What follows belongs to an exercise in optimizing a design on an open flow for small area, a short achievable clock period and few clock cycles; a production flow would make more cautious choices.
RTL that was checked went through simulation tests only; none was proved equivalent to the original.
The series may have gaps, and a smaller design here may also do less where the tests do not look.
Only the layout flow was run in run 2; the RTL was not checked for function there.

==> run_1/ff_map.png <==
Drawn at 1 px/um. Other sequential cells in the stronger grey, the rest of the logic in the fainter grey.
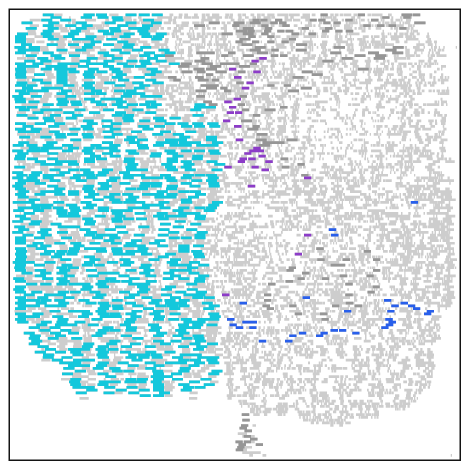
==> run_1/m1.png <==
Drawn at 1 px/um. Supply wires on this layer in grey. Cells faint in the background.
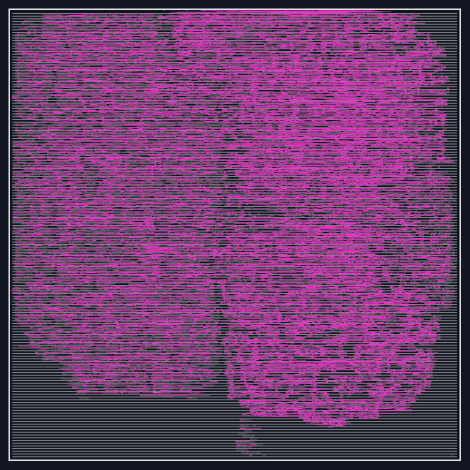
==> run_1/congestion_map.png <==
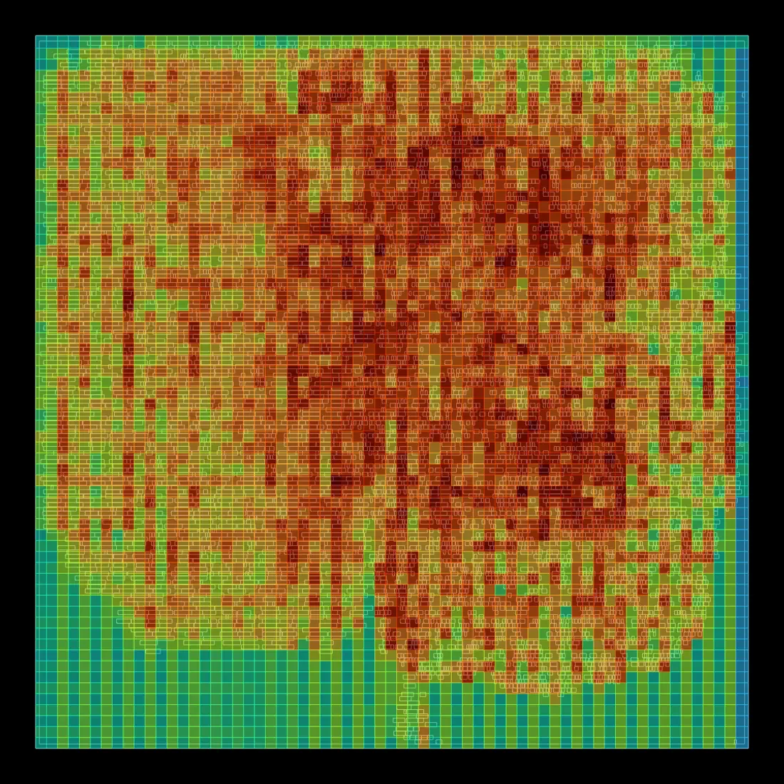
==> run_1/class_map.png <==
Drawn at 1 px/um. Fill, decap, tap and diode cells in grey.
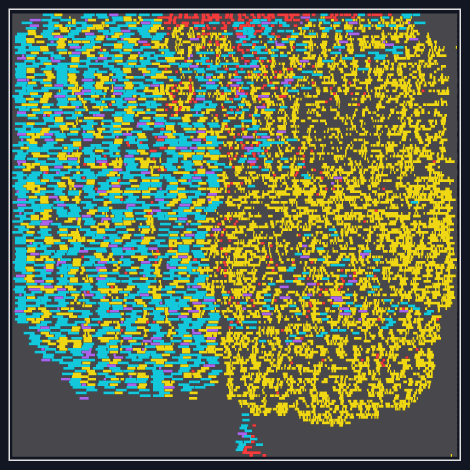
==> flow/config.mk <==
export PLATFORM = sky130hd
export DESIGN_NAME = TopLevel
export DESIGN_NICKNAME = TopLevel
export VERILOG_FILES = /design/flow/design.v
export SDC_FILE = /design/flow/constraint.sdc
export NUM_CORES = 4
export LEC_CHECK = 0
export CAP_MARGIN = 20
export CORE_MARGIN = 2
export CORE_UTILIZATION = 45
export SLEW_MARGIN = 20
==> flow/constraint.sdc <==
create_clock -name core_clock -period 130.0 [get_ports {clk}]
set_input_delay 26.0000 -clock core_clock [delete_from_list [all_inputs] [get_ports {clk}]]
set_output_delay 26.0000 -clock core_clock [all_outputs]
set_load 0.01 [all_outputs]
==> flow/design.v <==
module Register_file (
    input  logic        clk,
    input  logic        we,
    input  logic [4:0]  waddr,
    input  logic [31:0] wdata,
    input  logic [4:0]  raddr1,
    input  logic [4:0]  raddr2,
    output logic [31:0] rdata1,
    output logic [31:0] rdata2
);
    logic [31:0] regs [1:31];
    always_ff @(posedge clk)
        if (we && waddr != 5'd0) regs[waddr] <= wdata;
    always_comb begin
        rdata1 = (raddr1 == 5'd0) ? 32'd0 : regs[raddr1];
        rdata2 = (raddr2 == 5'd0) ? 32'd0 : regs[raddr2];
    end
endmodule
module mdu (
    input  logic        clk,
    input  logic        rst,
    input  logic        start,       
    input  logic [2:0]  f3,
    input  logic [31:0] a,
    input  logic [31:0] b,
    output logic        done,        
    output logic [31:0] result
);
    logic        busy;
    logic [2:0]  cnt;
    logic [32:0] H;      
    logic [31:0] L;      
    wire is_div = f3[2];
    wire sa = (f3[1:0] == 2'b01) | (f3[1:0] == 2'b10);    
    wire sb = (f3[1:0] == 2'b01);                         
    wire signed [32:0] a_val  = {sa & a[31], a};
    wire        [7:0]  mchunk = busy ? L[7:0] : b[7:0];
    wire signed [8:0]  m      = {busy & (cnt == 3'd3) & sb & L[7], mchunk};
    wire signed [32:0] h_in   = busy ? H : 33'sd0;
    wire signed [41:0] t      = h_in + a_val * m;
    wire mul_zero = (a == 32'd0) | (b == 32'd0);
    wire sgn   = ~f3[0];
    wire a_neg = sgn & a[31];
    wire b_neg = sgn & b[31];
    wire [31:0] ua = a_neg ? -a : a;
    wire [31:0] ud = b_neg ? -b : b;
    wire b_zero = (b == 32'd0);
    wire a_lt   = ua < ud;
    function automatic [63:0] divstep(input [31:0] r, input [31:0] q, input [31:0] d);
        logic [32:0] tt, dd;
        tt = {r, q[31]};
        dd = tt - {1'b0, d};
        if (!dd[32]) divstep = {dd[31:0], q[30:0], 1'b1};
        else         divstep = {tt[31:0], q[30:0], 1'b0};
    endfunction
    logic [63:0] s1, s2, s3, s4;
    always_comb begin
        s1 = divstep(H[31:0], L, ud);
        s2 = divstep(s1[63:32], s1[31:0], ud);
        s3 = divstep(s2[63:32], s2[31:0], ud);
        s4 = divstep(s3[63:32], s3[31:0], ud);
    end
    wire        q_neg = sgn & (a[31] ^ b[31]);
    wire [31:0] dx    = f3[1] ? s4[63:32] : s4[31:0];
    wire        dneg  = f3[1] ? a_neg : q_neg;
    wire [31:0] dres  = dneg ? -dx : dx;
    always_comb begin
        if (!busy) begin
            if (is_div) begin
                done   = start & (b_zero | a_lt);
                result = f3[1] ? a : {32{b_zero}};
            end else begin
                done   = start & mul_zero;
                result = 32'd0;
            end
        end else begin
            if (is_div) begin
                done   = (cnt == 3'd7);
                result = dres;
            end else begin
                done   = (cnt == 3'd3);
                result = (f3[1:0] == 2'b00) ? {t[7:0], L[31:8]} : t[39:8];
            end
        end
    end
    always_ff @(posedge clk) begin
        if (rst)
            busy <= 1'b0;
        else if (busy) begin
            if (done) busy <= 1'b0;
        end else if (start & ~done)
            busy <= 1'b1;
        if (!busy) cnt <= is_div ? 3'd0 : 3'd1;
        else       cnt <= cnt + 3'd1;
        if (is_div) begin
            if (!busy) begin H <= 33'd0; L <= ua; end
            else begin H <= {1'b0, s4[63:32]}; L <= s4[31:0]; end
        end else begin
            H <= t[40:8];
            L <= {t[7:0], busy ? L[31:8] : b[31:8]};
        end
    end
endmodule
module TopLevel (
    input  logic        clk,
    input  logic        rst,
    output logic [31:0] imem_addr,
    input  logic [31:0] imem_rdata,
    output logic        dmem_we,
    output logic [3:0]  dmem_mask,
    output logic [31:0] dmem_addr,
    output logic [31:0] dmem_wdata,
    input  logic [31:0] dmem_rdata
);
    logic [31:2] pc_f;           
    logic [31:2] pc_x;           
    logic [31:2] ir;             
    logic        v_x;            
    logic [31:0] res_m;          
    logic [31:0] sd_m;           
    logic [3:0]  mask_m;
    logic        we_m;           
    logic        wen_m;          
    logic        ld_m;           
    logic [4:0]  rd_m;
    logic [2:0]  lf3_m;          
    assign imem_addr  = {pc_f, 2'b00};
    assign dmem_we    = we_m;
    assign dmem_mask  = mask_m;
    assign dmem_addr  = res_m;
    assign dmem_wdata = sd_m;
    wire [4:0] opc      = ir[6:2];
    wire       op_lui   = (opc == 5'b01101);
    wire       op_auipc = (opc == 5'b00101);
    wire       op_jal   = (opc == 5'b11011);
    wire       op_jalr  = (opc == 5'b11001);
    wire       op_br    = (opc == 5'b11000);
    wire       op_load  = (opc == 5'b00000);
    wire       op_store = (opc == 5'b01000);
    wire       op_imm   = (opc == 5'b00100);
    wire       op_reg   = (opc == 5'b01100);
    wire [2:0] f3       = ir[14:12];
    wire [4:0] rd       = ir[11:7];
    wire [4:0] rs1      = ir[19:15];
    wire [4:0] rs2      = ir[24:20];
    wire       is_mdu   = op_reg & ir[25];
    wire       writes   = (op_lui | op_auipc | op_jal | op_jalr | op_load | op_imm | op_reg) & (rd != 5'd0);
    wire       uses1    = ~(op_lui | op_auipc | op_jal);
    wire       uses2    = op_reg | op_store | op_br;
    wire [31:0] imm_i = {{20{ir[31]}}, ir[31:20]};
    wire [31:0] imm_s = {{20{ir[31]}}, ir[31:25], ir[11:7]};
    wire [31:0] imm_u = {ir[31:12], 12'b0};
    wire [31:2] imm_b = {{19{ir[31]}}, ir[31], ir[7], ir[30:25], ir[11:9]};
    wire [31:2] imm_j = {{11{ir[31]}}, ir[31], ir[19:12], ir[20], ir[30:22]};
    logic [31:0] rf1, rf2, wb;
    Register_file regfile (
        .clk(clk), .we(wen_m), .waddr(rd_m), .wdata(wb),
        .raddr1(rs1), .raddr2(rs2), .rdata1(rf1), .rdata2(rf2));
    wire fwd1 = wen_m & (rd_m == rs1);
    wire fwd2 = wen_m & (rd_m == rs2);
    wire [31:0] rs1v = fwd1 ? res_m : rf1;
    wire [31:0] rs2v = fwd2 ? res_m : rf2;
    wire load_use = ld_m & ((uses1 & (rd_m == rs1)) | (uses2 & (rd_m == rs2)));
    wire [31:0] a_op = op_auipc ? {pc_x, 2'b00} : (op_lui ? 32'd0 : rs1v);
    wire [31:0] b_op = (op_reg | op_br) ? rs2v : (op_store ? imm_s : ((op_lui | op_auipc) ? imm_u : imm_i));
    wire        sub  = op_br | (op_reg & ((f3 == 3'b000 & ir[30]) | f3 == 3'b010 | f3 == 3'b011))
                             | (op_imm & (f3 == 3'b010 | f3 == 3'b011));
    wire [32:0] sum  = {1'b0, a_op} + {1'b0, b_op ^ {32{sub}}} + {32'd0, sub};
    wire        eq   = (sum[31:0] == 32'd0);
    wire        ltu  = ~sum[32];
    wire        lt   = (a_op[31] ^ b_op[31]) ? a_op[31] : sum[31];
    wire        sh_left = ~f3[2];
    logic [31:0] a_rev, sh_in, sh_r, sh_out;
    always_comb for (int i = 0; i < 32; i++) a_rev[i] = a_op[31 - i];
    assign sh_in = sh_left ? a_rev : a_op;
    wire        sh_fill = ir[30] & a_op[31] & ~sh_left;
    assign sh_r = 32'($signed({sh_fill, sh_in}) >>> b_op[4:0]);
    always_comb for (int i = 0; i < 32; i++) sh_out[i] = sh_left ? sh_r[31 - i] : sh_r[i];
    logic [31:0] alu;
    always_comb begin
        case (f3)
            3'b000:  alu = sum[31:0];
            3'b010:  alu = {31'd0, lt};
            3'b011:  alu = {31'd0, ltu};
            3'b100:  alu = a_op ^ b_op;
            3'b110:  alu = a_op | b_op;
            3'b111:  alu = a_op & b_op;
            default: alu = sh_out;
        endcase
    end
    logic        md_done;
    logic [31:0] md_res;
    mdu muldiv (
        .clk(clk), .rst(rst), .start(v_x & is_mdu & ~load_use), .f3(f3),
        .a(rs1v), .b(rs2v), .done(md_done), .result(md_res));
    wire        cond  = (f3[2] ? (f3[1] ? ltu : lt) : eq) ^ f3[0];
    wire        redir = op_jal | op_jalr | (op_br & cond);
    wire [31:2] pc_t  = pc_x + (op_br ? imm_b : imm_j);
    wire [31:2] tgt   = op_jalr ? sum[31:2] : pc_t;
    logic [31:0] xres;
    always_comb begin
        if (op_jal | op_jalr)          xres = {pc_f, 2'b00};    
        else if (is_mdu)               xres = md_res;
        else if (op_reg | op_imm)      xres = alu;
        else                           xres = sum[31:0];
    end
    logic [31:0] sd;
    logic [3:0]  mask;
    always_comb begin
        if (f3[1]) begin
            sd = rs2v; mask = 4'b1111;
        end else if (f3[0]) begin
            sd = {2{rs2v[15:0]}}; mask = sum[1] ? 4'b1100 : 4'b0011;
        end else begin
            sd = {4{rs2v[7:0]}}; mask = 4'b0001 << sum[1:0];
        end
    end
    wire stall = v_x & (load_use | (is_mdu & ~md_done));
    wire go    = v_x & ~stall;
    always_ff @(posedge clk) begin
        if (rst) begin
            pc_f <= 30'd0;
            v_x  <= 1'b0;
        end else if (!stall) begin
            if (go & redir) begin
                pc_f <= tgt;
                v_x  <= 1'b0;
            end else begin
                pc_f <= pc_f + 30'd1;
                v_x  <= 1'b1;
            end
        end
    end
    always_ff @(posedge clk)
        if (!stall) begin
            ir   <= imem_rdata[31:2];
            pc_x <= pc_f;
        end
    always_ff @(posedge clk) begin
        if (rst) begin
            we_m  <= 1'b0;
            wen_m <= 1'b0;
            ld_m  <= 1'b0;
        end else begin
            we_m  <= go & op_store;
            wen_m <= go & writes;
            ld_m  <= go & op_load & writes;
        end
        res_m  <= xres;
        sd_m   <= sd;
        mask_m <= mask;
        rd_m   <= rd;
        lf3_m  <= f3;
    end
    wire [31:0] ld_sh = dmem_rdata >> {res_m[1:0], 3'b000};
    logic [31:0] ldata;
    always_comb begin
        case (lf3_m[1:0])
            2'b00:   ldata = {{24{~lf3_m[2] & ld_sh[7]}},  ld_sh[7:0]};
            2'b01:   ldata = {{16{~lf3_m[2] & ld_sh[15]}}, ld_sh[15:0]};
            default: ldata = dmem_rdata;
        endcase
    end
    assign wb = ld_m ? ldata : res_m;
endmodule
==> flow/run.sh <==
#!/bin/bash
# synth_recipe.tcl (not shown) runs the flow's synth.tcl, then flattens the netlist and writes it again
# the make line also repeats each setting of config.mk as NAME=value (left out here)
make -C /OpenROAD-flow-scripts/flow DESIGN_CONFIG=/design/flow/config.mk WORK_HOME=/design/flow/orfs CLKGATE_MAP_FILE= SYNTH_SCRIPT=/design/flow/synth_recipe.tcl finish
==> results by group, run 1 <==
Critical path
  – Worst EP arrival: 2.43 ns
  – Worst r2r dst: res_m[22]
  – CP Buf/Inv Count: 1
  – Crit-path cells: clkdlybuf4s50_1
  – CP top delay family: buffers and inverters
  – Crit. End Element: output pin
  – Critical path launch point type: flip-flop
  – Crit Path Class: flip-flop to output pin
  – FF-to-FF setup slack: 103.00 ns
  – Crit-path slowest cell: clkdlybuf4s50_1
  – Required time of the critical path: 104.00 ns
  – Number of cells on the critical path: 1
  – Worst setup path endpoint: dmem_addr[12]
  – CP max stage delay: 0.85 ns

Routing
  – Vias per cell: 6.601
  – 1st-iter DRT viols: roughly 9100
  – Uppermost layer routed: met5
  – Met2 wire length: 153400 um
  – Detail Route met3 WL: approximately 34000 um

Global route
  – Wire length of the first global-routing pass: 491100 um
  – Global Route Usage Sum: 33.67%
  – Initial antenna violation count: 13
  – Global-route track usage on met3: 7.229%
  – Met2 global-route usage: 50.92%
  – Total grt overflow: 0

Floorplanning
  – Die area: between 0.2 and 0.25 sq mm
  – Core Rows: 163
  – Die width: 449.5 um
  – # IOs: 167
  – TAP cells: 2640
  – Core ar.: 0.1972 sq mm
  – Die height: 449.5 um
  – Initial Utilization: a little under half

Finish
  – Clock network area share: under 10%
  – Max reg flops: just under 1000
  – Commonest non-fill, non-tap cell in the layout: edfxtp_1
  – Dominant class by area: multi-input gates
  – Layout cells sized above 1: 15.95%
  – Non-clock buffers, area share: 3.587%
  – Storage element area: about 0.035 sq mm
  – Fin nets: 8622
  – Sequential cell area share: between 30 and 40%
  – Multi-input logic cell count: 5685
  – Inverters: 411
  – Largest regs: regfile.regs (992), muldiv.H (33)
  – Design Area, Final: around 0.1 sq mm
  – Final non-filler cell total: around 11000
  – Seq Cell Count: 1241
  – FILL cells: 17449
  – Clock buf count: 171
  – Most frequent cells in the layout: 1052 x edfxtp_1, 687 x nand2_1, 589 x mux4_2

Synthesis
  – Synth Area in XOR/XNOR: 3.138%
  – #FFs+latches synth: 1241
  – Synth Flop Type: edfxtp_1
  – Post-synth EDFFs: 1052
  – Largest family of logic cells by synthesized area: multiplexers
  – Post-Synth Simple-Gate Area: about a tenth
  – Mapped Area: 0.08931 sq mm
  – Mux cell area share after synthesis: around a fifth
  – Compound-Gate Fraction of Synth Area: between 10% and 20%
  – Cell variety after synth: 95
  – Post-Syn Instances: just under 8000
  – Most frequent cell after synthesis: edfxtp_1
  – Yosys top cell area share: 35.37%

Status
  – Status: no timing/DRC/antenna violations

Clock tree
  – Clock sinks: 1241
  – CTS Buf Count: 139
  – Clock latency on the worst-skew pair: 0.83 ns
  – Reg clk slew, reported paths: about 0.08 ns
  – Cts hold-fix bufs: 0
  – CTS root buffer: clkbuf_16
  – TritonCTS clock tree: done
  – Htree depth: 4

Timing
  – Final worst slack: 101.57 ns
  – Final Critical Period: 28.43 ns
  – Setup_tns: 0 ns
  – Final Cycle Share: a little over a fifth
  – Worst slew pin tran: between 1 and 1.5 ns
  – Final hold vios: 0
  – Fmax: 35.18 MHz

Placement
  – Dpl cells: 10389
  – Area after DPL: between 0.09 and 0.1 sq mm
  – DPL Wire Length: 244400 um
  – Gpl congestion: 1.069

Job
  – Max cap viols: 0

Worst hold path
  – Hold Path Class: flip-flop to flip-flop
  – Hold Crit Depth: 1
  – Min-delay src: muldiv.cnt[0]
  – Hold endpoint: muldiv.cnt[0]
Testbench counts for the RTL of run 1, summed over its fixed seeds: cycles 54,020.
Notes on ff_map.png above:
| colour | name in the netlist | flops |
|---|---|---|
| purple | res_m | 32 |
| blue | muldiv.H | 33 |
| cyan | regfile.regs | 992 |
not coloured: 184

Notes on m1.png above:
nets with wire on the layer: 8161
share of all routed wire: 38%
vias after detailed routing: 70343
met1 Use GR: 43.42%
final wirelength: 347400 um

Notes on congestion_map.png above:
fin util: 50.45%
GR peak layer: met2
drt wl/cell: 32.60 um

Notes on class_map.png above:
| colour | class | cells | share of their area |
|---|---|---|---|
| yellow | remaining logic cells | 6096 | 55% |
| cyan | sequential cells | 1241 | 37% |
| purple | clock drivers and dummy loads | 255 | 4.8% |
| red | remaining buffers and delay cells | 413 | 3.7% |

==> run_1/clock_nets.png <==
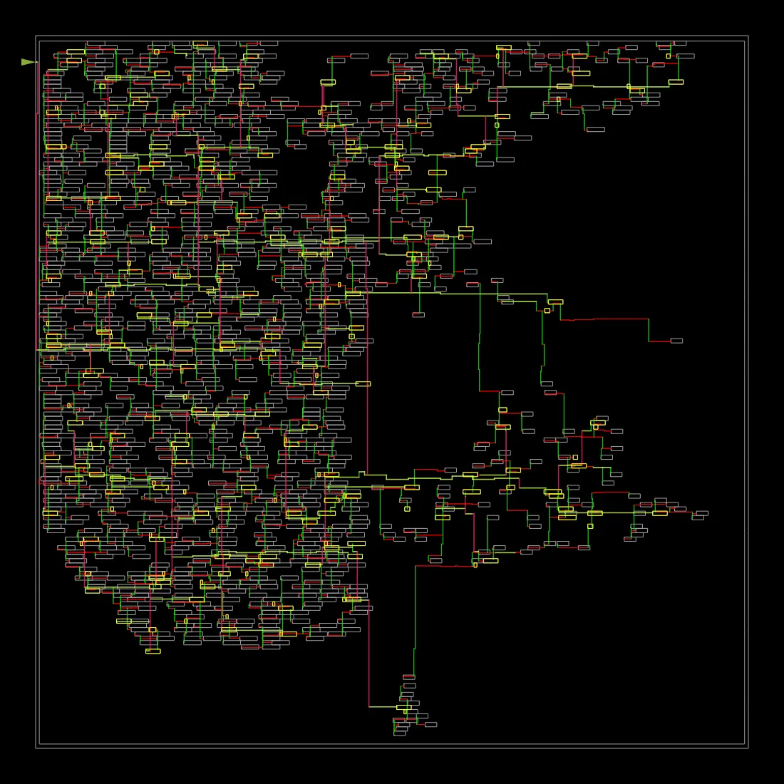

## Run 2: files that changed since run 1, shown whole
removed: flow/run.sh
==> flow/design.v <==
module aoi222 (
    input  logic a1, b1, a2, b2, a3, b3,
    output logic y
);
    assign y = ~((a1 & b1) | (a2 & b2) | (a3 & b3));
endmodule
module rdport (
    input  logic [31:1]       sel,      
    input  logic [31:1][31:0] r,
    output logic [31:0]       q
);
    for (genvar n = 0; n < 32; n++) begin : g_bit
        logic [10:0] t;
        for (genvar k = 0; k < 10; k++) begin : g_aoi
            aoi222 u (.a1(sel[3*k+1]), .b1(r[3*k+1][n]),
                      .a2(sel[3*k+2]), .b2(r[3*k+2][n]),
                      .a3(sel[3*k+3]), .b3(r[3*k+3][n]), .y(t[k]));
        end
        assign t[10] = ~(sel[31] & r[31][n]);
        assign q[n]  = ~&t;
    end
endmodule
module Register_file (
    input  logic        clk,
    input  logic        we,
    input  logic [4:0]  waddr,
    input  logic [31:0] wdata,
    input  logic [4:0]  raddr1,
    input  logic [4:0]  raddr2,
    output logic [31:0] rdata1,
    output logic [31:0] rdata2
);
    logic [31:1][31:0] regs;
    always_ff @(posedge clk)
        for (int i = 1; i < 32; i++)
            if (we && waddr == i) regs[i] <= wdata;
    logic [31:1] s1, s2;
    always_comb
        for (int i = 1; i < 32; i++) begin
            s1[i] = (raddr1 == i);
            s2[i] = (raddr2 == i);
        end
    rdport p1 (.sel(s1), .r(regs), .q(rdata1));
    rdport p2 (.sel(s2), .r(regs), .q(rdata2));
endmodule
module add_rc #(parameter int W = 32) (
    input  logic [W-1:0] a,
    input  logic [W-1:0] b,
    input  logic         ci,
    output logic [W-1:0] s,
    output logic         co
);
    logic [W:0] c;
    always_comb begin
        c[0] = ci;
        for (int i = 0; i < W; i++) begin
            s[i]   = a[i] ^ b[i] ^ c[i];
            c[i+1] = (a[i] & b[i]) | (a[i] & c[i]) | (b[i] & c[i]);
        end
        co = c[W];
    end
endmodule
module add_bk #(parameter int W = 32) (
    input  logic [W-1:0] a,
    input  logic [W-1:0] b,
    input  logic         ci,
    output logic [W-1:0] s,
    output logic         co
);
    localparam int LG = (W > 32) ? 6 : (W > 16) ? 5 : (W > 8) ? 4 : (W > 4) ? 3 : 2;    
    logic [W-1:0] g, p, gg, pp;
    always_comb begin
        g  = a & b;
        p  = a ^ b;
        gg = g;
        pp = p;
        gg[0] = g[0] | (p[0] & ci);
        for (int l = 1; (1 << l) <= W; l++)
            for (int j = (1 << l) - 1; j < W; j += (1 << l)) begin
                gg[j] = gg[j] | (pp[j] & gg[j - (1 << (l - 1))]);
                pp[j] = pp[j] & pp[j - (1 << (l - 1))];
            end
        for (int l = LG - 1; l >= 1; l--)
            for (int j = 3 * (1 << (l - 1)) - 1; j < W; j += (1 << l)) begin
                gg[j] = gg[j] | (pp[j] & gg[j - (1 << (l - 1))]);
                pp[j] = pp[j] & pp[j - (1 << (l - 1))];
            end
        s  = p ^ {gg[W-2:0], ci};
        co = gg[W-1];
    end
endmodule
module inc_rc #(parameter int W = 32) (
    input  logic [W-1:0] a,
    input  logic         ci,
    output logic [W-1:0] s
);
    logic [W:0] c;
    always_comb begin
        c[0] = ci;
        for (int i = 0; i < W; i++) begin
            s[i]   = a[i] ^ c[i];
            c[i+1] = a[i] & c[i];
        end
    end
endmodule
module mdu (
    input  logic        clk,
    input  logic        rst,
    input  logic        start,       
    input  logic [2:0]  f3,
    input  logic [31:0] a,
    input  logic [31:0] b,
    output logic        quick,       
    output logic        busy,        
    output logic        wb,          
    output logic [31:0] result,
    output logic        sh_req,      
    output logic [31:0] sh_val,
    output logic [4:0]  sh_amt,
    input  logic [31:0] sh_res
);
    logic [3:0]  cnt;    
    logic [2:0]  fr;     
    logic [32:0] H;      
    logic [31:0] L;      
    logic [31:0] D;      
    logic        rneg, qneg;
    wire sa = (fr[1:0] == 2'b01) | (fr[1:0] == 2'b10);    
    wire sb = (fr[1:0] == 2'b01);                         
    wire        m4 = (cnt == 4'd0) & sb & L[3];
    wire        an = sa & D[31];                          
    logic [5:0] mneg;
    inc_rc #(6) u_mneg (.a(~{m4, m4, L[3:0]} & {6{an}}), .ci(an), .s(mneg));
    localparam int TW = 38;
    logic [TW-1:0] rows [0:6];
    always_comb begin
        rows[0] = {{5{H[32]}}, H};
        for (int i = 0; i < 4; i++)
            rows[i+1] = {{TW-32{1'b0}}, D & {32{L[i]}}} << i;
        rows[5] = {{2{m4}}, ~D & {32{m4}}, 4'd0};
        rows[6] = {mneg, 32'd0} | ({{TW-1{1'b0}}, m4} << 4);    
    end
    logic [TW-1:0] cs_s, cs_c;
    always_comb begin
        cs_s = rows[0];
        cs_c = rows[1];
        for (int r = 2; r <= 6; r++) begin
            logic [TW-1:0] ns, nc;
            ns = cs_s ^ cs_c ^ rows[r];
            nc = ((cs_s & cs_c) | (cs_s & rows[r]) | (cs_c & rows[r])) << 1;
            cs_s = ns;
            cs_c = nc;
        end
    end
    logic [TW-1:0] t;
    logic          t_co;
    add_rc #(TW) u_mcpa (.a(cs_s), .b(cs_c), .ci(1'b0), .s(t), .co(t_co));
    wire sgn   = ~f3[0];
    wire a_neg = sgn & a[31];
    wire b_neg = sgn & b[31];
    logic [31:0] ua, ud;
    inc_rc #(32) u_nega (.a(a ^ {32{a_neg}}), .ci(a_neg), .s(ua));
    inc_rc #(32) u_negb (.a(b ^ {32{b_neg}}), .ci(b_neg), .s(ud));
    wire b_zero = (b == 32'd0);
    function automatic [5:0] bitlen(input [31:0] x);
        bitlen = 6'd0;
        for (int i = 0; i < 32; i++) if (x[i]) bitlen = 6'(i + 1);
    endfunction
    wire [5:0] la = bitlen(ua);
    wire [5:0] ld = bitlen(ud);
    wire       a_short = (la < ld);           
    wire [5:0] n = la - ld;                   
    assign sh_req = f3[2];
    assign sh_val = ud;
    assign sh_amt = {n[4:1], 1'b0};
    logic [32:0] dA;
    logic        geA;
    add_bk #(33) u_subA (.a({1'b0, H[31:0]}), .b(~{D, 1'b0}), .ci(1'b1), .s(dA), .co(geA));
    wire  [31:0] rA = geA ? dA[31:0] : H[31:0];
    logic [31:0] dB;
    logic        geB;
    add_bk #(32) u_subB (.a(rA), .b(~D), .ci(1'b1), .s(dB), .co(geB));
    wire  [31:0] rB = geB ? dB : rA;
    wire  [31:0] qB = {L[29:0], geA, geB};
    wire [31:0] dx   = fr[1] ? rB : qB;
    wire        dneg = fr[1] ? rneg : qneg;
    logic [31:0] dres;
    inc_rc #(32) u_negr (.a(dx ^ {32{dneg}}), .ci(dneg), .s(dres));
    assign quick = f3[2] ? (b_zero | a_short) : ((a == 32'd0) | (b == 32'd0));
    assign wb    = busy & (cnt == 4'd0);
    always_comb begin
        if (!busy) result = (f3[2] & f3[1]) ? a : {32{f3[2] & b_zero}};
        else if (fr[2]) result = dres;
        else result = (fr[1:0] == 2'b00) ? {t[3:0], L[31:4]} : t[35:4];
    end
    always_ff @(posedge clk) begin
        if (rst)
            busy <= 1'b0;
        else if (busy) begin
            if (wb) busy <= 1'b0;
        end else if (start & ~quick)
            busy <= 1'b1;
        if (!busy) begin
            fr   <= f3;
            rneg <= a_neg;
            qneg <= sgn & (a[31] ^ b[31]);
            if (f3[2]) begin
                cnt <= {1'b0, n[4:1]};
                H   <= {1'b0, ua};
                L   <= 32'd0;
                D   <= sh_res;
            end else begin
                cnt <= 4'd7;
                H   <= 33'd0;
                L   <= b;
                D   <= a;
            end
        end else begin
            cnt <= cnt - 4'd1;
            if (fr[2]) begin
                H <= {1'b0, rB};
                L <= qB;
                D <= D >> 2;
            end else begin
                H <= t[36:4];
                L <= {t[3:0], L[31:4]};
            end
        end
    end
endmodule
module TopLevel (
    input  logic        clk,
    input  logic        rst,
    output logic [31:0] imem_addr,
    input  logic [31:0] imem_rdata,
    output logic        dmem_we,
    output logic [3:0]  dmem_mask,
    output logic [31:0] dmem_addr,
    output logic [31:0] dmem_wdata,
    input  logic [31:0] dmem_rdata
);
    logic [31:2] pc_f;           
    logic [31:2] pc_x;           
    logic        pred_x;         
    logic [31:2] ir;             
    logic        v_x;            
    logic [31:0] res_m;          
    logic [31:0] sd_m;           
    logic [3:0]  mask_m;
    logic        we_m;           
    logic        wen_m;          
    logic        ld_m;           
    logic [4:0]  rd_m;
    logic [2:0]  lf3_m;          
    assign imem_addr  = {pc_f, 2'b00};
    assign dmem_we    = we_m;
    assign dmem_mask  = mask_m;
    assign dmem_addr  = res_m;
    assign dmem_wdata = sd_m;
    wire [4:0] opc      = ir[6:2];
    wire       op_lui   = (opc == 5'b01101);
    wire       op_auipc = (opc == 5'b00101);
    wire       op_jal   = (opc == 5'b11011);
    wire       op_jalr  = (opc == 5'b11001);
    wire       op_br    = (opc == 5'b11000);
    wire       op_load  = (opc == 5'b00000);
    wire       op_store = (opc == 5'b01000);
    wire       op_imm   = (opc == 5'b00100);
    wire       op_reg   = (opc == 5'b01100);
    wire [2:0] f3       = ir[14:12];
    wire [4:0] rd       = ir[11:7];
    wire [4:0] rs1      = ir[19:15];
    wire [4:0] rs2      = ir[24:20];
    wire       is_mdu   = op_reg & ir[25];
    wire       writes   = (op_lui | op_auipc | op_jal | op_jalr | op_load | op_imm | op_reg) & (rd != 5'd0);
    wire       uses1    = ~(op_lui | op_auipc | op_jal);
    wire       uses2    = op_reg | op_store | op_br;
    wire [31:0] imm_i = {{20{ir[31]}}, ir[31:20]};
    wire [31:0] imm_s = {{20{ir[31]}}, ir[31:25], ir[11:7]};
    wire [31:0] imm_u = {ir[31:12], 12'b0};
    wire [31:2] imm_b = {{19{ir[31]}}, ir[31], ir[7], ir[30:25], ir[11:9]};
    wire [31:2] imm_j = {{11{ir[31]}}, ir[31], ir[19:12], ir[20], ir[30:22]};
    logic [31:0] rf1, rf2, wb;
    Register_file regfile (
        .clk(clk), .we(wen_m), .waddr(rd_m), .wdata(wb),
        .raddr1(rs1), .raddr2(rs2), .rdata1(rf1), .rdata2(rf2));
    wire fwd1 = wen_m & (rd_m == rs1);
    wire fwd2 = wen_m & (rd_m == rs2);
    wire [31:0] rs1v = fwd1 ? res_m : rf1;
    wire [31:0] rs2v = fwd2 ? res_m : rf2;
    wire load_use = ld_m & ((uses1 & (rd_m == rs1)) | (uses2 & (rd_m == rs2)));
    wire [31:0] a_op = op_auipc ? {pc_x, 2'b00} : (op_lui ? 32'd0 : rs1v);
    wire [31:0] b_op = (op_reg | op_br) ? rs2v : (op_store ? imm_s : ((op_lui | op_auipc) ? imm_u : imm_i));
    wire        sub  = op_br | (op_reg & ((f3 == 3'b000 & ir[30]) | f3 == 3'b010 | f3 == 3'b011))
                             | (op_imm & (f3 == 3'b010 | f3 == 3'b011));
    logic [32:0] sum;
    add_rc #(32) u_alu_add (.a(a_op), .b(b_op ^ {32{sub}}), .ci(sub), .s(sum[31:0]), .co(sum[32]));
    wire        eq   = (sum[31:0] == 32'd0);
    wire        ltu  = ~sum[32];
    wire        lt   = (a_op[31] ^ b_op[31]) ? a_op[31] : sum[31];
    logic        md_shreq;
    logic [31:0] md_shval;
    logic [4:0]  md_shamt;
    wire        md_sh   = is_mdu & md_shreq;
    wire        sh_left = md_sh | ~f3[2];
    wire [31:0] sh_src  = md_sh ? md_shval : a_op;
    wire [4:0]  sh_amt  = md_sh ? md_shamt : b_op[4:0];
    logic [31:0] a_rev, sh_in, sh_r, sh_out;
    always_comb for (int i = 0; i < 32; i++) a_rev[i] = sh_src[31 - i];
    assign sh_in = sh_left ? a_rev : sh_src;
    wire        sh_fill = ir[30] & sh_src[31] & ~sh_left;
    assign sh_r = 32'($signed({sh_fill, sh_in}) >>> sh_amt);
    always_comb for (int i = 0; i < 32; i++) sh_out[i] = sh_left ? sh_r[31 - i] : sh_r[i];
    logic [31:0] alu;
    always_comb begin
        case (f3)
            3'b000:  alu = sum[31:0];
            3'b010:  alu = {31'd0, lt};
            3'b011:  alu = {31'd0, ltu};
            3'b100:  alu = a_op ^ b_op;
            3'b110:  alu = a_op | b_op;
            3'b111:  alu = a_op & b_op;
            default: alu = sh_out;
        endcase
    end
    logic        md_quick, md_busy, md_wb;
    logic [31:0] md_res;
    logic [4:0]  md_rd;          
    wire md_start = is_mdu & ~md_busy & ~load_use & (rd != 5'd0);
    mdu muldiv (
        .clk(clk), .rst(rst), .start(v_x & md_start), .f3(f3),
        .a(rs1v), .b(rs2v), .quick(md_quick), .busy(md_busy), .wb(md_wb), .result(md_res),
        .sh_req(md_shreq), .sh_val(md_shval), .sh_amt(md_shamt), .sh_res(sh_out));
    always_ff @(posedge clk)
        if (!md_busy) md_rd <= rd;
    wire md_hold = md_busy & (is_mdu | (uses1 & (rs1 == md_rd)) | (uses2 & (rs2 == md_rd))
                              | (writes & (rd == md_rd)));
    wire md_away = is_mdu & ~md_quick;
    wire        cond  = (f3[2] ? (f3[1] ? ltu : lt) : eq) ^ f3[0];
    wire        redir = op_jalr | (op_jal & ~pred_x) | (op_br & (cond ^ pred_x));
    logic [31:2] pc_t, pc_n;
    logic        pc_t_co;
    add_rc #(30) u_pc_add (.a(pc_x), .b(pred_x ? 30'd1 : (op_br ? imm_b : imm_j)), .ci(1'b0),
                           .s(pc_t), .co(pc_t_co));
    inc_rc #(30) u_pc_inc (.a(pc_f), .ci(1'b1), .s(pc_n));
    wire [31:2] tgt   = op_jalr ? sum[31:2] : pc_t;
    wire [31:2] link  = pred_x ? pc_t : pc_f;
    logic        predict;
    logic [10:2] pt_lo;
    wire x_alu = go & writes & (op_imm | (op_reg & ~is_mdu) | op_lui | op_auipc);
    fetch_predict u_fpred (.fi(imem_rdata), .pc_lo(pc_f[10:2]), .x_alu(x_alu), .x_rd(rd),
                           .x_zero(xres == 32'd0), .x_neg(xres[31]), .predict(predict), .pt_lo(pt_lo));
    wire [31:2] ptgt = {pc_f[31:11], pt_lo};
    logic [31:0] xres;
    always_comb begin
        if (op_jal | op_jalr)          xres = {link, 2'b00};
        else if (is_mdu)               xres = md_res;
        else if (op_reg | op_imm)      xres = alu;
        else                           xres = sum[31:0];
    end
    logic [31:0] sd;
    logic [3:0]  mask;
    always_comb begin
        if (f3[1]) begin
            sd = rs2v; mask = 4'b1111;
        end else if (f3[0]) begin
            sd = {2{rs2v[15:0]}}; mask = sum[1] ? 4'b1100 : 4'b0011;
        end else begin
            sd = {4{rs2v[7:0]}}; mask = 4'b0001 << sum[1:0];
        end
    end
    wire stall = v_x & (load_use | md_hold | (md_wb & (writes | op_store)));
    wire go    = v_x & ~stall;
    wire md_wr = md_wb;
    logic [31:2] pc_alt, pc_d;
    always_comb begin
        if (rst)             pc_alt = 30'd0;
        else if (stall)      pc_alt = pc_f;
        else if (go & redir) pc_alt = tgt;
        else                 pc_alt = pc_n;
    end
    wire pred_ok = ~rst & ~stall & ~(go & redir);
    pc_select u_pcsel (.sel(predict & pred_ok), .a(ptgt), .b(pc_alt), .y(pc_d));
    always_ff @(posedge clk) begin
        pc_f <= pc_d;
        if (rst)         v_x <= 1'b0;
        else if (!stall) v_x <= ~(go & redir);
    end
    always_ff @(posedge clk)
        if (!stall) begin
            ir   <= imem_rdata[31:2];
            pc_x   <= pc_f;
            pred_x <= predict;
        end
    always_ff @(posedge clk) begin
        if (rst) begin
            we_m  <= 1'b0;
            wen_m <= 1'b0;
            ld_m  <= 1'b0;
        end else begin
            we_m  <= go & op_store;
            wen_m <= md_wr | (go & writes & ~md_away);
            ld_m  <= go & op_load & writes;
        end
        res_m  <= md_wr ? md_res : xres;
        sd_m   <= sd;
        mask_m <= mask;
        rd_m   <= md_wr ? md_rd : rd;
        lf3_m  <= f3;
    end
    wire [31:0] ld_sh = dmem_rdata >> {res_m[1:0], 3'b000};
    logic [31:0] ldata;
    always_comb begin
        case (lf3_m[1:0])
            2'b00:   ldata = {{24{~lf3_m[2] & ld_sh[7]}},  ld_sh[7:0]};
            2'b01:   ldata = {{16{~lf3_m[2] & ld_sh[15]}}, ld_sh[15:0]};
            default: ldata = dmem_rdata;
        endcase
    end
    assign wb = ld_m ? ldata : res_m;
endmodule
module fetch_predict (
    input  logic [31:0] fi,
    input  logic [10:2] pc_lo,
    input  logic        x_alu,       
    input  logic [4:0]  x_rd,
    input  logic        x_zero,      
    input  logic        x_neg,       
    output logic        predict,
    output logic [10:2] pt_lo
);
    wire        f_br  = (fi[6:2] == 5'b11000) & (fi[7] == fi[31]);      
    wire        f_jal = (fi[6:2] == 5'b11011) & ({fi[19:12], fi[20]} == {9{fi[31]}});
    wire        s1 = x_alu & (fi[19:15] == x_rd) & (fi[24:20] == 5'd0);
    wire        s2 = x_alu & (fi[24:20] == x_rd) & (fi[19:15] == 5'd0);
    logic       lt, taken;
    always_comb begin
        if (s1) lt = fi[13] ? 1'b0 : x_neg;
        else    lt = fi[13] ? ~x_zero : (~x_neg & ~x_zero);
        taken = (fi[14] ? lt : x_zero) ^ fi[12];
    end
    wire        known = s1 | s2;
    wire [10:2] f_imm = {fi[30:25], fi[2] ? fi[24:22] : fi[11:9]};
    logic       c;
    add_bk #(9) u_add (.a(pc_lo), .b(f_imm), .ci(1'b0), .s(pt_lo), .co(c));
    assign predict = ((f_br & (known ? taken : fi[31])) | f_jal) & (c == fi[31]);
endmodule
module pc_select (
    input  logic        sel,
    input  logic [31:2] a,
    input  logic [31:2] b,
    output logic [31:2] y
);
    assign y = sel ? a : b;
endmodule
==> flow/flow/run.sh <==
#!/bin/bash
set -euo pipefail
bash standard.sh \
  BUFFER_PORTS_ARGS="-buffer_cell sky130_fd_sc_hd__buf_4" \
  SETUP_SLACK_MARGIN=102.5 \
  finish > flow.log 2>&1
==> flow/standard.sh <==
#!/bin/bash
# synth_recipe.tcl (not shown) runs the flow's synth.tcl, then flattens the netlist and writes it again
# the make line also repeats each setting of config.mk as NAME=value (left out here)
make -C /OpenROAD-flow-scripts/flow DESIGN_CONFIG=/design/flow/config.mk WORK_HOME=/design/flow/orfs CLKGATE_MAP_FILE= SYNTH_SCRIPT=/design/flow/synth_recipe.tcl "${@:-finish}"
==> flow/config.mk <==
export PLATFORM = sky130hd
export DESIGN_NAME = TopLevel
export DESIGN_NICKNAME = TopLevel
export VERILOG_FILES = /design/flow/design.v
export SDC_FILE = /design/flow/constraint.sdc
export NUM_CORES = 4
export LEC_CHECK = 0
export CAP_MARGIN = 20
export CORE_MARGIN = 2
export CORE_UTILIZATION = 45
export SLEW_MARGIN = 20
export SYNTH_HIERARCHICAL = 1
==> run_2/clock_nets.png <==
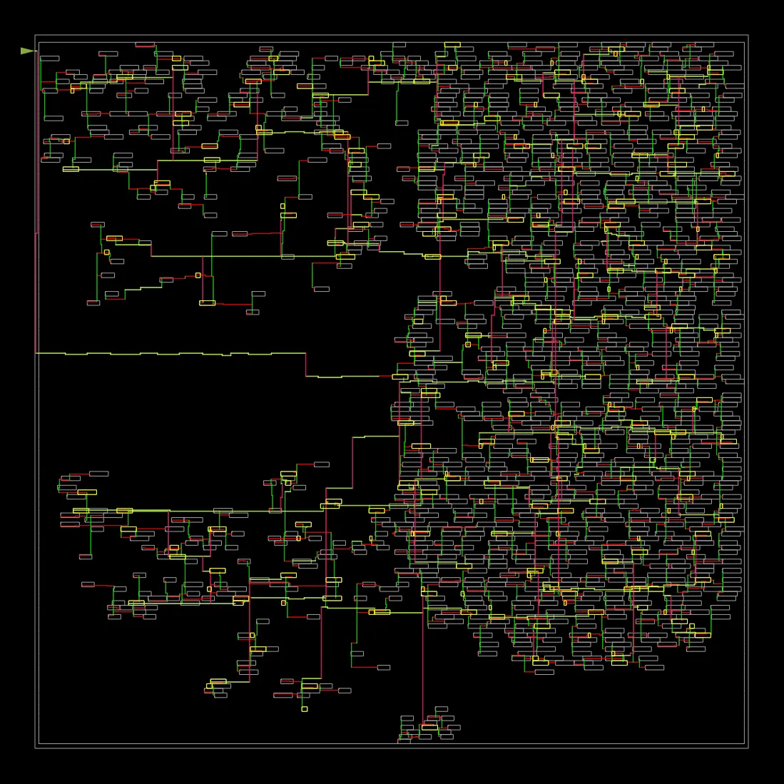
CTS Buf Count: 143
clock sinks: 1275

==> run_2/floorplan.png <==
Drawn at 1 px/um. Pins as bars on the die edge.
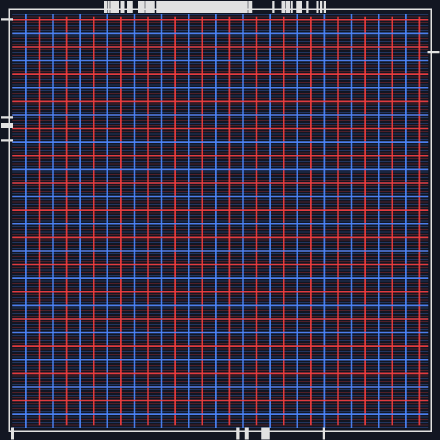
| colour | net |
|---|---|
| blue | VSS |
| red | VDD |
signal pins: 167
met4 straps: 30
met5 straps: 30
rows: 152
met1 rails: 153

==> run 2 against run 1 <==
Compared with the run above: non-clock buffer count rose by 60; register-to-register slack improved by 4.8 ns; via count fell by 2.2%; sequential cell count rose by 34; setup slack improved by 0.16 ns; worst hold slack improved by 0.016 ns; largest cell class unchanged.
==> results by group, run 2 <==
Placement
  – DPL Wire Length: 254800 um (+4.3%)
  – Gpl congestion: 1.061 (-0.76%)
  – IO Port Bufs: 162
  – Dpl cells: 9236 (-11%)
  – Area after DPL: 0.08355 sq mm (-12%)

Finish
  – Max reg flops: 992 (unchanged)
  – Area of the multi-input gates: 0.03991 sq mm
  – Final non-filler cell total: 9596 (-9.9%)
  – Multi-input logic cell count: 4871 (-14%)
  – Non-clock buffers, area share: 4.550% (+0.96 points)
  – Dominant class by area: multi-input gates
  – Fin nets: 7737 (-10%)
  – Clock network area share: 5.249% (+0.60 points)
  – Inverters: 379 (-7.8%)
  – Storage element area: 0.03658 sq mm (+3.3%)
  – Sequential cell area share: 40.80% (+5.2 points)
  – Commonest non-fill, non-tap cell in the layout: edfxtp_1
  – Largest reg by FF count: regfile.regs
  – Layout cells sized above 1: 16.09% (+0.14 points)
  – Largest regs: regfile.regs (992), muldiv.H (33)
  – Most frequent cells in the layout: 1095 x edfxtp_1, 642 x a222oi_1, 602 x nand2_1
  – Seq Cell Count: 1275 (+2.7%)
  – Design Area, Final: 0.08965 sq mm (-9.9%)
  – Synthesis-to-finish area growth: 14.84%
  – FILL cells: 15259 (-13%)
  – Clock buf count: 187 (+9.4%)

Clock tree
  – CTS root buffer: clkbuf_16
  – Clock latency on the worst-skew pair: 0.84 ns (about the same)
  – TritonCTS clock tree: done
  – Htree depth: 4 (unchanged)
  – Cts hold-fix bufs: 0 (unchanged)
  – Reg clk slew, reported paths: 0.06 ns (-0.02 ns)

Timing
  – Fmax: 35.37 MHz (+0.56%)
  – Final Critical Period: 28.27 ns (-0.1580 ns)
  – Worst slew pin tran: 1.284 ns (-0.07670 ns)
  – Min Hold Slack: approximately 0.5 ns
  – Final worst slack: 101.73 ns (+0.1580 ns)
  – Setup_tns: 0 ns (unchanged)
  – Final Cycle Share: 21.75% (-0.12 points)
  – Final hold vios: 0 (unchanged)
  – Slew headroom: 11.97%

Routing
  – Uppermost layer routed: met5
  – 1st-iter DRT viols: 13588 (+49%)
  – Detail Route met3 WL: 50720 um (+50%)
  – Met2 wire length: 159400 um (+3.9%)
  – Final wirelength: 376100 um (+8.2%)
  – Drt wl/cell: 39.19 um (+20%)

Floorplanning
  – Initial Utilization: 45.40% (+0.12 points)
  – TAP cells: 2310 (-13%)
  – # IOs: 167 (unchanged)
  – Die width: 420.5 um (-6.5%)
  – Core Rows: 152 (-6.7%)
  – Die area: 0.1768 sq mm (-12%)

Critical path
  – Crit Path Class: primary input to flip-flop
  – Number of cells on the critical path: 16 (+15)
  – Required time of the critical path: 130.71 ns (+26.71 ns)
  – FF-to-FF setup slack: 107.77 ns (+4.77 ns)
  – Crit-path slowest cell: fa_2
  – Worst r2r dst: pc_f[22]
  – Worst setup path endpoint: pc_f[22]
  – CP Buf/Inv Count: 5 (+4)
  – CP top delay family: adder cells
  – Worst EP arrival: 28.97 ns (+26.54 ns)
  – CP max stage delay: 0.35 ns (-0.50 ns)

Worst hold path
  – Hold endpoint: muldiv.cnt[0]
  – Hold Crit Depth: 1 (unchanged)
  – Min-delay src: muldiv.cnt[0]
  – Hold Path Class: flip-flop to flip-flop

Global route
  – GR peak layer: met2
  – Total grt overflow: 0 (unchanged)
  – Global Route Usage Sum: 41.50% (+7.8 points)
  – Met1 Use GR: 50.06% (+6.6 points)
  – Initial antenna violation count: 29 (+16)
  – Global-route track usage on met3: 14.29% (+7.1 points)
  – Number of global-route vias before repair: 64601

Status
  – Status: no timing/DRC/antenna violations

Synthesis
  – Post-Syn Instances: 6833 (-13%)

Job
  – Max cap viols: 0 (unchanged)
==> run_2/congestion_map.png <==
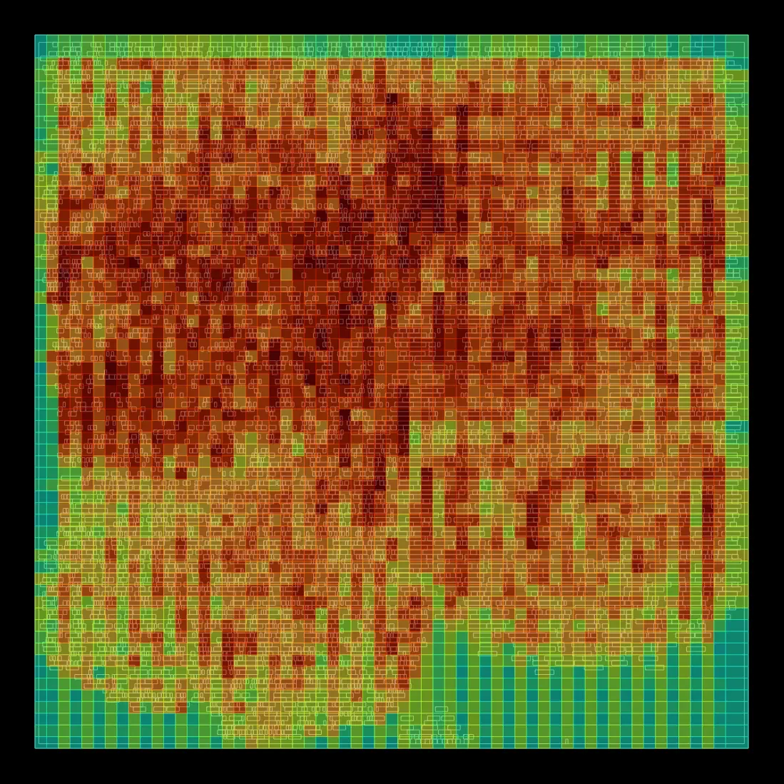
fin util: 52.14%
met2 global-route usage: 60.79%

==> run_2/m1.png <==
Drawn at 1 px/um. Supply wires on this layer in grey. Cells faint in the background.
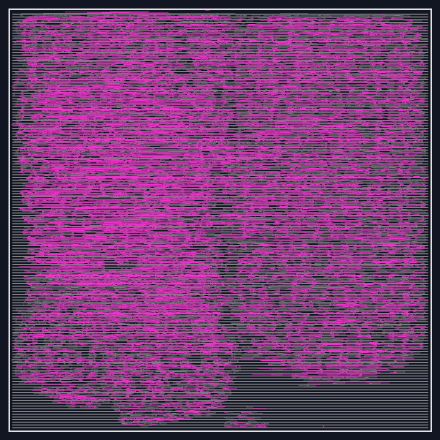

## Run 3: what changed since run 2
--- a/flow/design.v
+++ b/flow/design.v
@@ -349,5 +349,3 @@
     logic [10:2] pt_lo;
-    wire x_alu = go & writes & (op_imm | (op_reg & ~is_mdu) | op_lui | op_auipc);
-    fetch_predict u_fpred (.fi(imem_rdata), .pc_lo(pc_f[10:2]), .x_alu(x_alu), .x_rd(rd),
-                           .x_zero(xres == 32'd0), .x_neg(xres[31]), .predict(predict), .pt_lo(pt_lo));
+    fetch_predict u_fpred (.fi(imem_rdata), .pc_lo(pc_f[10:2]), .predict(predict), .pt_lo(pt_lo));
     wire [31:2] ptgt = {pc_f[31:11], pt_lo};
@@ -424,6 +422,2 @@
     input  logic [10:2] pc_lo,
-    input  logic        x_alu,       
-    input  logic [4:0]  x_rd,
-    input  logic        x_zero,      
-    input  logic        x_neg,       
     output logic        predict,
@@ -431,13 +425,4 @@
 );
-    wire        f_br  = (fi[6:2] == 5'b11000) & (fi[7] == fi[31]);      
+    wire        f_br  = (fi[6:2] == 5'b11000) & fi[31] & fi[7];
     wire        f_jal = (fi[6:2] == 5'b11011) & ({fi[19:12], fi[20]} == {9{fi[31]}});
-    wire        s1 = x_alu & (fi[19:15] == x_rd) & (fi[24:20] == 5'd0);
-    wire        s2 = x_alu & (fi[24:20] == x_rd) & (fi[19:15] == 5'd0);
-    logic       lt, taken;
-    always_comb begin
-        if (s1) lt = fi[13] ? 1'b0 : x_neg;
-        else    lt = fi[13] ? ~x_zero : (~x_neg & ~x_zero);
-        taken = (fi[14] ? lt : x_zero) ^ fi[12];
-    end
-    wire        known = s1 | s2;
     wire [10:2] f_imm = {fi[30:25], fi[2] ? fi[24:22] : fi[11:9]};
@@ -445,3 +430,3 @@
     add_bk #(9) u_add (.a(pc_lo), .b(f_imm), .ci(1'b0), .s(pt_lo), .co(c));
-    assign predict = ((f_br & (known ? taken : fi[31])) | f_jal) & (c == fi[31]);
+    assign predict = (f_br | f_jal) & (c == fi[31]);
 endmodule
==> flow/run.sh (new file) <==
#!/bin/bash
# synth_recipe.tcl (not shown) runs the flow's synth.tcl, then flattens the netlist and writes it again
# the make line also repeats each setting of config.mk as NAME=value (left out here)
make -C /OpenROAD-flow-scripts/flow DESIGN_CONFIG=/design/flow/config.mk WORK_HOME=/design/flow/orfs CLKGATE_MAP_FILE= SYNTH_SCRIPT=/design/flow/synth_recipe.tcl finish
removed: flow/flow/run.sh
removed: flow/standard.sh
==> run_3/m1.png <==
Drawn at 1 px/um. Supply wires on this layer in grey. Cells faint in the background.
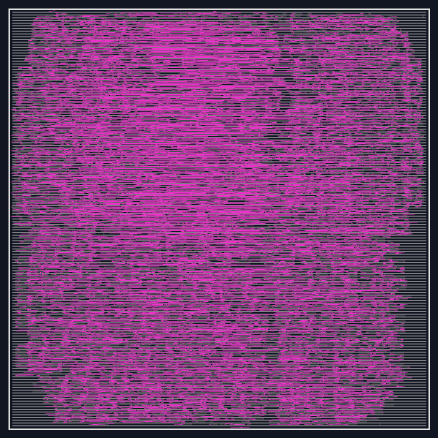
longest straight run: 138 um
share of all routed wire: 39%
main direction: horizontal

==> run_3/congestion_map.png <==
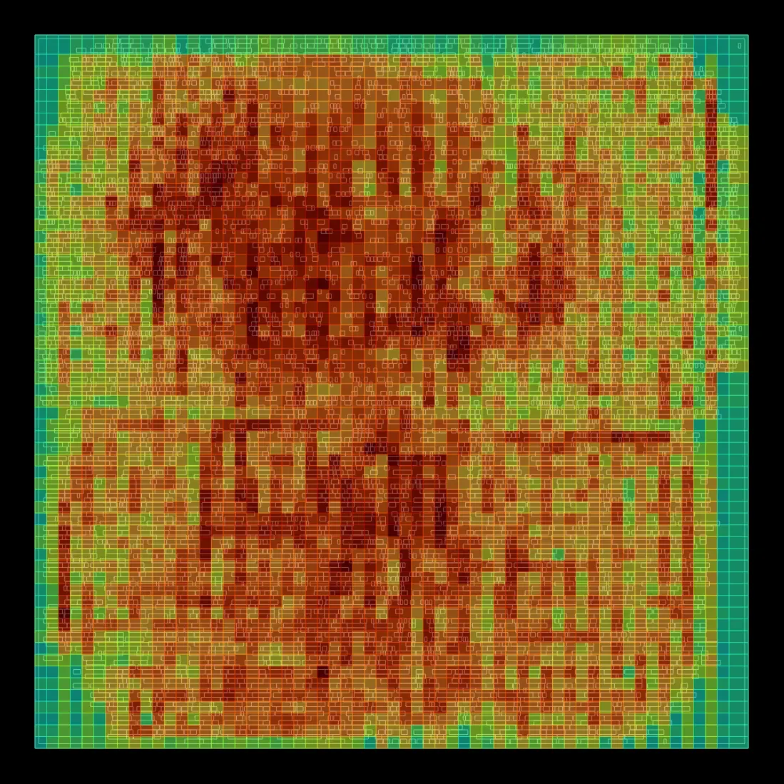
GR peak layer: met1
met1 Use GR: 55.87%

==> run 3 against run 2 <==
Compared with the run above: sequential share of layout area up 0.78 points; critical path depth up 1; clock skew up 0.024 ns; count of clock-buffer cells in the layout down 2; critical endpoint unchanged; fmax down 4.4%; setup slack worse by 1.3 ns; non-clock buffer count down 20; still clean; synthesized area down 1.0%; worst hold slack better by 0.013 ns; cell area down 2.1%.
==> results by group, run 3 <==
Status
  – Status: no timing/DRC/antenna violations

Critical path
  – Required time of the critical path: 130.67 ns (-0.04 ns)
  – Worst setup path endpoint: pc_f[22]
  – CP Buf/Inv Count: 5 (unchanged)
  – CP top delay family: buffers and inverters
  – Crit Path Class: primary input to flip-flop
  – Number of cells on the critical path: 17 (+1)
  – CP max stage delay: 0.64 ns (+0.29 ns)
  – FF-to-FF setup slack: 109.29 ns (+1.52 ns)

Placement
  – Dpl cells: 8955 (-3.0%)
  – DPL Wire Length: 258600 um (+1.5%)
  – IO Port Bufs: 162 (unchanged)

Floorplanning
  – # IOs: 167 (unchanged)
  – Initial Utilization: 45.15% (-0.25 points)
  – Core Rows: 152 (unchanged)
  – Die area: 0.1751 sq mm (-0.98%)

Global route
  – Met2 global-route usage: 55.74% (-5.0 points)
  – Number of global-route vias before repair: 61888 (-4.2%)
  – Initial antenna violation count: 36 (+24%)
  – Total grt overflow: 0 (unchanged)

Finish
  – Largest regs: regfile.regs (992), muldiv.H (33)
  – Largest reg by FF count: regfile.regs
  – Synthesis-to-finish area growth: 13.56%
  – Commonest non-fill, non-tap cell in the layout: edfxtp_1
  – Max reg flops: 992 (unchanged)
  – Seq Cell Count: 1275 (unchanged)
  – Final non-filler cell total: 9226 (-3.9%)
  – Storage element area: 0.03649 sq mm (-0.24%)
  – Dominant class by area: multi-input gates
  – Multi-input logic cell count: 4633 (-4.9%)
  – Non-clock buffers, area share: 4.338% (-0.21 points)
  – Design Area, Final: 0.08777 sq mm (-2.1%)
  – Sequential cell area share: 41.58% (+0.78 points)
  – Clock buf count: 185 (-1.1%)
  – Most frequent cells in the layout: 1095 x edfxtp_1, 643 x a222oi_1, 493 x nand2_1
  – Area of the multi-input gates: 0.03878 sq mm (-2.8%)

Timing
  – Min Hold Slack: 0.5024 ns (+0.01283 ns)
  – Setup_tns: 0 ns (unchanged)
  – Final worst slack: 100.43 ns (-1.296 ns)
  – Final hold vios: 0 (unchanged)

Routing
  – Met2 wire length: 145500 um (-8.7%)
  – Detail Route met3 WL: 52450 um (+3.4%)
  – Final wirelength: 364800 um (-3.0%)
  – 1st-iter DRT viols: 13327 (-1.9%)

Clock tree
  – Reg clk slew, reported paths: 0.08 ns (+0.02 ns)
  – Clock latency on the worst-skew pair: 0.84 ns (about the same)
  – Clock sinks: 1275 (unchanged)
  – Htree depth: 4 (unchanged)
  – CTS root buffer: clkbuf_16
  – TritonCTS clock tree: done

Job
  – Max cap viols: 0 (unchanged)

Worst hold path
  – Hold Path Class: flip-flop to flip-flop
  – Hold endpoint: muldiv.cnt[0]

Synthesis
  – Post-Syn Instances: 6569 (-3.9%)
Testbench counts for the RTL of run 3, summed over its fixed seeds: cycles 49,680.
==> run_3/floorplan.png <==
Drawn at 1 px/um. Pins as bars on the die edge.
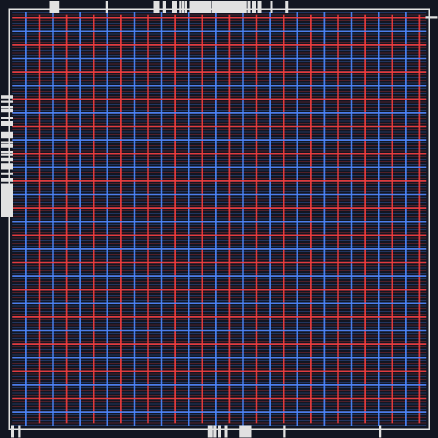
| colour | net |
|---|---|
| red | VDD |
| blue | VSS |
met5 straps: 30
rows: 152
met4 straps: 30
met1 rails: 153
die width: 418.4 um
Core ar.: 0.1712 sq mm
die height: 418.4 um

==> run_3/ff_map.png <==
Drawn at 1 px/um. Other sequential cells in the stronger grey, the rest of the logic in the fainter grey.
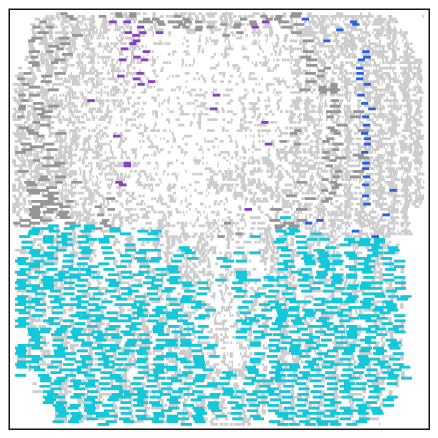

## Run 4: what changed since run 3
--- a/flow/design.v
+++ b/flow/design.v
@@ -349,4 +349,5 @@
     logic [10:2] pt_lo;
-    fetch_predict u_fpred (.fi(imem_rdata), .pc_lo(pc_f[10:2]), .predict(predict), .pt_lo(pt_lo));
-    wire [31:2] ptgt = {pc_f[31:11], pt_lo};
+    wire x_alu = go & writes & (op_imm | (op_reg & ~is_mdu) | op_lui | op_auipc);
+    fetch_predict u_fpred (.fi(imem_rdata), .pc_lo(pc_f[10:2]), .x_alu(x_alu), .x_rd(rd),
+                           .x_zero(xres == 32'd0), .x_neg(xres[31]), .predict(predict), .pt_lo(pt_lo));
     logic [31:0] xres;
@@ -379,4 +380,5 @@
     end
-    wire pred_ok = ~rst & ~stall & ~(go & redir);
-    pc_select u_pcsel (.sel(predict & pred_ok), .a(ptgt), .b(pc_alt), .y(pc_d));
+    wire pred_ok = ~rst & ~stall & ~(go & redir) & ~(&pc_f[10:2]);
+    pc_select u_pcsel (.sel(predict & pred_ok), .a(pt_lo), .b(pc_alt[10:2]), .y(pc_d[10:2]));
+    assign pc_d[31:11] = pc_alt[31:11];
     always_ff @(posedge clk) begin
@@ -390,3 +392,3 @@
             pc_x   <= pc_f;
-            pred_x <= predict;
+            pred_x <= predict & pred_ok;
         end
@@ -422,2 +424,6 @@
     input  logic [10:2] pc_lo,
+    input  logic        x_alu,       
+    input  logic [4:0]  x_rd,
+    input  logic        x_zero,      
+    input  logic        x_neg,       
     output logic        predict,
@@ -425,8 +431,31 @@
 );
-    wire        f_br  = (fi[6:2] == 5'b11000) & fi[31] & fi[7];
-    wire        f_jal = (fi[6:2] == 5'b11011) & ({fi[19:12], fi[20]} == {9{fi[31]}});
-    wire [10:2] f_imm = {fi[30:25], fi[2] ? fi[24:22] : fi[11:9]};
-    logic       c;
-    add_bk #(9) u_add (.a(pc_lo), .b(f_imm), .ci(1'b0), .s(pt_lo), .co(c));
-    assign predict = (f_br | f_jal) & (c == fi[31]);
+    wire        f_br  = (fi[6:2] == 5'b11000) & (fi[7] == fi[31]);
+    wire        s1 = x_alu & (fi[19:15] == x_rd) & (fi[24:20] == 5'd0);
+    wire        s2 = x_alu & (fi[24:20] == x_rd) & (fi[19:15] == 5'd0);
+    logic       lt, taken;
+    always_comb begin
+        if (s1) lt = fi[13] ? 1'b0 : x_neg;
+        else    lt = fi[13] ? ~x_zero : (~x_neg & ~x_zero);
+        taken = (fi[14] ? lt : x_zero) ^ fi[12];
+    end
+    wire        known = s1 | s2;
+    logic       c, c_unused;
+    add_bk #(9) u_add (.a(pc_lo), .b({fi[30:25], fi[11:9]}), .ci(1'b0), .s(pt_lo), .co(c_unused));
+    carry9 u_c (.a(pc_lo), .b({fi[30:25], fi[11:9]}), .c(c));
+    assign predict = f_br & (known ? taken : fi[31]) & (c == fi[31]);
+endmodule
+module carry9 (
+    input  logic [8:0] a,
+    input  logic [8:0] b,
+    output logic       c
+);
+    wire [8:0] g = a & b;
+    wire [8:0] p = a | b;
+    logic [2:0] gg, pp;
+    always_comb
+        for (int k = 0; k < 3; k++) begin
+            gg[k] = g[3*k+2] | (p[3*k+2] & g[3*k+1]) | (p[3*k+2] & p[3*k+1] & g[3*k]);
+            pp[k] = p[3*k+2] & p[3*k+1] & p[3*k];
+        end
+    assign c = gg[2] | (pp[2] & gg[1]) | (pp[2] & pp[1] & gg[0]);
 endmodule
@@ -434,5 +463,5 @@
     input  logic        sel,
-    input  logic [31:2] a,
-    input  logic [31:2] b,
-    output logic [31:2] y
+    input  logic [10:2] a,
+    input  logic [10:2] b,
+    output logic [10:2] y
 );
==> flow/flow/run.sh (new file) <==
#!/bin/bash
set -euo pipefail
bash standard.sh \
  BUFFER_PORTS_ARGS="-buffer_cell sky130_fd_sc_hd__buf_4" \
  CTS_ARGS="-sink_clustering_enable -repair_clock_nets -dont_use_dummy_load -sink_clustering_size 30 -sink_clustering_max_diameter 100" \
  SETUP_SLACK_MARGIN=102 \
  finish > flow.log 2>&1
==> flow/standard.sh (new file) <==
#!/bin/bash
# synth_recipe.tcl (not shown) runs the flow's synth.tcl, then flattens the netlist and writes it again
# the make line also repeats each setting of config.mk as NAME=value (left out here)
make -C /OpenROAD-flow-scripts/flow DESIGN_CONFIG=/design/flow/config.mk WORK_HOME=/design/flow/orfs CLKGATE_MAP_FILE= SYNTH_SCRIPT=/design/flow/synth_recipe.tcl "${@:-finish}"
--- a/flow/config.mk
+++ b/flow/config.mk
@@ -9,3 +9,3 @@
 export CORE_MARGIN = 2
-export CORE_UTILIZATION = 45
+export CORE_UTILIZATION = 52
 export SLEW_MARGIN = 20
removed: flow/run.sh
==> run_4/ff_map.png <==
Drawn at 1 px/um. Other sequential cells in the stronger grey, the rest of the logic in the fainter grey.
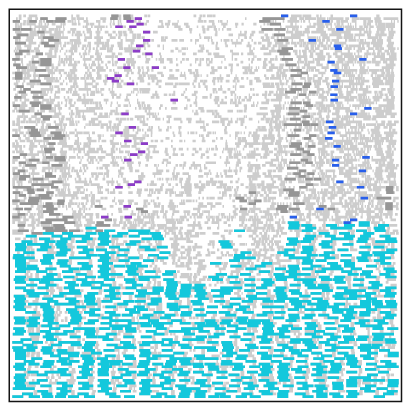
| colour | name in the netlist | flops |
|---|---|---|
| blue | muldiv.H | 33 |
| cyan | regfile.regs | 992 |
| purple | res_m | 32 |

==> run_4/m1.png <==
Drawn at 1 px/um. Supply wires on this layer in grey. Cells faint in the background.
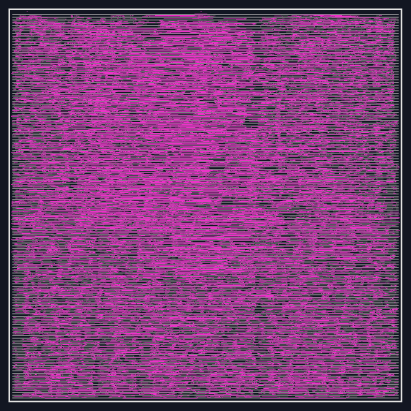
main direction: horizontal
wire length on this layer: 134 mm
nets with wire on the layer: 7122

==> run 4 against run 3 <==
Compared with the run above: critical path type unchanged; still clean; largest cell class unchanged; synthesized area grew 0.65%; count of clock-buffer cells in the layout down 129; sequential share of layout area increased by 1.7 points.
==> results by group, run 4 <==
Placement
  – Dpl cells: 8799 (-1.7%)
  – IO Port Bufs: 162 (unchanged)
  – Area after DPL: roughly 0.083 sq mm
  – DPL Wire Length: 244500 um (-5.4%)

Clock tree
  – CTS Buf Count: 56
  – Htree depth: 2 (-2)
  – Clock sinks: 1275 (unchanged)
  – CTS root buffer: clkbuf_16
  – Reg clk slew, reported paths: 0.09 ns (about the same)
  – TritonCTS clock tree: done
  – Clock latency on the worst-skew pair: 0.77 ns (-0.07 ns)

Global route
  – Total grt overflow: 0 (unchanged)
  – Global-route track usage on met3: 18.99%
  – Initial antenna violation count: 32 (-11%)
  – Number of global-route vias before repair: 61774 (-0.18%)
  – GR peak layer: met1
  – Met2 global-route usage: 59.39% (+3.6 points)
  – Wire length of the first global-routing pass: 479400 um
  – Met1 Use GR: 62.90% (+7.0 points)

Timing
  – Min Hold Slack: 0.4969 ns (-0.005470 ns)
  – RSZ-0062 raised after global routing: false
  – Final hold vios: 0 (unchanged)
  – Setup_tns: 0 ns (unchanged)
  – Final Cycle Share: 21.58%
  – Final worst slack: 101.95 ns (+1.513 ns)
  – Slew Viols, Final: 0

Critical path
  – FF-to-FF setup slack: 108.37 ns (-0.92 ns)
  – Critical path launch point type: primary input
  – Required time of the critical path: 130.42 ns (-0.25 ns)
  – CP top delay family: compound AO/OA/AOI/OAI gates
  – Worst setup path endpoint: regfile.regs[987]
  – Number of cells on the critical path: 8 (-9)
  – Worst EP arrival: 28.47 ns
  – Crit Path Class: primary input to flip-flop
  – CP Buf/Inv Count: 2 (-3)
  – Crit. End Element: flip-flop
  – Crit-path cells: buf_4, mux2_2, a21oi_1, nor3_4, nor2_1, o31a_1, buf_6, a21oi_4
  – CP max stage delay: 0.70 ns (+0.06 ns)
  – Worst r2r dst: pc_f[9]
  – Crit-path slowest cell: a21oi_4

Finish
  – Multi-input logic cell count: 4813 (+3.9%)
  – Largest reg by FF count: regfile.regs
  – Final non-filler cell total: 8894 (-3.6%)
  – Most frequent cells in the layout: 1095 x edfxtp_1, 641 x a222oi_1, 594 x nand2_1
  – Multi-input combinational area share: approximately 47%
  – Commonest non-fill, non-tap cell in the layout: edfxtp_1
  – Largest regs: regfile.regs (992), muldiv.H (33)
  – Clock buf count: 56 (-70%)
  – Inverters: around 370
  – Dominant class by area: multi-input gates
  – Non-clock buffers, area share: 3.869% (-0.47 points)
  – Fin nets: 7539
  – Synthesis-to-finish area growth: 8.487%
  – Max reg flops: 992 (unchanged)
  – Area of the multi-input gates: 0.03936 sq mm (+1.5%)
  – Seq Cell Count: 1275 (unchanged)
  – Storage element area: 0.03649 sq mm (about the same)
  – Inserted Diodes: 21

Routing
  – Met1 Wirelength: about 130000 um
  – 1st-iter DRT viols: 14592 (+9.5%)
  – Uppermost layer routed: met5
  – Met2 wire length: 136500 um (-6.1%)
  – Detail Route met3 WL: 63690 um (+21%)
  – Drt wl/cell: 39.77 um
  – Final wirelength: 353700 um (-3.0%)

Floorplanning
  – Die area: 0.1527 sq mm (-13%)
  – Die height: 390.8 um (-6.6%)
  – Core Rows: 141 (-7.2%)
  – # IOs: 167 (unchanged)
  – Die width: 390.8 um (-6.6%)
  – TAP cells: 1930
  – Initial Utilization: 52.49% (+7.3 points)

Worst hold path
  – Hold endpoint: muldiv.cnt[0]
  – Hold Path Class: flip-flop to flip-flop
  – Min-delay src: muldiv.cnt[0]
  – Hold Crit Depth: 1

Synthesis
  – Post-Syn Instances: 6770 (+3.1%)
  – Mapped Area: slightly below 0.08 sq mm

Status
  – Status: no timing/DRC/antenna violations

Job
  – Max cap viols: 0 (unchanged)
Testbench counts for the RTL of run 4, summed over its fixed seeds: cycles 49,025.
==> run_4/class_map.png <==
Drawn at 1 px/um. Fill, decap, tap and diode cells in grey.
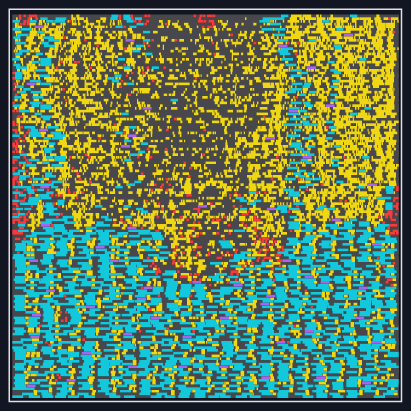
| colour | class | cells | share of their area |
|---|---|---|---|
| purple | clock-net drivers | 56 | 1.7% |
| red | remaining buffers and delay cells | 426 | 4.0% |
| yellow | remaining logic cells | 5186 | 50% |
| cyan | sequential cells | 1275 | 45% |
fin util: 56.94%
Design Area, Final: 0.08438 sq mm
sequential cell area share: 43.24%
Core ar.: 0.1482 sq mm

==> run_4/clock_nets.png <==
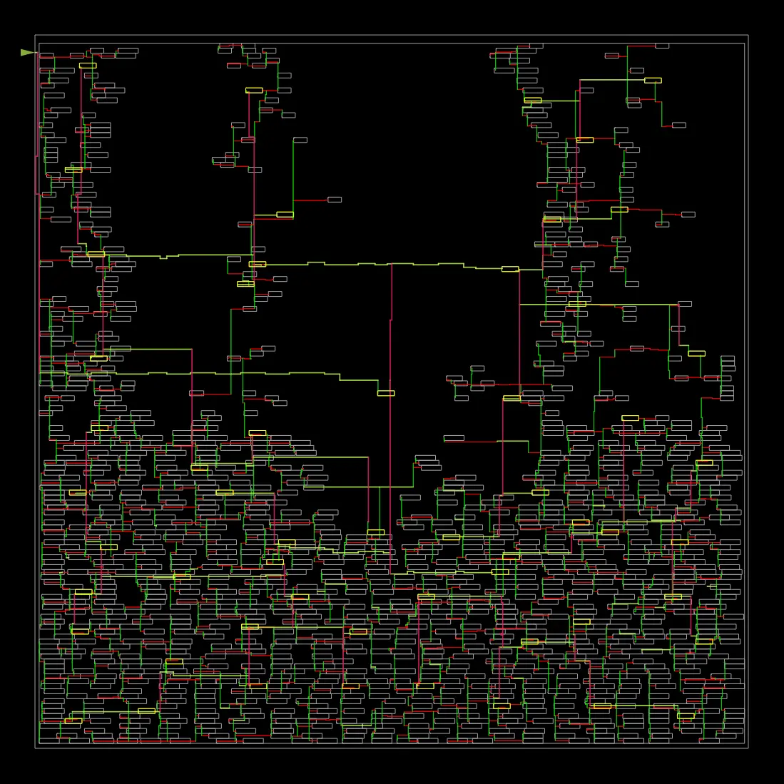

## Run 5: what changed since run 4
==> flow/run.sh (new file) <==
#!/bin/bash
# synth_recipe.tcl (not shown) runs the flow's synth.tcl, then flattens the netlist and writes it again
# the make line also repeats each setting of config.mk as NAME=value (left out here)
make -C /OpenROAD-flow-scripts/flow DESIGN_CONFIG=/design/flow/config.mk WORK_HOME=/design/flow/orfs CLKGATE_MAP_FILE= SYNTH_SCRIPT=/design/flow/synth_recipe.tcl finish
--- a/flow/config.mk
+++ b/flow/config.mk
@@ -9,3 +9,3 @@
 export CORE_MARGIN = 2
-export CORE_UTILIZATION = 52
+export CORE_UTILIZATION = 45
 export SLEW_MARGIN = 20
removed: flow/flow/run.sh
removed: flow/standard.sh
==> run_5/clock_nets.png <==
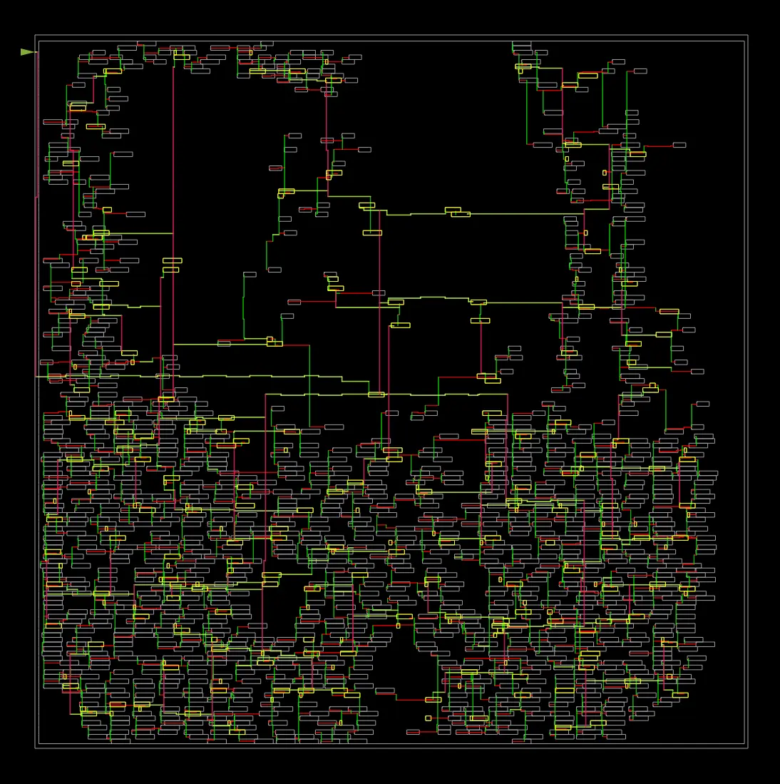
Seq Cell Count: 1275
final setup skew: 0.04660 ns
CTS Buf Count: 140

==> run_5/class_map.png <==
Drawn at 1 px/um. Fill, decap, tap and diode cells in grey.
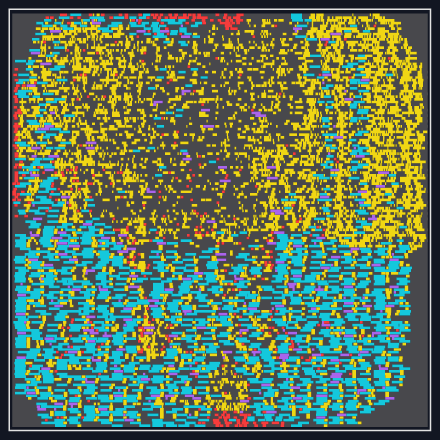
| colour | class | cells | share of their area |
|---|---|---|---|
| red | remaining buffers and delay cells | 434 | 4.3% |
| purple | clock drivers and dummy loads | 260 | 5.6% |
| yellow | remaining logic cells | 5176 | 47% |
| cyan | sequential cells | 1275 | 43% |
Core Rows: 152
sequential cell area share: 41.27%
Core ar.: 0.1717 sq mm
fin util: 51.48%
Design Area, Final: 0.08841 sq mm

==> run 5 against run 4 <==
Compared with the run above: worst hold slack got worse by 0.0036 ns; sequential share of layout area shrank 2.0 points; fmax is 3.6% lower; final cell count up 6.6%; still clean; cell area is 4.8% higher; critical path depth grew 1; count of clock-buffer cells in the layout rose by 115; synthesized cell count is the same; setup slack worse by 1.0 ns.
==> results by group, run 5 <==
Finish
  – Multi-input logic cell count: 4803 (-0.21%)
  – Most frequent cells in the layout: 1095 x edfxtp_1, 641 x a222oi_1, 594 x nand2_1
  – Inverters: 373 (unchanged)
  – Clock network area share: ~5.4%
  – Fin nets: 7621 (+1.1%)
  – Area of the multi-input gates: 0.03917 sq mm (-0.48%)
  – Commonest non-fill, non-tap cell in the layout: edfxtp_1
  – Max reg flops: 992 (unchanged)
  – Largest regs: regfile.regs (992), muldiv.H (33)
  – Storage element area: 0.03649 sq mm (unchanged)
  – Dominant class by area: multi-input gates
  – Synthesis-to-finish area growth: 13.67%
  – Non-clock buffers, area share: 4.144% (+0.28 points)
  – Clock buf count: 171 (+210%)
  – Signal buffers: 434
  – Final non-filler cell total: 9477 (+6.6%)
  – Largest reg by FF count: regfile.regs

Critical path
  – Critical path launch point type: primary input
  – Crit-path cells: clkdlybuf4s50_1, mux2_2, a21oi_1, nor3_2, nor2_1, o31a_1, buf_4, a21oi_2, buf_4
  – Worst setup path endpoint: regfile.regs[22]
  – Crit-path slowest cell: clkdlybuf4s50_1
  – Number of cells on the critical path: 9 (+1)
  – CP top delay family: buffers and inverters
  – FF-to-FF setup slack: 107.93 ns (-0.44 ns)
  – Crit Path Class: primary input to flip-flop
  – CP max stage delay: 0.75 ns (+0.05 ns)
  – Worst EP arrival: 29.71 ns (+1.24 ns)
  – Worst r2r dst: pc_f[3]
  – Required time of the critical path: 130.62 ns (+0.20 ns)
  – CP Buf/Inv Count: 3 (+1)

Clock tree
  – Reg clk slew, reported paths: 0.06 ns (-0.03 ns)
  – Htree depth: 4 (+2)
  – TritonCTS clock tree: done
  – CTS root buffer: clkbuf_16
  – Clock latency on the worst-skew pair: 0.83 ns (+0.06 ns)
  – Clock sinks: 1275 (unchanged)

Timing
  – Setup_tns: 0 ns (unchanged)
  – Final Cycle Share: 22.38% (+0.80 points)
  – Final worst slack: 100.90 ns (-1.043 ns)
  – Slew Viols, Final: 0 (unchanged)
  – Final hold vios: 0 (unchanged)
  – Min Hold Slack: 0.4933 ns (-0.003610 ns)
  – RSZ-0062 raised after global routing: false

Routing
  – Detail Route met3 WL: 51780 um (-19%)
  – Drt wl/cell: 38.49 um (-3.2%)
  – Final wirelength: 364800 um (+3.1%)
  – 1st-iter DRT viols: 12726 (-13%)
  – Met2 wire length: 148400 um (+8.7%)
  – Uppermost layer routed: met5
  – Met1 Wirelength: 140900 um (+5.2%)

Global route
  – Met2 global-route usage: 56.74% (-2.6 points)
  – Number of global-route vias before repair: 62623 (+1.4%)
  – Global Route Usage Sum: between 40% and 50%
  – Wire length of the first global-routing pass: 498900 um (+4.1%)
  – Initial antenna violation count: 33 (+3.1%)
  – Total grt overflow: 0 (unchanged)
  – Met1 Use GR: 55.01% (-7.9 points)
  – Global-route track usage on met3: 14.17% (-4.8 points)

Worst hold path
  – Hold endpoint: muldiv.cnt[0]
  – Hold Crit Depth: 1 (unchanged)
  – Hold Path Class: flip-flop to flip-flop

Placement
  – IO Port Bufs: 162 (unchanged)
  – Dpl cells: 9195 (+4.5%)

Job
  – Max cap viols: 0 (unchanged)

Floorplanning
  – Die area: 0.1762 sq mm (+15%)
  – Die width: 419.8 um (+7.4%)
  – TAP cells: 2310 (+20%)
  – Die height: 419.8 um (+7.4%)
  – Initial Utilization: 45.29% (-7.2 points)
  – # IOs: 167 (unchanged)

Synthesis
  – Mapped Area: 0.07778 sq mm (unchanged)
  – Post-Syn Instances: 6770 (unchanged)

Status
  – Status: no timing/DRC/antenna violations
==> run_5/ff_map.png <==
Drawn at 1 px/um. Other sequential cells in the stronger grey, the rest of the logic in the fainter grey.
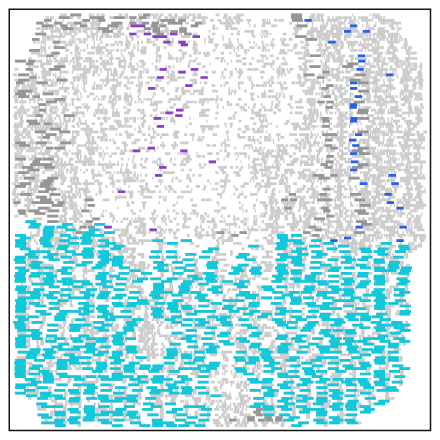
| colour | name in the netlist | flops |
|---|---|---|
| blue | muldiv.H | 33 |
| cyan | regfile.regs | 992 |
| purple | res_m | 32 |
not coloured: 218

==> run_5/m1.png <==
Drawn at 1 px/um. Supply wires on this layer in grey. Cells faint in the background.
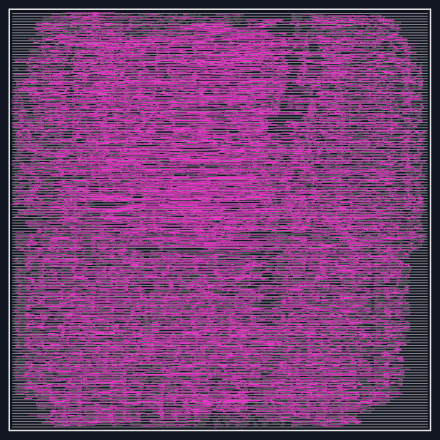

## Run 6: what changed since run 5
--- a/flow/design.v
+++ b/flow/design.v
@@ -253,3 +253,3 @@
     logic [4:0]  rd_m;
-    logic [2:0]  lf3_m;          
+    logic [9:0]  lsel_m;         
     assign imem_addr  = {pc_f, 2'b00};
@@ -359,2 +359,15 @@
     end
+    wire        l_b = (f3[1:0] == 2'b00), l_h = (f3[1:0] == 2'b01), l_w = f3[1];
+    wire [1:0]  la  = sum[1:0];
+    wire [9:0]  lsel = {
+        l_b & ~f3[2],                                
+        l_h & ~f3[2],                                
+        l_w,                                         
+        l_h & la[1],                                 
+        (l_h & ~la[1]) | l_w,                        
+        ~l_w & (la == 2'd3),                         
+        ~l_w & (la == 2'd2),                         
+        ~l_w & (la == 2'd1),                         
+        l_w | (la == 2'd0),                          
+        1'b0};                                       
     logic [31:0] sd;
@@ -408,14 +421,5 @@
         rd_m   <= md_wr ? md_rd : rd;
-        lf3_m  <= f3;
+        lsel_m <= (go & op_load & writes & ~md_wr) ? lsel : 10'b00_0000_0001;
     end
-    wire [31:0] ld_sh = dmem_rdata >> {res_m[1:0], 3'b000};
-    logic [31:0] ldata;
-    always_comb begin
-        case (lf3_m[1:0])
-            2'b00:   ldata = {{24{~lf3_m[2] & ld_sh[7]}},  ld_sh[7:0]};
-            2'b01:   ldata = {{16{~lf3_m[2] & ld_sh[15]}}, ld_sh[15:0]};
-            default: ldata = dmem_rdata;
-        endcase
-    end
-    assign wb = ld_m ? ldata : res_m;
+    ld_wb u_ldwb (.sel(lsel_m), .d(dmem_rdata), .r(res_m), .wb(wb));
 endmodule
@@ -469 +473,17 @@
 endmodule
+module ld_wb (
+    input  logic [9:0]  sel,
+    input  logic [31:0] d,
+    input  logic [31:0] r,
+    output logic [31:0] wb
+);
+    wire sign_b = (sel[1] & d[7]) | (sel[2] & d[15]) | (sel[3] & d[23]) | (sel[4] & d[31]);
+    wire sign_h = (sel[5] & d[15]) | (sel[6] & d[31]);
+    wire ext_b  = sel[9] & sign_b;
+    wire ext_h  = sel[8] & sign_h;
+    assign wb[7:0]   = ({8{sel[1]}} & d[7:0]) | ({8{sel[2]}} & d[15:8]) | ({8{sel[3]}} & d[23:16])
+                     | ({8{sel[4]}} & d[31:24]) | ({8{sel[0]}} & r[7:0]);
+    assign wb[15:8]  = ({8{sel[5]}} & d[15:8]) | ({8{sel[6]}} & d[31:24]) | {8{ext_b}}
+                     | ({8{sel[0]}} & r[15:8]);
+    assign wb[31:16] = ({16{sel[7]}} & d[31:16]) | {16{ext_h | ext_b}} | ({16{sel[0]}} & r[31:16]);
+endmodule
==> flow/flow/run.sh (new file) <==
#!/bin/bash
set -euo pipefail
bash standard.sh \
  BUFFER_PORTS_ARGS="-buffer_cell sky130_fd_sc_hd__buf_4" \
  CTS_ARGS="-sink_clustering_enable -repair_clock_nets -dont_use_dummy_load -sink_clustering_size 24 -sink_clustering_max_diameter 80" \
  SETUP_SLACK_MARGIN=102.3 \
  finish > flow.log 2>&1
==> flow/standard.sh (new file) <==
#!/bin/bash
# synth_recipe.tcl (not shown) runs the flow's synth.tcl, then flattens the netlist and writes it again
# the make line also repeats each setting of config.mk as NAME=value (left out here)
make -C /OpenROAD-flow-scripts/flow DESIGN_CONFIG=/design/flow/config.mk WORK_HOME=/design/flow/orfs CLKGATE_MAP_FILE= SYNTH_SCRIPT=/design/flow/synth_recipe.tcl "${@:-finish}"
--- a/flow/config.mk
+++ b/flow/config.mk
@@ -9,3 +9,3 @@
 export CORE_MARGIN = 2
-export CORE_UTILIZATION = 45
+export CORE_UTILIZATION = 52
 export SLEW_MARGIN = 20
removed: flow/run.sh
==> run_6/m1.png <==
Drawn at 1 px/um. Supply wires on this layer in grey. Cells faint in the background.
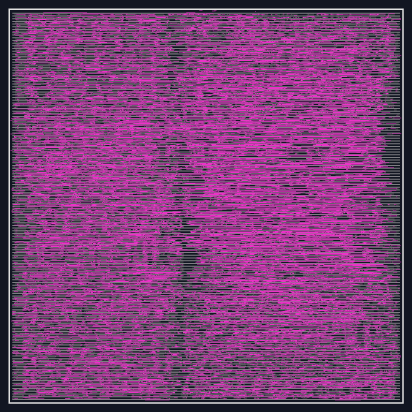
main direction: horizontal
longest straight run: 91.1 um
wire length on this layer: 127 mm
share of all routed wire: 34%
vias after detailed routing: 68802
met1 Use GR: 58.31%

==> run_6/class_map.png <==
Drawn at 1 px/um. Fill, decap, tap and diode cells in grey.
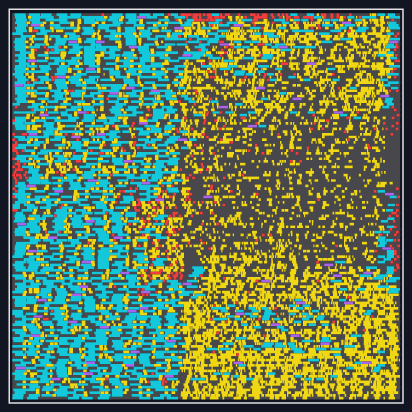
| colour | class | cells | share of their area |
|---|---|---|---|
| yellow | remaining logic cells | 5143 | 49% |
| purple | clock-net drivers | 80 | 2.4% |
| cyan | sequential cells | 1282 | 44% |
| red | remaining buffers and delay cells | 475 | 4.3% |
fin util: 57.35%
Design Area, Final: 0.08590 sq mm
sequential cell area share: 42.66%

==> run_6/clock_nets.png <==
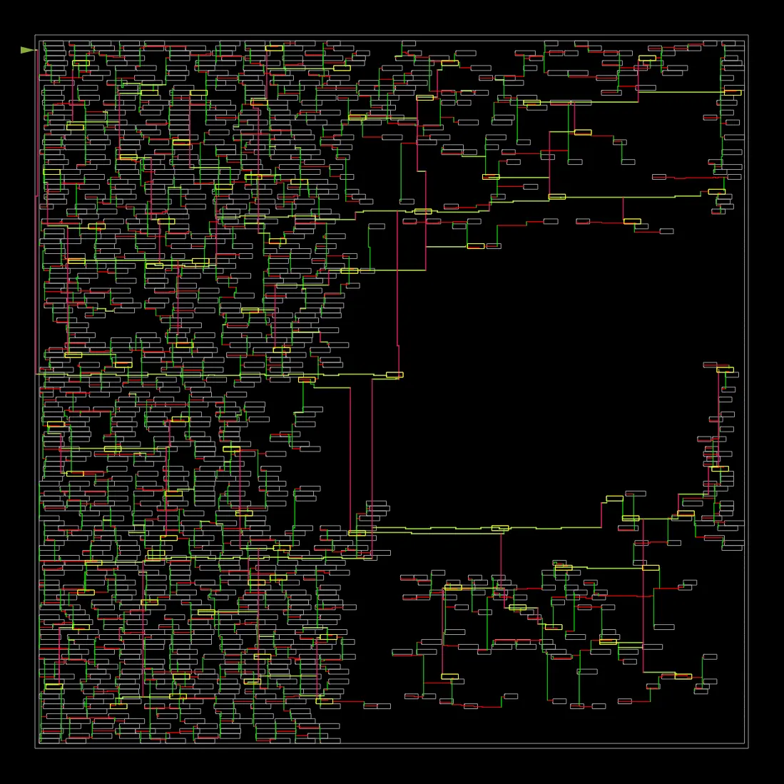
Seq Cell Count: 1282
clock buf count: 80

==> run 6 against run 5 <==
Compared with the run above: still clean on timing, DRC and antenna; core utilization up 5.9 points; clock skew up 0.086 ns; final cell count down 4.8%; die area down 13%; largest cell class unchanged.
==> results by group, run 6 <==
Finish
  – Clock network area share: 2.331% (-3.0 points)
  – Largest regs: regfile.regs (992), muldiv.H (33)
  – Multi-input logic cell count: 4766 (-0.77%)
  – Synthesis-to-finish area growth: 9.617%
  – Inverters: 377 (+1.1%)
  – Signal buffers: 475 (+9.4%)
  – Max reg flops: 992 (unchanged)
  – Final non-filler cell total: 9019 (-4.8%)
  – Largest reg by FF count: regfile.regs
  – Area of the multi-input gates: 0.03965 sq mm (+1.2%)
  – Dominant class by area: multi-input gates
  – Most frequent cells in the layout: 1095 x edfxtp_1, 654 x a222oi_1, 498 x nand2_1
  – Commonest non-fill, non-tap cell in the layout: edfxtp_1
  – Storage element area: 0.03665 sq mm (+0.43%)
  – Non-clock buffers, area share: 4.198% (+0.054 points)
  – Fin nets: 7599 (-0.29%)

Global route
  – Total grt overflow: 0 (unchanged)
  – Initial antenna violation count: 38 (+15%)
  – Number of global-route vias before repair: 64318 (+2.7%)
  – Global-route track usage on met3: 16.49% (+2.3 points)
  – Global Route Usage Sum: 47.95% (+7.3 points)
  – Met2 global-route usage: 70.10% (+13 points)
  – Wire length of the first global-routing pass: 511100 um (+2.4%)

Clock tree
  – TritonCTS clock tree: done
  – CTS Buf Count: 80 (-43%)
  – Clock sinks: 1282 (+0.55%)
  – CTS root buffer: clkbuf_16
  – Clock latency on the worst-skew pair: 0.79 ns (-0.04 ns)

Timing
  – Final setup skew: 0.1321 ns (+0.08553 ns)
  – Final Cycle Share: 21.43% (-0.95 points)
  – Slew Viols, Final: 0 (unchanged)
  – RSZ-0062 raised after global routing: true
  – Final worst slack: 102.14 ns (+1.235 ns)
  – Min Hold Slack: 0.5103 ns (+0.01707 ns)
  – Setup_tns: 0 ns (unchanged)

Critical path
  – Crit-path slowest cell: nand3_2
  – Number of cells on the critical path: 4 (-5)
  – Worst EP arrival: 28.02 ns (-1.69 ns)
  – Critical path launch point type: primary input
  – FF-to-FF setup slack: 107.76 ns (-0.17 ns)
  – Crit Path Class: primary input to flip-flop
  – CP Buf/Inv Count: 1 (-2)
  – CP max stage delay: 0.84 ns (+0.09 ns)
  – CP top delay family: compound AO/OA/AOI/OAI gates
  – Worst setup path endpoint: regfile.regs[157]
  – Required time of the critical path: 130.16 ns (-0.46 ns)
  – Crit-path cells: buf_4, a22o_4, o21ai_4, nand3_2

Worst hold path
  – Hold Crit Depth: 1 (unchanged)
  – Hold endpoint: muldiv.cnt[0]
  – Hold Path Class: flip-flop to flip-flop

Floorplanning
  – # IOs: 167 (unchanged)
  – Core ar.: 0.1498 sq mm (-13%)
  – Initial Utilization: 52.32% (+7.0 points)
  – Die width: 392.2 um (-6.6%)
  – Core Rows: 142 (-6.6%)
  – TAP cells: 2016 (-13%)
  – Die area: 0.1538 sq mm (-13%)
  – Die height: 392.2 um (-6.6%)

Routing
  – 1st-iter DRT viols: 15080 (+18%)
  – Final wirelength: 376400 um (+3.2%)
  – Met1 Wirelength: 127000 um (-9.9%)
  – Drt wl/cell: 41.73 um (+8.4%)
  – Detail Route met3 WL: 54120 um (+4.5%)
  – Uppermost layer routed: met5

Job
  – Max cap viols: 0 (unchanged)

Placement
  – Dpl cells: 8911 (-3.1%)
  – IO Port Bufs: 162 (unchanged)

Status
  – Status: no timing/DRC/antenna violations

Synthesis
  – Post-Syn Instances: 6748 (-0.32%)
  – Mapped Area: 0.07836 sq mm (+0.74%)
Testbench counts for the RTL of run 6, summed over its fixed seeds: cycles 49,025.
==> run_6/ff_map.png <==
Drawn at 1 px/um. Other sequential cells in the stronger grey, the rest of the logic in the fainter grey.
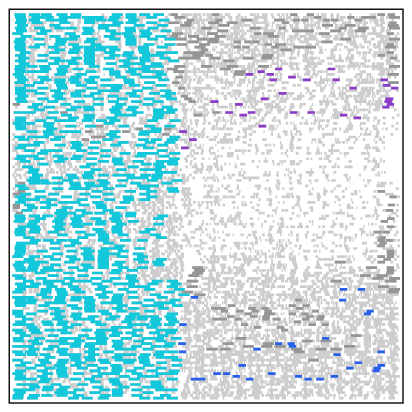

## Run 7: what changed since run 6
--- a/flow/config.mk
+++ b/flow/config.mk
@@ -7,6 +7,6 @@
 export LEC_CHECK = 0
-export CAP_MARGIN = 20
+export CAP_MARGIN = 5
 export CORE_MARGIN = 2
 export CORE_UTILIZATION = 52
-export SLEW_MARGIN = 20
+export SLEW_MARGIN = 5
 export SYNTH_HIERARCHICAL = 1
==> run_7/ff_map.png <==
Drawn at 1 px/um. Other sequential cells in the stronger grey, the rest of the logic in the fainter grey.
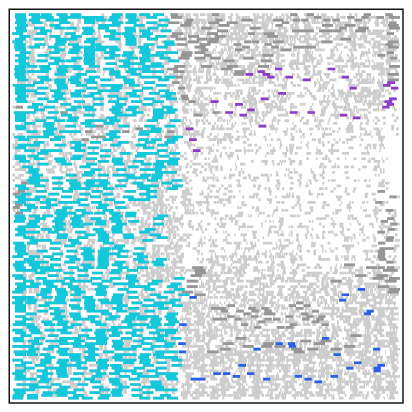
| colour | name in the netlist | flops |
|---|---|---|
| purple | res_m | 32 |
| blue | muldiv.H | 33 |
| cyan | regfile.regs | 992 |
not coloured: 225

==> run_7/congestion_map.png <==
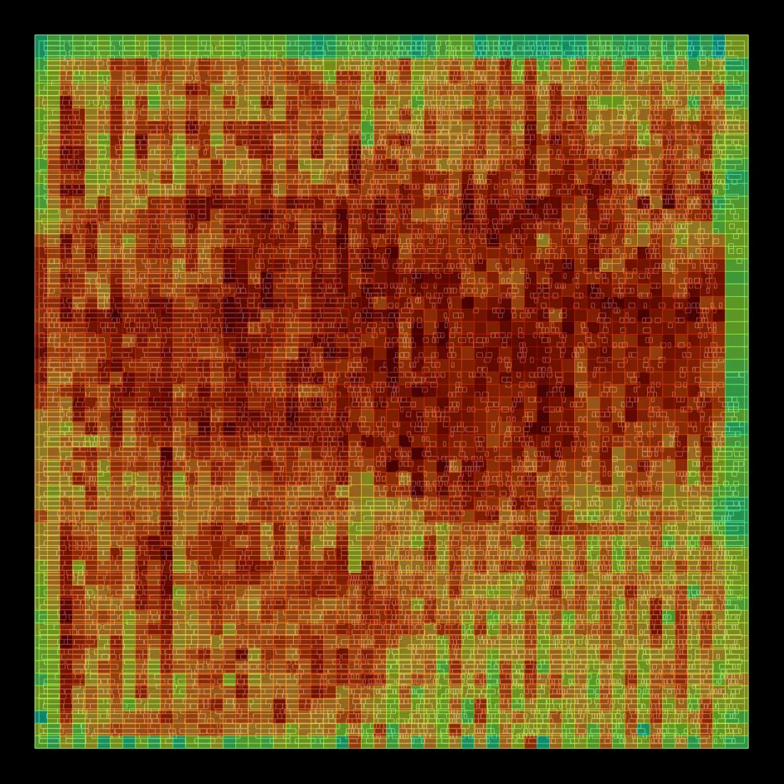
fin util: 57.22%
global-route track usage on met3: 16.06%
drt wl/cell: 41.66 um
Global Route Usage Sum: 47.77%
met1 Use GR: 57.90%

==> run 7 against run 6 <==
Compared with the run above: non-clock buffer count fell by 5; fmax decreased by 0.78%; cell area decreased by 0.22%; synthesized area unchanged; via count hardly changed; clock skew up 0.0061 ns; die area unchanged; synthesized cell count stayed put; worst hold slack better by 0.0035 ns; now fails the layout checks on max-capacitance violations, max-slew violations; critical endpoint is now regfile.regs[504]; register-to-register slack better by 0.07 ns.
==> results by group, run 7 <==
Status
  – Status: finished with violations
  – Layout check faults: max-capacitance violations, max-slew violations

Finish
  – Signal buffers: 470 (-1.1%)
  – Design Area, Final: 0.08570 sq mm (-0.22%)
  – Dominant class by area: multi-input gates
  – Clock network area share: 2.248% (-0.082 points)
  – Seq Cell Count: 1282 (unchanged)
  – FILL cells: 12640
  – Most frequent cells in the layout: 1095 x edfxtp_1, 654 x a222oi_1, 511 x nand2_1
  – Inverters: 377 (unchanged)
  – Synthesis-to-finish area growth: 9.371%
  – Storage element area: 0.03665 sq mm (about the same)
  – Largest regs: regfile.regs (992), muldiv.H (33)
  – Fin nets: 7591 (-0.11%)
  – Max reg flops: 992 (unchanged)
  – Non-clock buffers, area share: 4.151% (-0.048 points)
  – Final non-filler cell total: 9014 (-0.055%)
  – Clock buf count: 77 (-3.8%)
  – Largest reg by FF count: regfile.regs
  – Commonest non-fill, non-tap cell in the layout: edfxtp_1
  – Multi-input logic cell count: 4766 (unchanged)
  – Area of the multi-input gates: 0.03957 sq mm (-0.20%)
  – Sequential cell area share: 42.76% (+0.097 points)

Global route
  – Wire length of the first global-routing pass: 509300 um (-0.34%)
  – Maximum number of pins on one net before global-route repair: 98
  – Number of global-route vias before repair: 64047 (-0.42%)
  – Initial antenna violation count: 37 (-2.6%)
  – Met2 global-route usage: 69.41% (-0.69 points)
  – Total grt overflow: 0 (unchanged)

Floorplanning
  – Die width: 392.2 um (unchanged)
  – Die area: 0.1538 sq mm (unchanged)
  – Core ar.: 0.1498 sq mm (unchanged)
  – # IOs: 167 (unchanged)
  – Core Rows: 142 (unchanged)
  – Die height: 392.2 um (unchanged)
  – Initial Utilization: 52.32% (unchanged)
  – TAP cells: 2016 (unchanged)

Placement
  – Dpl cells: 8908 (-0.034%)
  – IO Port Bufs: 162 (unchanged)

Clock tree
  – Clock latency on the worst-skew pair: 0.79 ns (about the same)
  – Post-CTS sizing: 16
  – CTS root buffer: clkbuf_16
  – CTS Buf Count: 77 (-3.8%)
  – Max Buffers Root-to-Sink: 3
  – Clock sinks: 1282 (unchanged)
  – TritonCTS clock tree: done
  – Cts hold-fix bufs: 0

Worst hold path
  – Hold Crit Depth: 1 (unchanged)
  – Hold endpoint: muldiv.cnt[0]

Critical path
  – Number of cells on the critical path: 4 (unchanged)
  – CP top delay family: simple AND/OR/NAND/NOR gates
  – FF-to-FF setup slack: 107.83 ns (+0.07 ns)
  – Crit Path Class: primary input to flip-flop
  – CP Buf/Inv Count: 1 (unchanged)
  – Worst EP arrival: 28.20 ns (+0.18 ns)
  – Required time of the critical path: 130.12 ns (-0.04 ns)
  – CP max stage delay: 1.13 ns (+0.29 ns)
  – Worst-path fanout max: 31
  – Worst setup path endpoint: regfile.regs[504]
  – Crit-path slowest cell: nand3_1
  – Critical path launch point type: primary input
  – Crit-path cells: buf_4, a22o_4, o21ai_4, nand3_1

Routing
  – Met1 Wirelength: 127100 um (about the same)
  – Final wirelength: 375500 um (-0.23%)
  – Uppermost layer routed: met5
  – Detail Route met3 WL: 52620 um (-2.8%)
  – Drt first pass iters: 14
  – Vias after detailed routing: 68817 (+0.022%)
  – 1st-iter DRT viols: 15338 (+1.7%)

Timing
  – Final worst slack: 101.92 ns (-0.2200 ns)
  – Final Cycle Share: 21.60% (+0.17 points)
  – Slew Viols, Final: 3 (+3)
  – Final setup skew: 0.1382 ns (+0.006081 ns)
  – Final setup fails: 0
  – Setup_tns: 0 ns (unchanged)
  – RSZ-0062 raised after global routing: true
  – Min Hold Slack: 0.5138 ns (+0.003482 ns)

Synthesis
  – Mapped Area: 0.07836 sq mm (unchanged)
  – Post-Syn Instances: 6748 (unchanged)

Job
  – Max cap viols: 1 (+1)
==> run_7/m1.png <==
Drawn at 1 px/um. Supply wires on this layer in grey. Cells faint in the background.
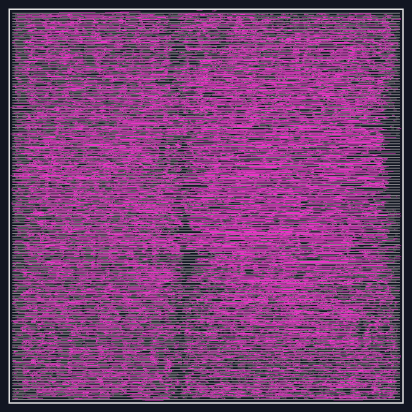
longest straight run: 95.2 um
nets with wire on the layer: 7141
wire length on this layer: 127 mm

==> run_7/class_map.png <==
Drawn at 1 px/um. Fill, decap, tap and diode cells in grey.
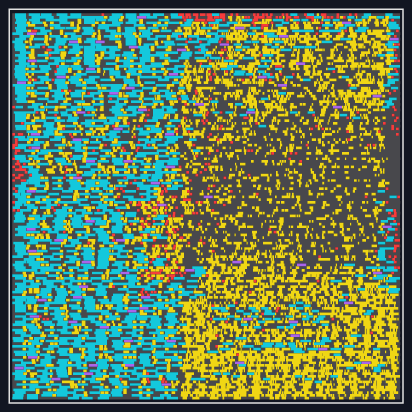

## Run 8: what changed since run 7
--- a/flow/design.v
+++ b/flow/design.v
@@ -253,3 +253,3 @@
     logic [4:0]  rd_m;
-    logic [9:0]  lsel_m;         
+    logic [13:0] lsel_m;         
     assign imem_addr  = {pc_f, 2'b00};
@@ -360,6 +360,8 @@
     wire        l_b = (f3[1:0] == 2'b00), l_h = (f3[1:0] == 2'b01), l_w = f3[1];
+    wire        l_s = ~f3[2];                        
     wire [1:0]  la  = sum[1:0];
-    wire [9:0]  lsel = {
-        l_b & ~f3[2],                                
-        l_h & ~f3[2],                                
+    wire [3:0]  lane = {la == 2'd3, la == 2'd2, la == 2'd1, la == 2'd0};
+    wire [13:0] lsel = {
+        l_s & l_b & lane[3],                         
+        l_s & l_b & lane[1],                         
         l_w,                                         
@@ -367,6 +369,10 @@
         (l_h & ~la[1]) | l_w,                        
-        ~l_w & (la == 2'd3),                         
-        ~l_w & (la == 2'd2),                         
-        ~l_w & (la == 2'd1),                         
-        l_w | (la == 2'd0),                          
+        l_s & ((l_b & lane[3]) | (l_h & la[1])),     
+        l_s & l_b & lane[2],                         
+        l_s & ((l_b & lane[1]) | (l_h & ~la[1])),    
+        l_s & l_b & lane[0],                         
+        ~l_w & lane[3],                              
+        ~l_w & lane[2],                              
+        ~l_w & lane[1],                              
+        l_w | lane[0],                               
         1'b0};                                       
@@ -421,3 +427,3 @@
         rd_m   <= md_wr ? md_rd : rd;
-        lsel_m <= (go & op_load & writes & ~md_wr) ? lsel : 10'b00_0000_0001;
+        lsel_m <= (go & op_load & writes & ~md_wr) ? lsel : 14'd1;
     end
@@ -474,3 +480,3 @@
 module ld_wb (
-    input  logic [9:0]  sel,
+    input  logic [13:0] sel,
     input  logic [31:0] d,
@@ -479,11 +485,9 @@
 );
-    wire sign_b = (sel[1] & d[7]) | (sel[2] & d[15]) | (sel[3] & d[23]) | (sel[4] & d[31]);
-    wire sign_h = (sel[5] & d[15]) | (sel[6] & d[31]);
-    wire ext_b  = sel[9] & sign_b;
-    wire ext_h  = sel[8] & sign_h;
+    wire ext_lo = (sel[5] & d[7]) | (sel[12] & d[15]) | (sel[7] & d[23]) | (sel[13] & d[31]);
+    wire ext_hi = (sel[5] & d[7]) | (sel[6] & d[15]) | (sel[7] & d[23]) | (sel[8] & d[31]);
     assign wb[7:0]   = ({8{sel[1]}} & d[7:0]) | ({8{sel[2]}} & d[15:8]) | ({8{sel[3]}} & d[23:16])
                      | ({8{sel[4]}} & d[31:24]) | ({8{sel[0]}} & r[7:0]);
-    assign wb[15:8]  = ({8{sel[5]}} & d[15:8]) | ({8{sel[6]}} & d[31:24]) | {8{ext_b}}
+    assign wb[15:8]  = ({8{sel[9]}} & d[15:8]) | ({8{sel[10]}} & d[31:24]) | {8{ext_lo}}
                      | ({8{sel[0]}} & r[15:8]);
-    assign wb[31:16] = ({16{sel[7]}} & d[31:16]) | {16{ext_h | ext_b}} | ({16{sel[0]}} & r[31:16]);
+    assign wb[31:16] = ({16{sel[11]}} & d[31:16]) | {16{ext_hi}} | ({16{sel[0]}} & r[31:16]);
 endmodule
==> flow/flow/run.sh (replaced) <==
#!/bin/bash
set -euo pipefail
bash standard.sh \
  BUFFER_PORTS_ARGS="-buffer_cell sky130_fd_sc_hd__buf_4" \
  CTS_ARGS="-sink_clustering_enable -repair_clock_nets -dont_use_dummy_load -sink_clustering_size 28 -sink_clustering_max_diameter 95" \
  SETUP_SLACK_MARGIN=102.3 \
  finish > flow.log 2>&1
--- a/flow/config.mk
+++ b/flow/config.mk
@@ -7,6 +7,6 @@
 export LEC_CHECK = 0
-export CAP_MARGIN = 5
+export CAP_MARGIN = 20
 export CORE_MARGIN = 2
 export CORE_UTILIZATION = 52
-export SLEW_MARGIN = 5
+export SLEW_MARGIN = 20
 export SYNTH_HIERARCHICAL = 1
==> run_8/class_map.png <==
Drawn at 1 px/um. Fill, decap, tap and diode cells in grey.
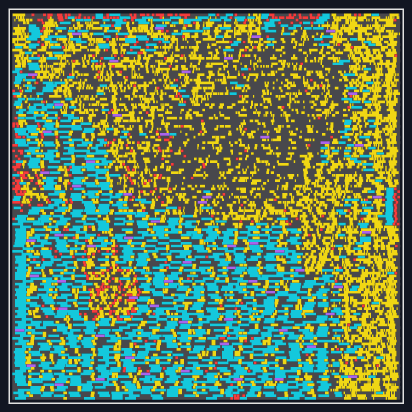
| colour | class | cells | share of their area |
|---|---|---|---|
| red | remaining buffers and delay cells | 473 | 4.3% |
| cyan | sequential cells | 1286 | 44% |
| yellow | remaining logic cells | 5200 | 49% |
| purple | clock-net drivers | 61 | 1.8% |
sequential cell area share: 43.03%
Core Rows: 142
Design Area, Final: 0.08535 sq mm
fin util: 56.98%
Core ar.: 0.1498 sq mm

==> run_8/floorplan.png <==
Drawn at 1 px/um. Pins as bars on the die edge.
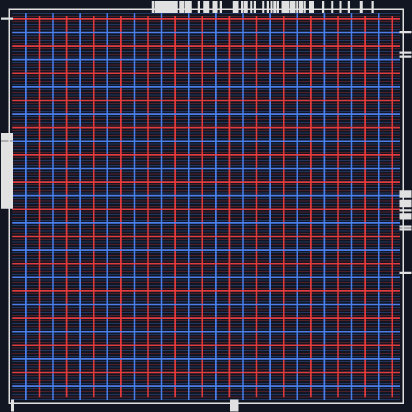
| colour | net |
|---|---|
| red | VDD |
| blue | VSS |
met1 rails: 143
signal pins: 167
rows: 142
met5 straps: 28
die width: 392.4 um
die height: 392.4 um

==> run 8 against run 7 <==
Compared with the run above: the run now finishes clean; setup slack better by 0.35 ns; critical path type is now flip-flop to output pin; first-iteration DRC count is 1.9% lower; core utilization decreased by 0.24 points.
==> results by group, run 8 <==
Finish
  – Storage element area: 0.03672 sq mm (+0.20%)
  – Inserted Diodes: 41
  – Max reg flops: 992 (unchanged)
  – Dominant class by area: multi-input gates
  – Largest reg by FF count: regfile.regs
  – Seq Cell Count: 1286 (+0.31%)
  – Commonest non-fill, non-tap cell in the layout: edfxtp_1
  – Multi-input combinational area share: ~46%
  – Multi-input logic cell count: 4824 (+1.2%)
  – Most frequent cells in the layout: 1095 x edfxtp_1, 659 x a222oi_1, 581 x nand2_1
  – Signal buffers: 473 (+0.64%)
  – Clock buf count: 61 (-21%)
  – Clock network area share: 1.789% (-0.46 points)
  – Final non-filler cell total: 9077 (+0.70%)
  – Largest regs: regfile.regs (992), muldiv.H (33)
  – FILL cells: 12726 (+0.68%)
  – Fin nets: 7639 (+0.63%)
  – Layout cells sized above 1: 13.40%
  – Non-clock buffers, area share: 4.161% (+0.010 points)
  – Synthesis-to-finish area growth: 8.802%
  – Inverters: 376 (-0.27%)
  – Area of the multi-input gates: 0.03950 sq mm (-0.17%)

Clock tree
  – CTS root buffer: clkbuf_16
  – Post CTS Setup Buffer Count: 0
  – Clock sinks: 1286 (+0.31%)
  – CTS Buf Count: 61 (-21%)
  – Clock latency on the worst-skew pair: 0.83 ns (+0.04 ns)
  – Post-CTS sizing: 14 (-2)
  – Reg clk slew, reported paths: around 0.06 ns
  – Htree depth: 2
  – Max Buffers Root-to-Sink: 3 (unchanged)
  – TritonCTS clock tree: done
  – Cts hold-fix bufs: 0 (unchanged)

Routing
  – Final ANT Viol Nets: 0
  – DRC: 0
  – Drt first pass iters: 17 (+3)
  – Met2 wire length: 153000 um
  – Drt wl/cell: 41.51 um (-0.36%)
  – Uppermost layer routed: met5
  – 1st-iter DRT viols: 15049 (-1.9%)
  – Met1 Wirelength: 130400 um (+2.6%)
  – Detail Route met3 WL: 62650 um (+19%)
  – Vias per cell: between 7 and 8

Placement
  – Gpl congestion: 1.102
  – Area after DPL: 0.08361 sq mm
  – IO Port Bufs: 162 (unchanged)
  – Dpl cells: 8972 (+0.72%)
  – DPL Wire Length: 274200 um
  – Post-Place Setup Slack: approximately 100 ns

Global route
  – Global-route track usage on met3: 21.76% (+5.7 points)
  – Initial antenna violation count: 63 (+70%)
  – Number of global-route vias before repair: 63556 (-0.77%)
  – Wire length of the first global-routing pass: 509800 um (about the same)
  – GR peak layer: met2
  – Global Route Usage Sum: 47.73% (about the same)
  – Met2 global-route usage: 66.76% (-2.6 points)
  – Total grt overflow: 0 (unchanged)
  – Maximum number of pins on one net before global-route repair: 74 (-24%)

Critical path
  – Crit Path Class: flip-flop to output pin
  – FF-to-FF setup slack: 107.69 ns (-0.14 ns)
  – Crit-path cells: buf_4
  – Worst EP arrival: 1.73 ns (-26.47 ns)
  – CP top delay family: flip-flops
  – Number of cells on the critical path: 1 (-3)
  – CP startpoint: res_m[6]
  – Crit. End Element: output pin
  – Reg-to-Reg Start: ir[21]
  – Critical path launch point type: flip-flop
  – R2R depth: 56
  – CP Buf/Inv Count: 1 (unchanged)
  – Required time of the critical path: 104.00 ns (-26.12 ns)
  – Worst r2r dst: pc_f[4]
  – Worst-path fanout max: 2 (-94%)
  – CP max stage delay: 0.75 ns (-0.38 ns)
  – Crit-path slowest cell: dfxtp_1
  – Worst setup path endpoint: dmem_addr[6]

Synthesis
  – Yosys warns: 21
  – Mapped Area: 0.07844 sq mm (+0.11%)
  – Post-Syn Instances: 6825 (+1.1%)
  – Avg Cell Area, Syn: 11.49 sq um

Timing
  – Min Hold Slack: 0.4793 ns (-0.03458 ns)
  – Setup_tns: 0 ns (unchanged)
  – RSZ-0062 raised after global routing: true
  – Final setup skew: 0.1577 ns (+0.01950 ns)
  – Fmax: 36.07 MHz
  – Worst slew pin tran: 1.312 ns
  – Final hold vios: 0
  – Slew headroom: 11.63%
  – Final worst slack: 102.27 ns (+0.3540 ns)
  – Final Cycle Share: 21.33% (-0.27 points)
  – Slew Viols, Final: 0 (-3)
  – Final Critical Period: 27.73 ns
  – Final setup fails: 0 (unchanged)

Floorplanning
  – Initial Utilization: 52.37% (+0.055 points)
  – # IOs: 167 (unchanged)
  – Die area: 0.1540 sq mm (+0.10%)
  – TAP cells: 2016 (unchanged)

Worst hold path
  – Hold endpoint: muldiv.cnt[0]
  – Hold Path Class: flip-flop to flip-flop
  – Min-delay src: muldiv.cnt[0]
  – Hold Crit Depth: 1 (unchanged)

Job
  – Max cap viols: 0 (-1)

Status
  – Status: no timing/DRC/antenna violations
Testbench counts for the RTL of run 8, summed over its fixed seeds: cycles 49,025.
==> run_8/m1.png <==
Drawn at 1 px/um. Supply wires on this layer in grey. Cells faint in the background.
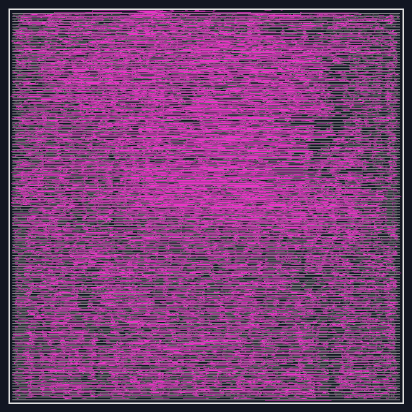
wire length on this layer: 130 mm
nets with wire on the layer: 7180
met1 Use GR: 59.47%
final wirelength: 376800 um
vias after detailed routing: 69160


## Gallery

Clock wiring as the flow saved it.
panel A
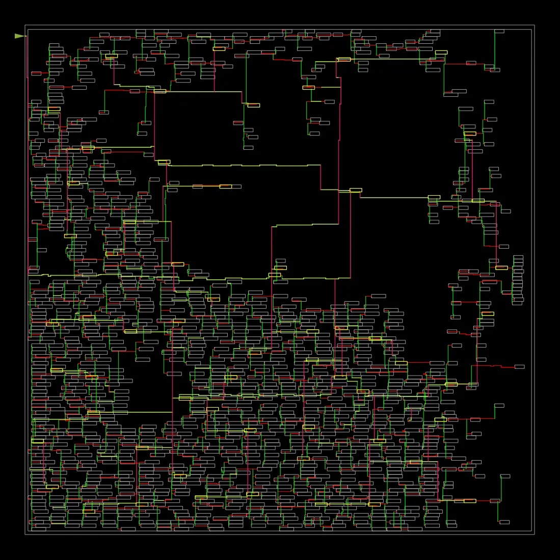
panel B
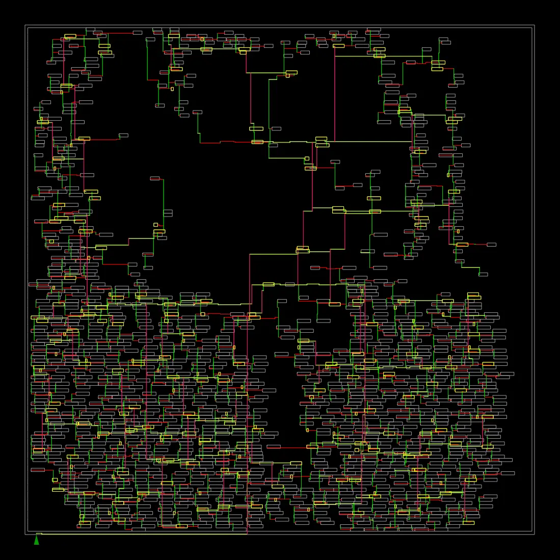
panel C
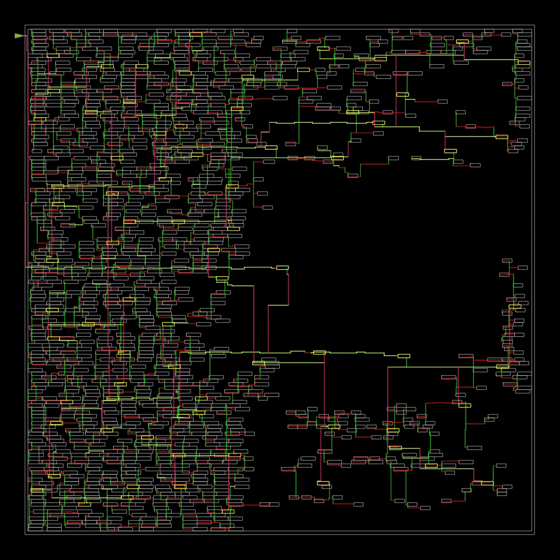
run 7: panel C
run 8: panel A
run 3: panel B
The one with the fewest clock buffers is panel A.


==> gallery <==
PDN straps and rails.
Drawn at 1 px/um. Pins as bars on the die edge.
image #1
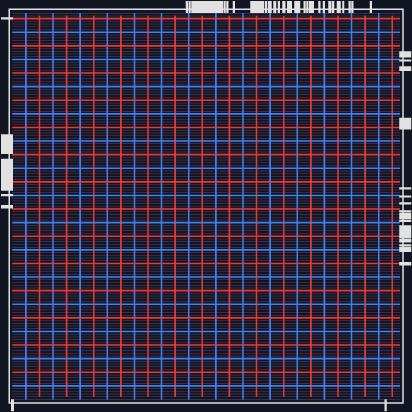
image #2
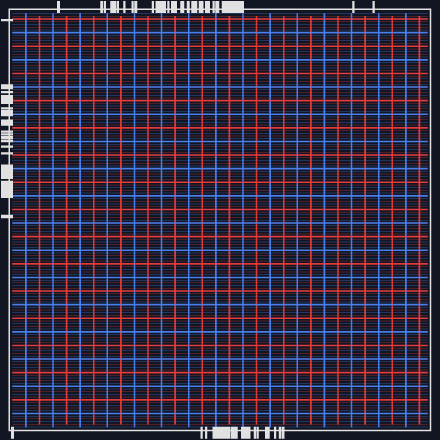
image #3
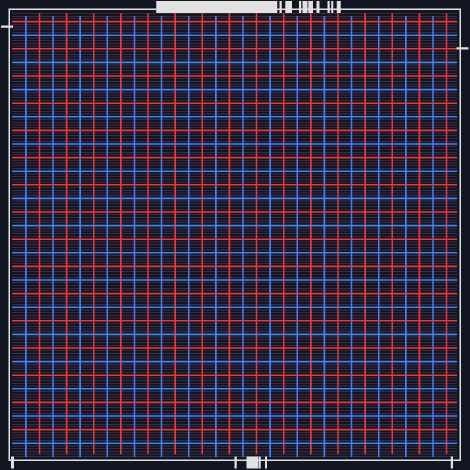
Image #1 is run 6.
Image #2 is run 5.
Image #3 is run 1.

Key to image #2:
| colour | net |
|---|---|
| red | VDD |
| blue | VSS |
met1 rails: 153
rows: 152
met5 straps: 30
signal pins: 167
met4 straps: 30

[what the ideal ports hide]
How much do the figures lean on ideal ports? The routed layouts below were timed once more, with nothing changed but the port constraints.
Step 1 assumes that a clkbuf_16 drives the clock port and a buf_2 every other input.
Step 2, shift: input delay + t, output delay - t, t = (earliest + latest rising clock arrival at the registers) / 2. This alone moves slack from input paths to output paths.
Slacks: no drivers / after step 1 / after step 2; pairs: no drivers / after step 1.
run | shift t [ns] | setup WS [ns] | worst setup path after step 2
run 1 | 0.874 | 101.572 / 101.490 / 101.162 | input to register
run 2 | 0.895 | 101.730 / 101.774 / 100.879 | input to register
run 3 | 0.875 | 100.434 / 100.493 / 99.618 | input to register
run 4 | 0.786 | 101.947 / 101.928 / 101.214 | input to register
run 5 | 0.890 | 100.904 / 100.964 / 100.074 | input to register
run 6 | 0.808 | 102.139 / 102.166 / 101.358 | input to register
run 7 | 0.815 | 101.919 / 101.955 / 101.140 | input to register
run 8 | 0.840 | 102.273 / 102.180 / 101.525 | input to register
For run 2, which loses most, drivers alone change the setup slack by +0.044 ns; drivers and shift together by -0.851 ns.
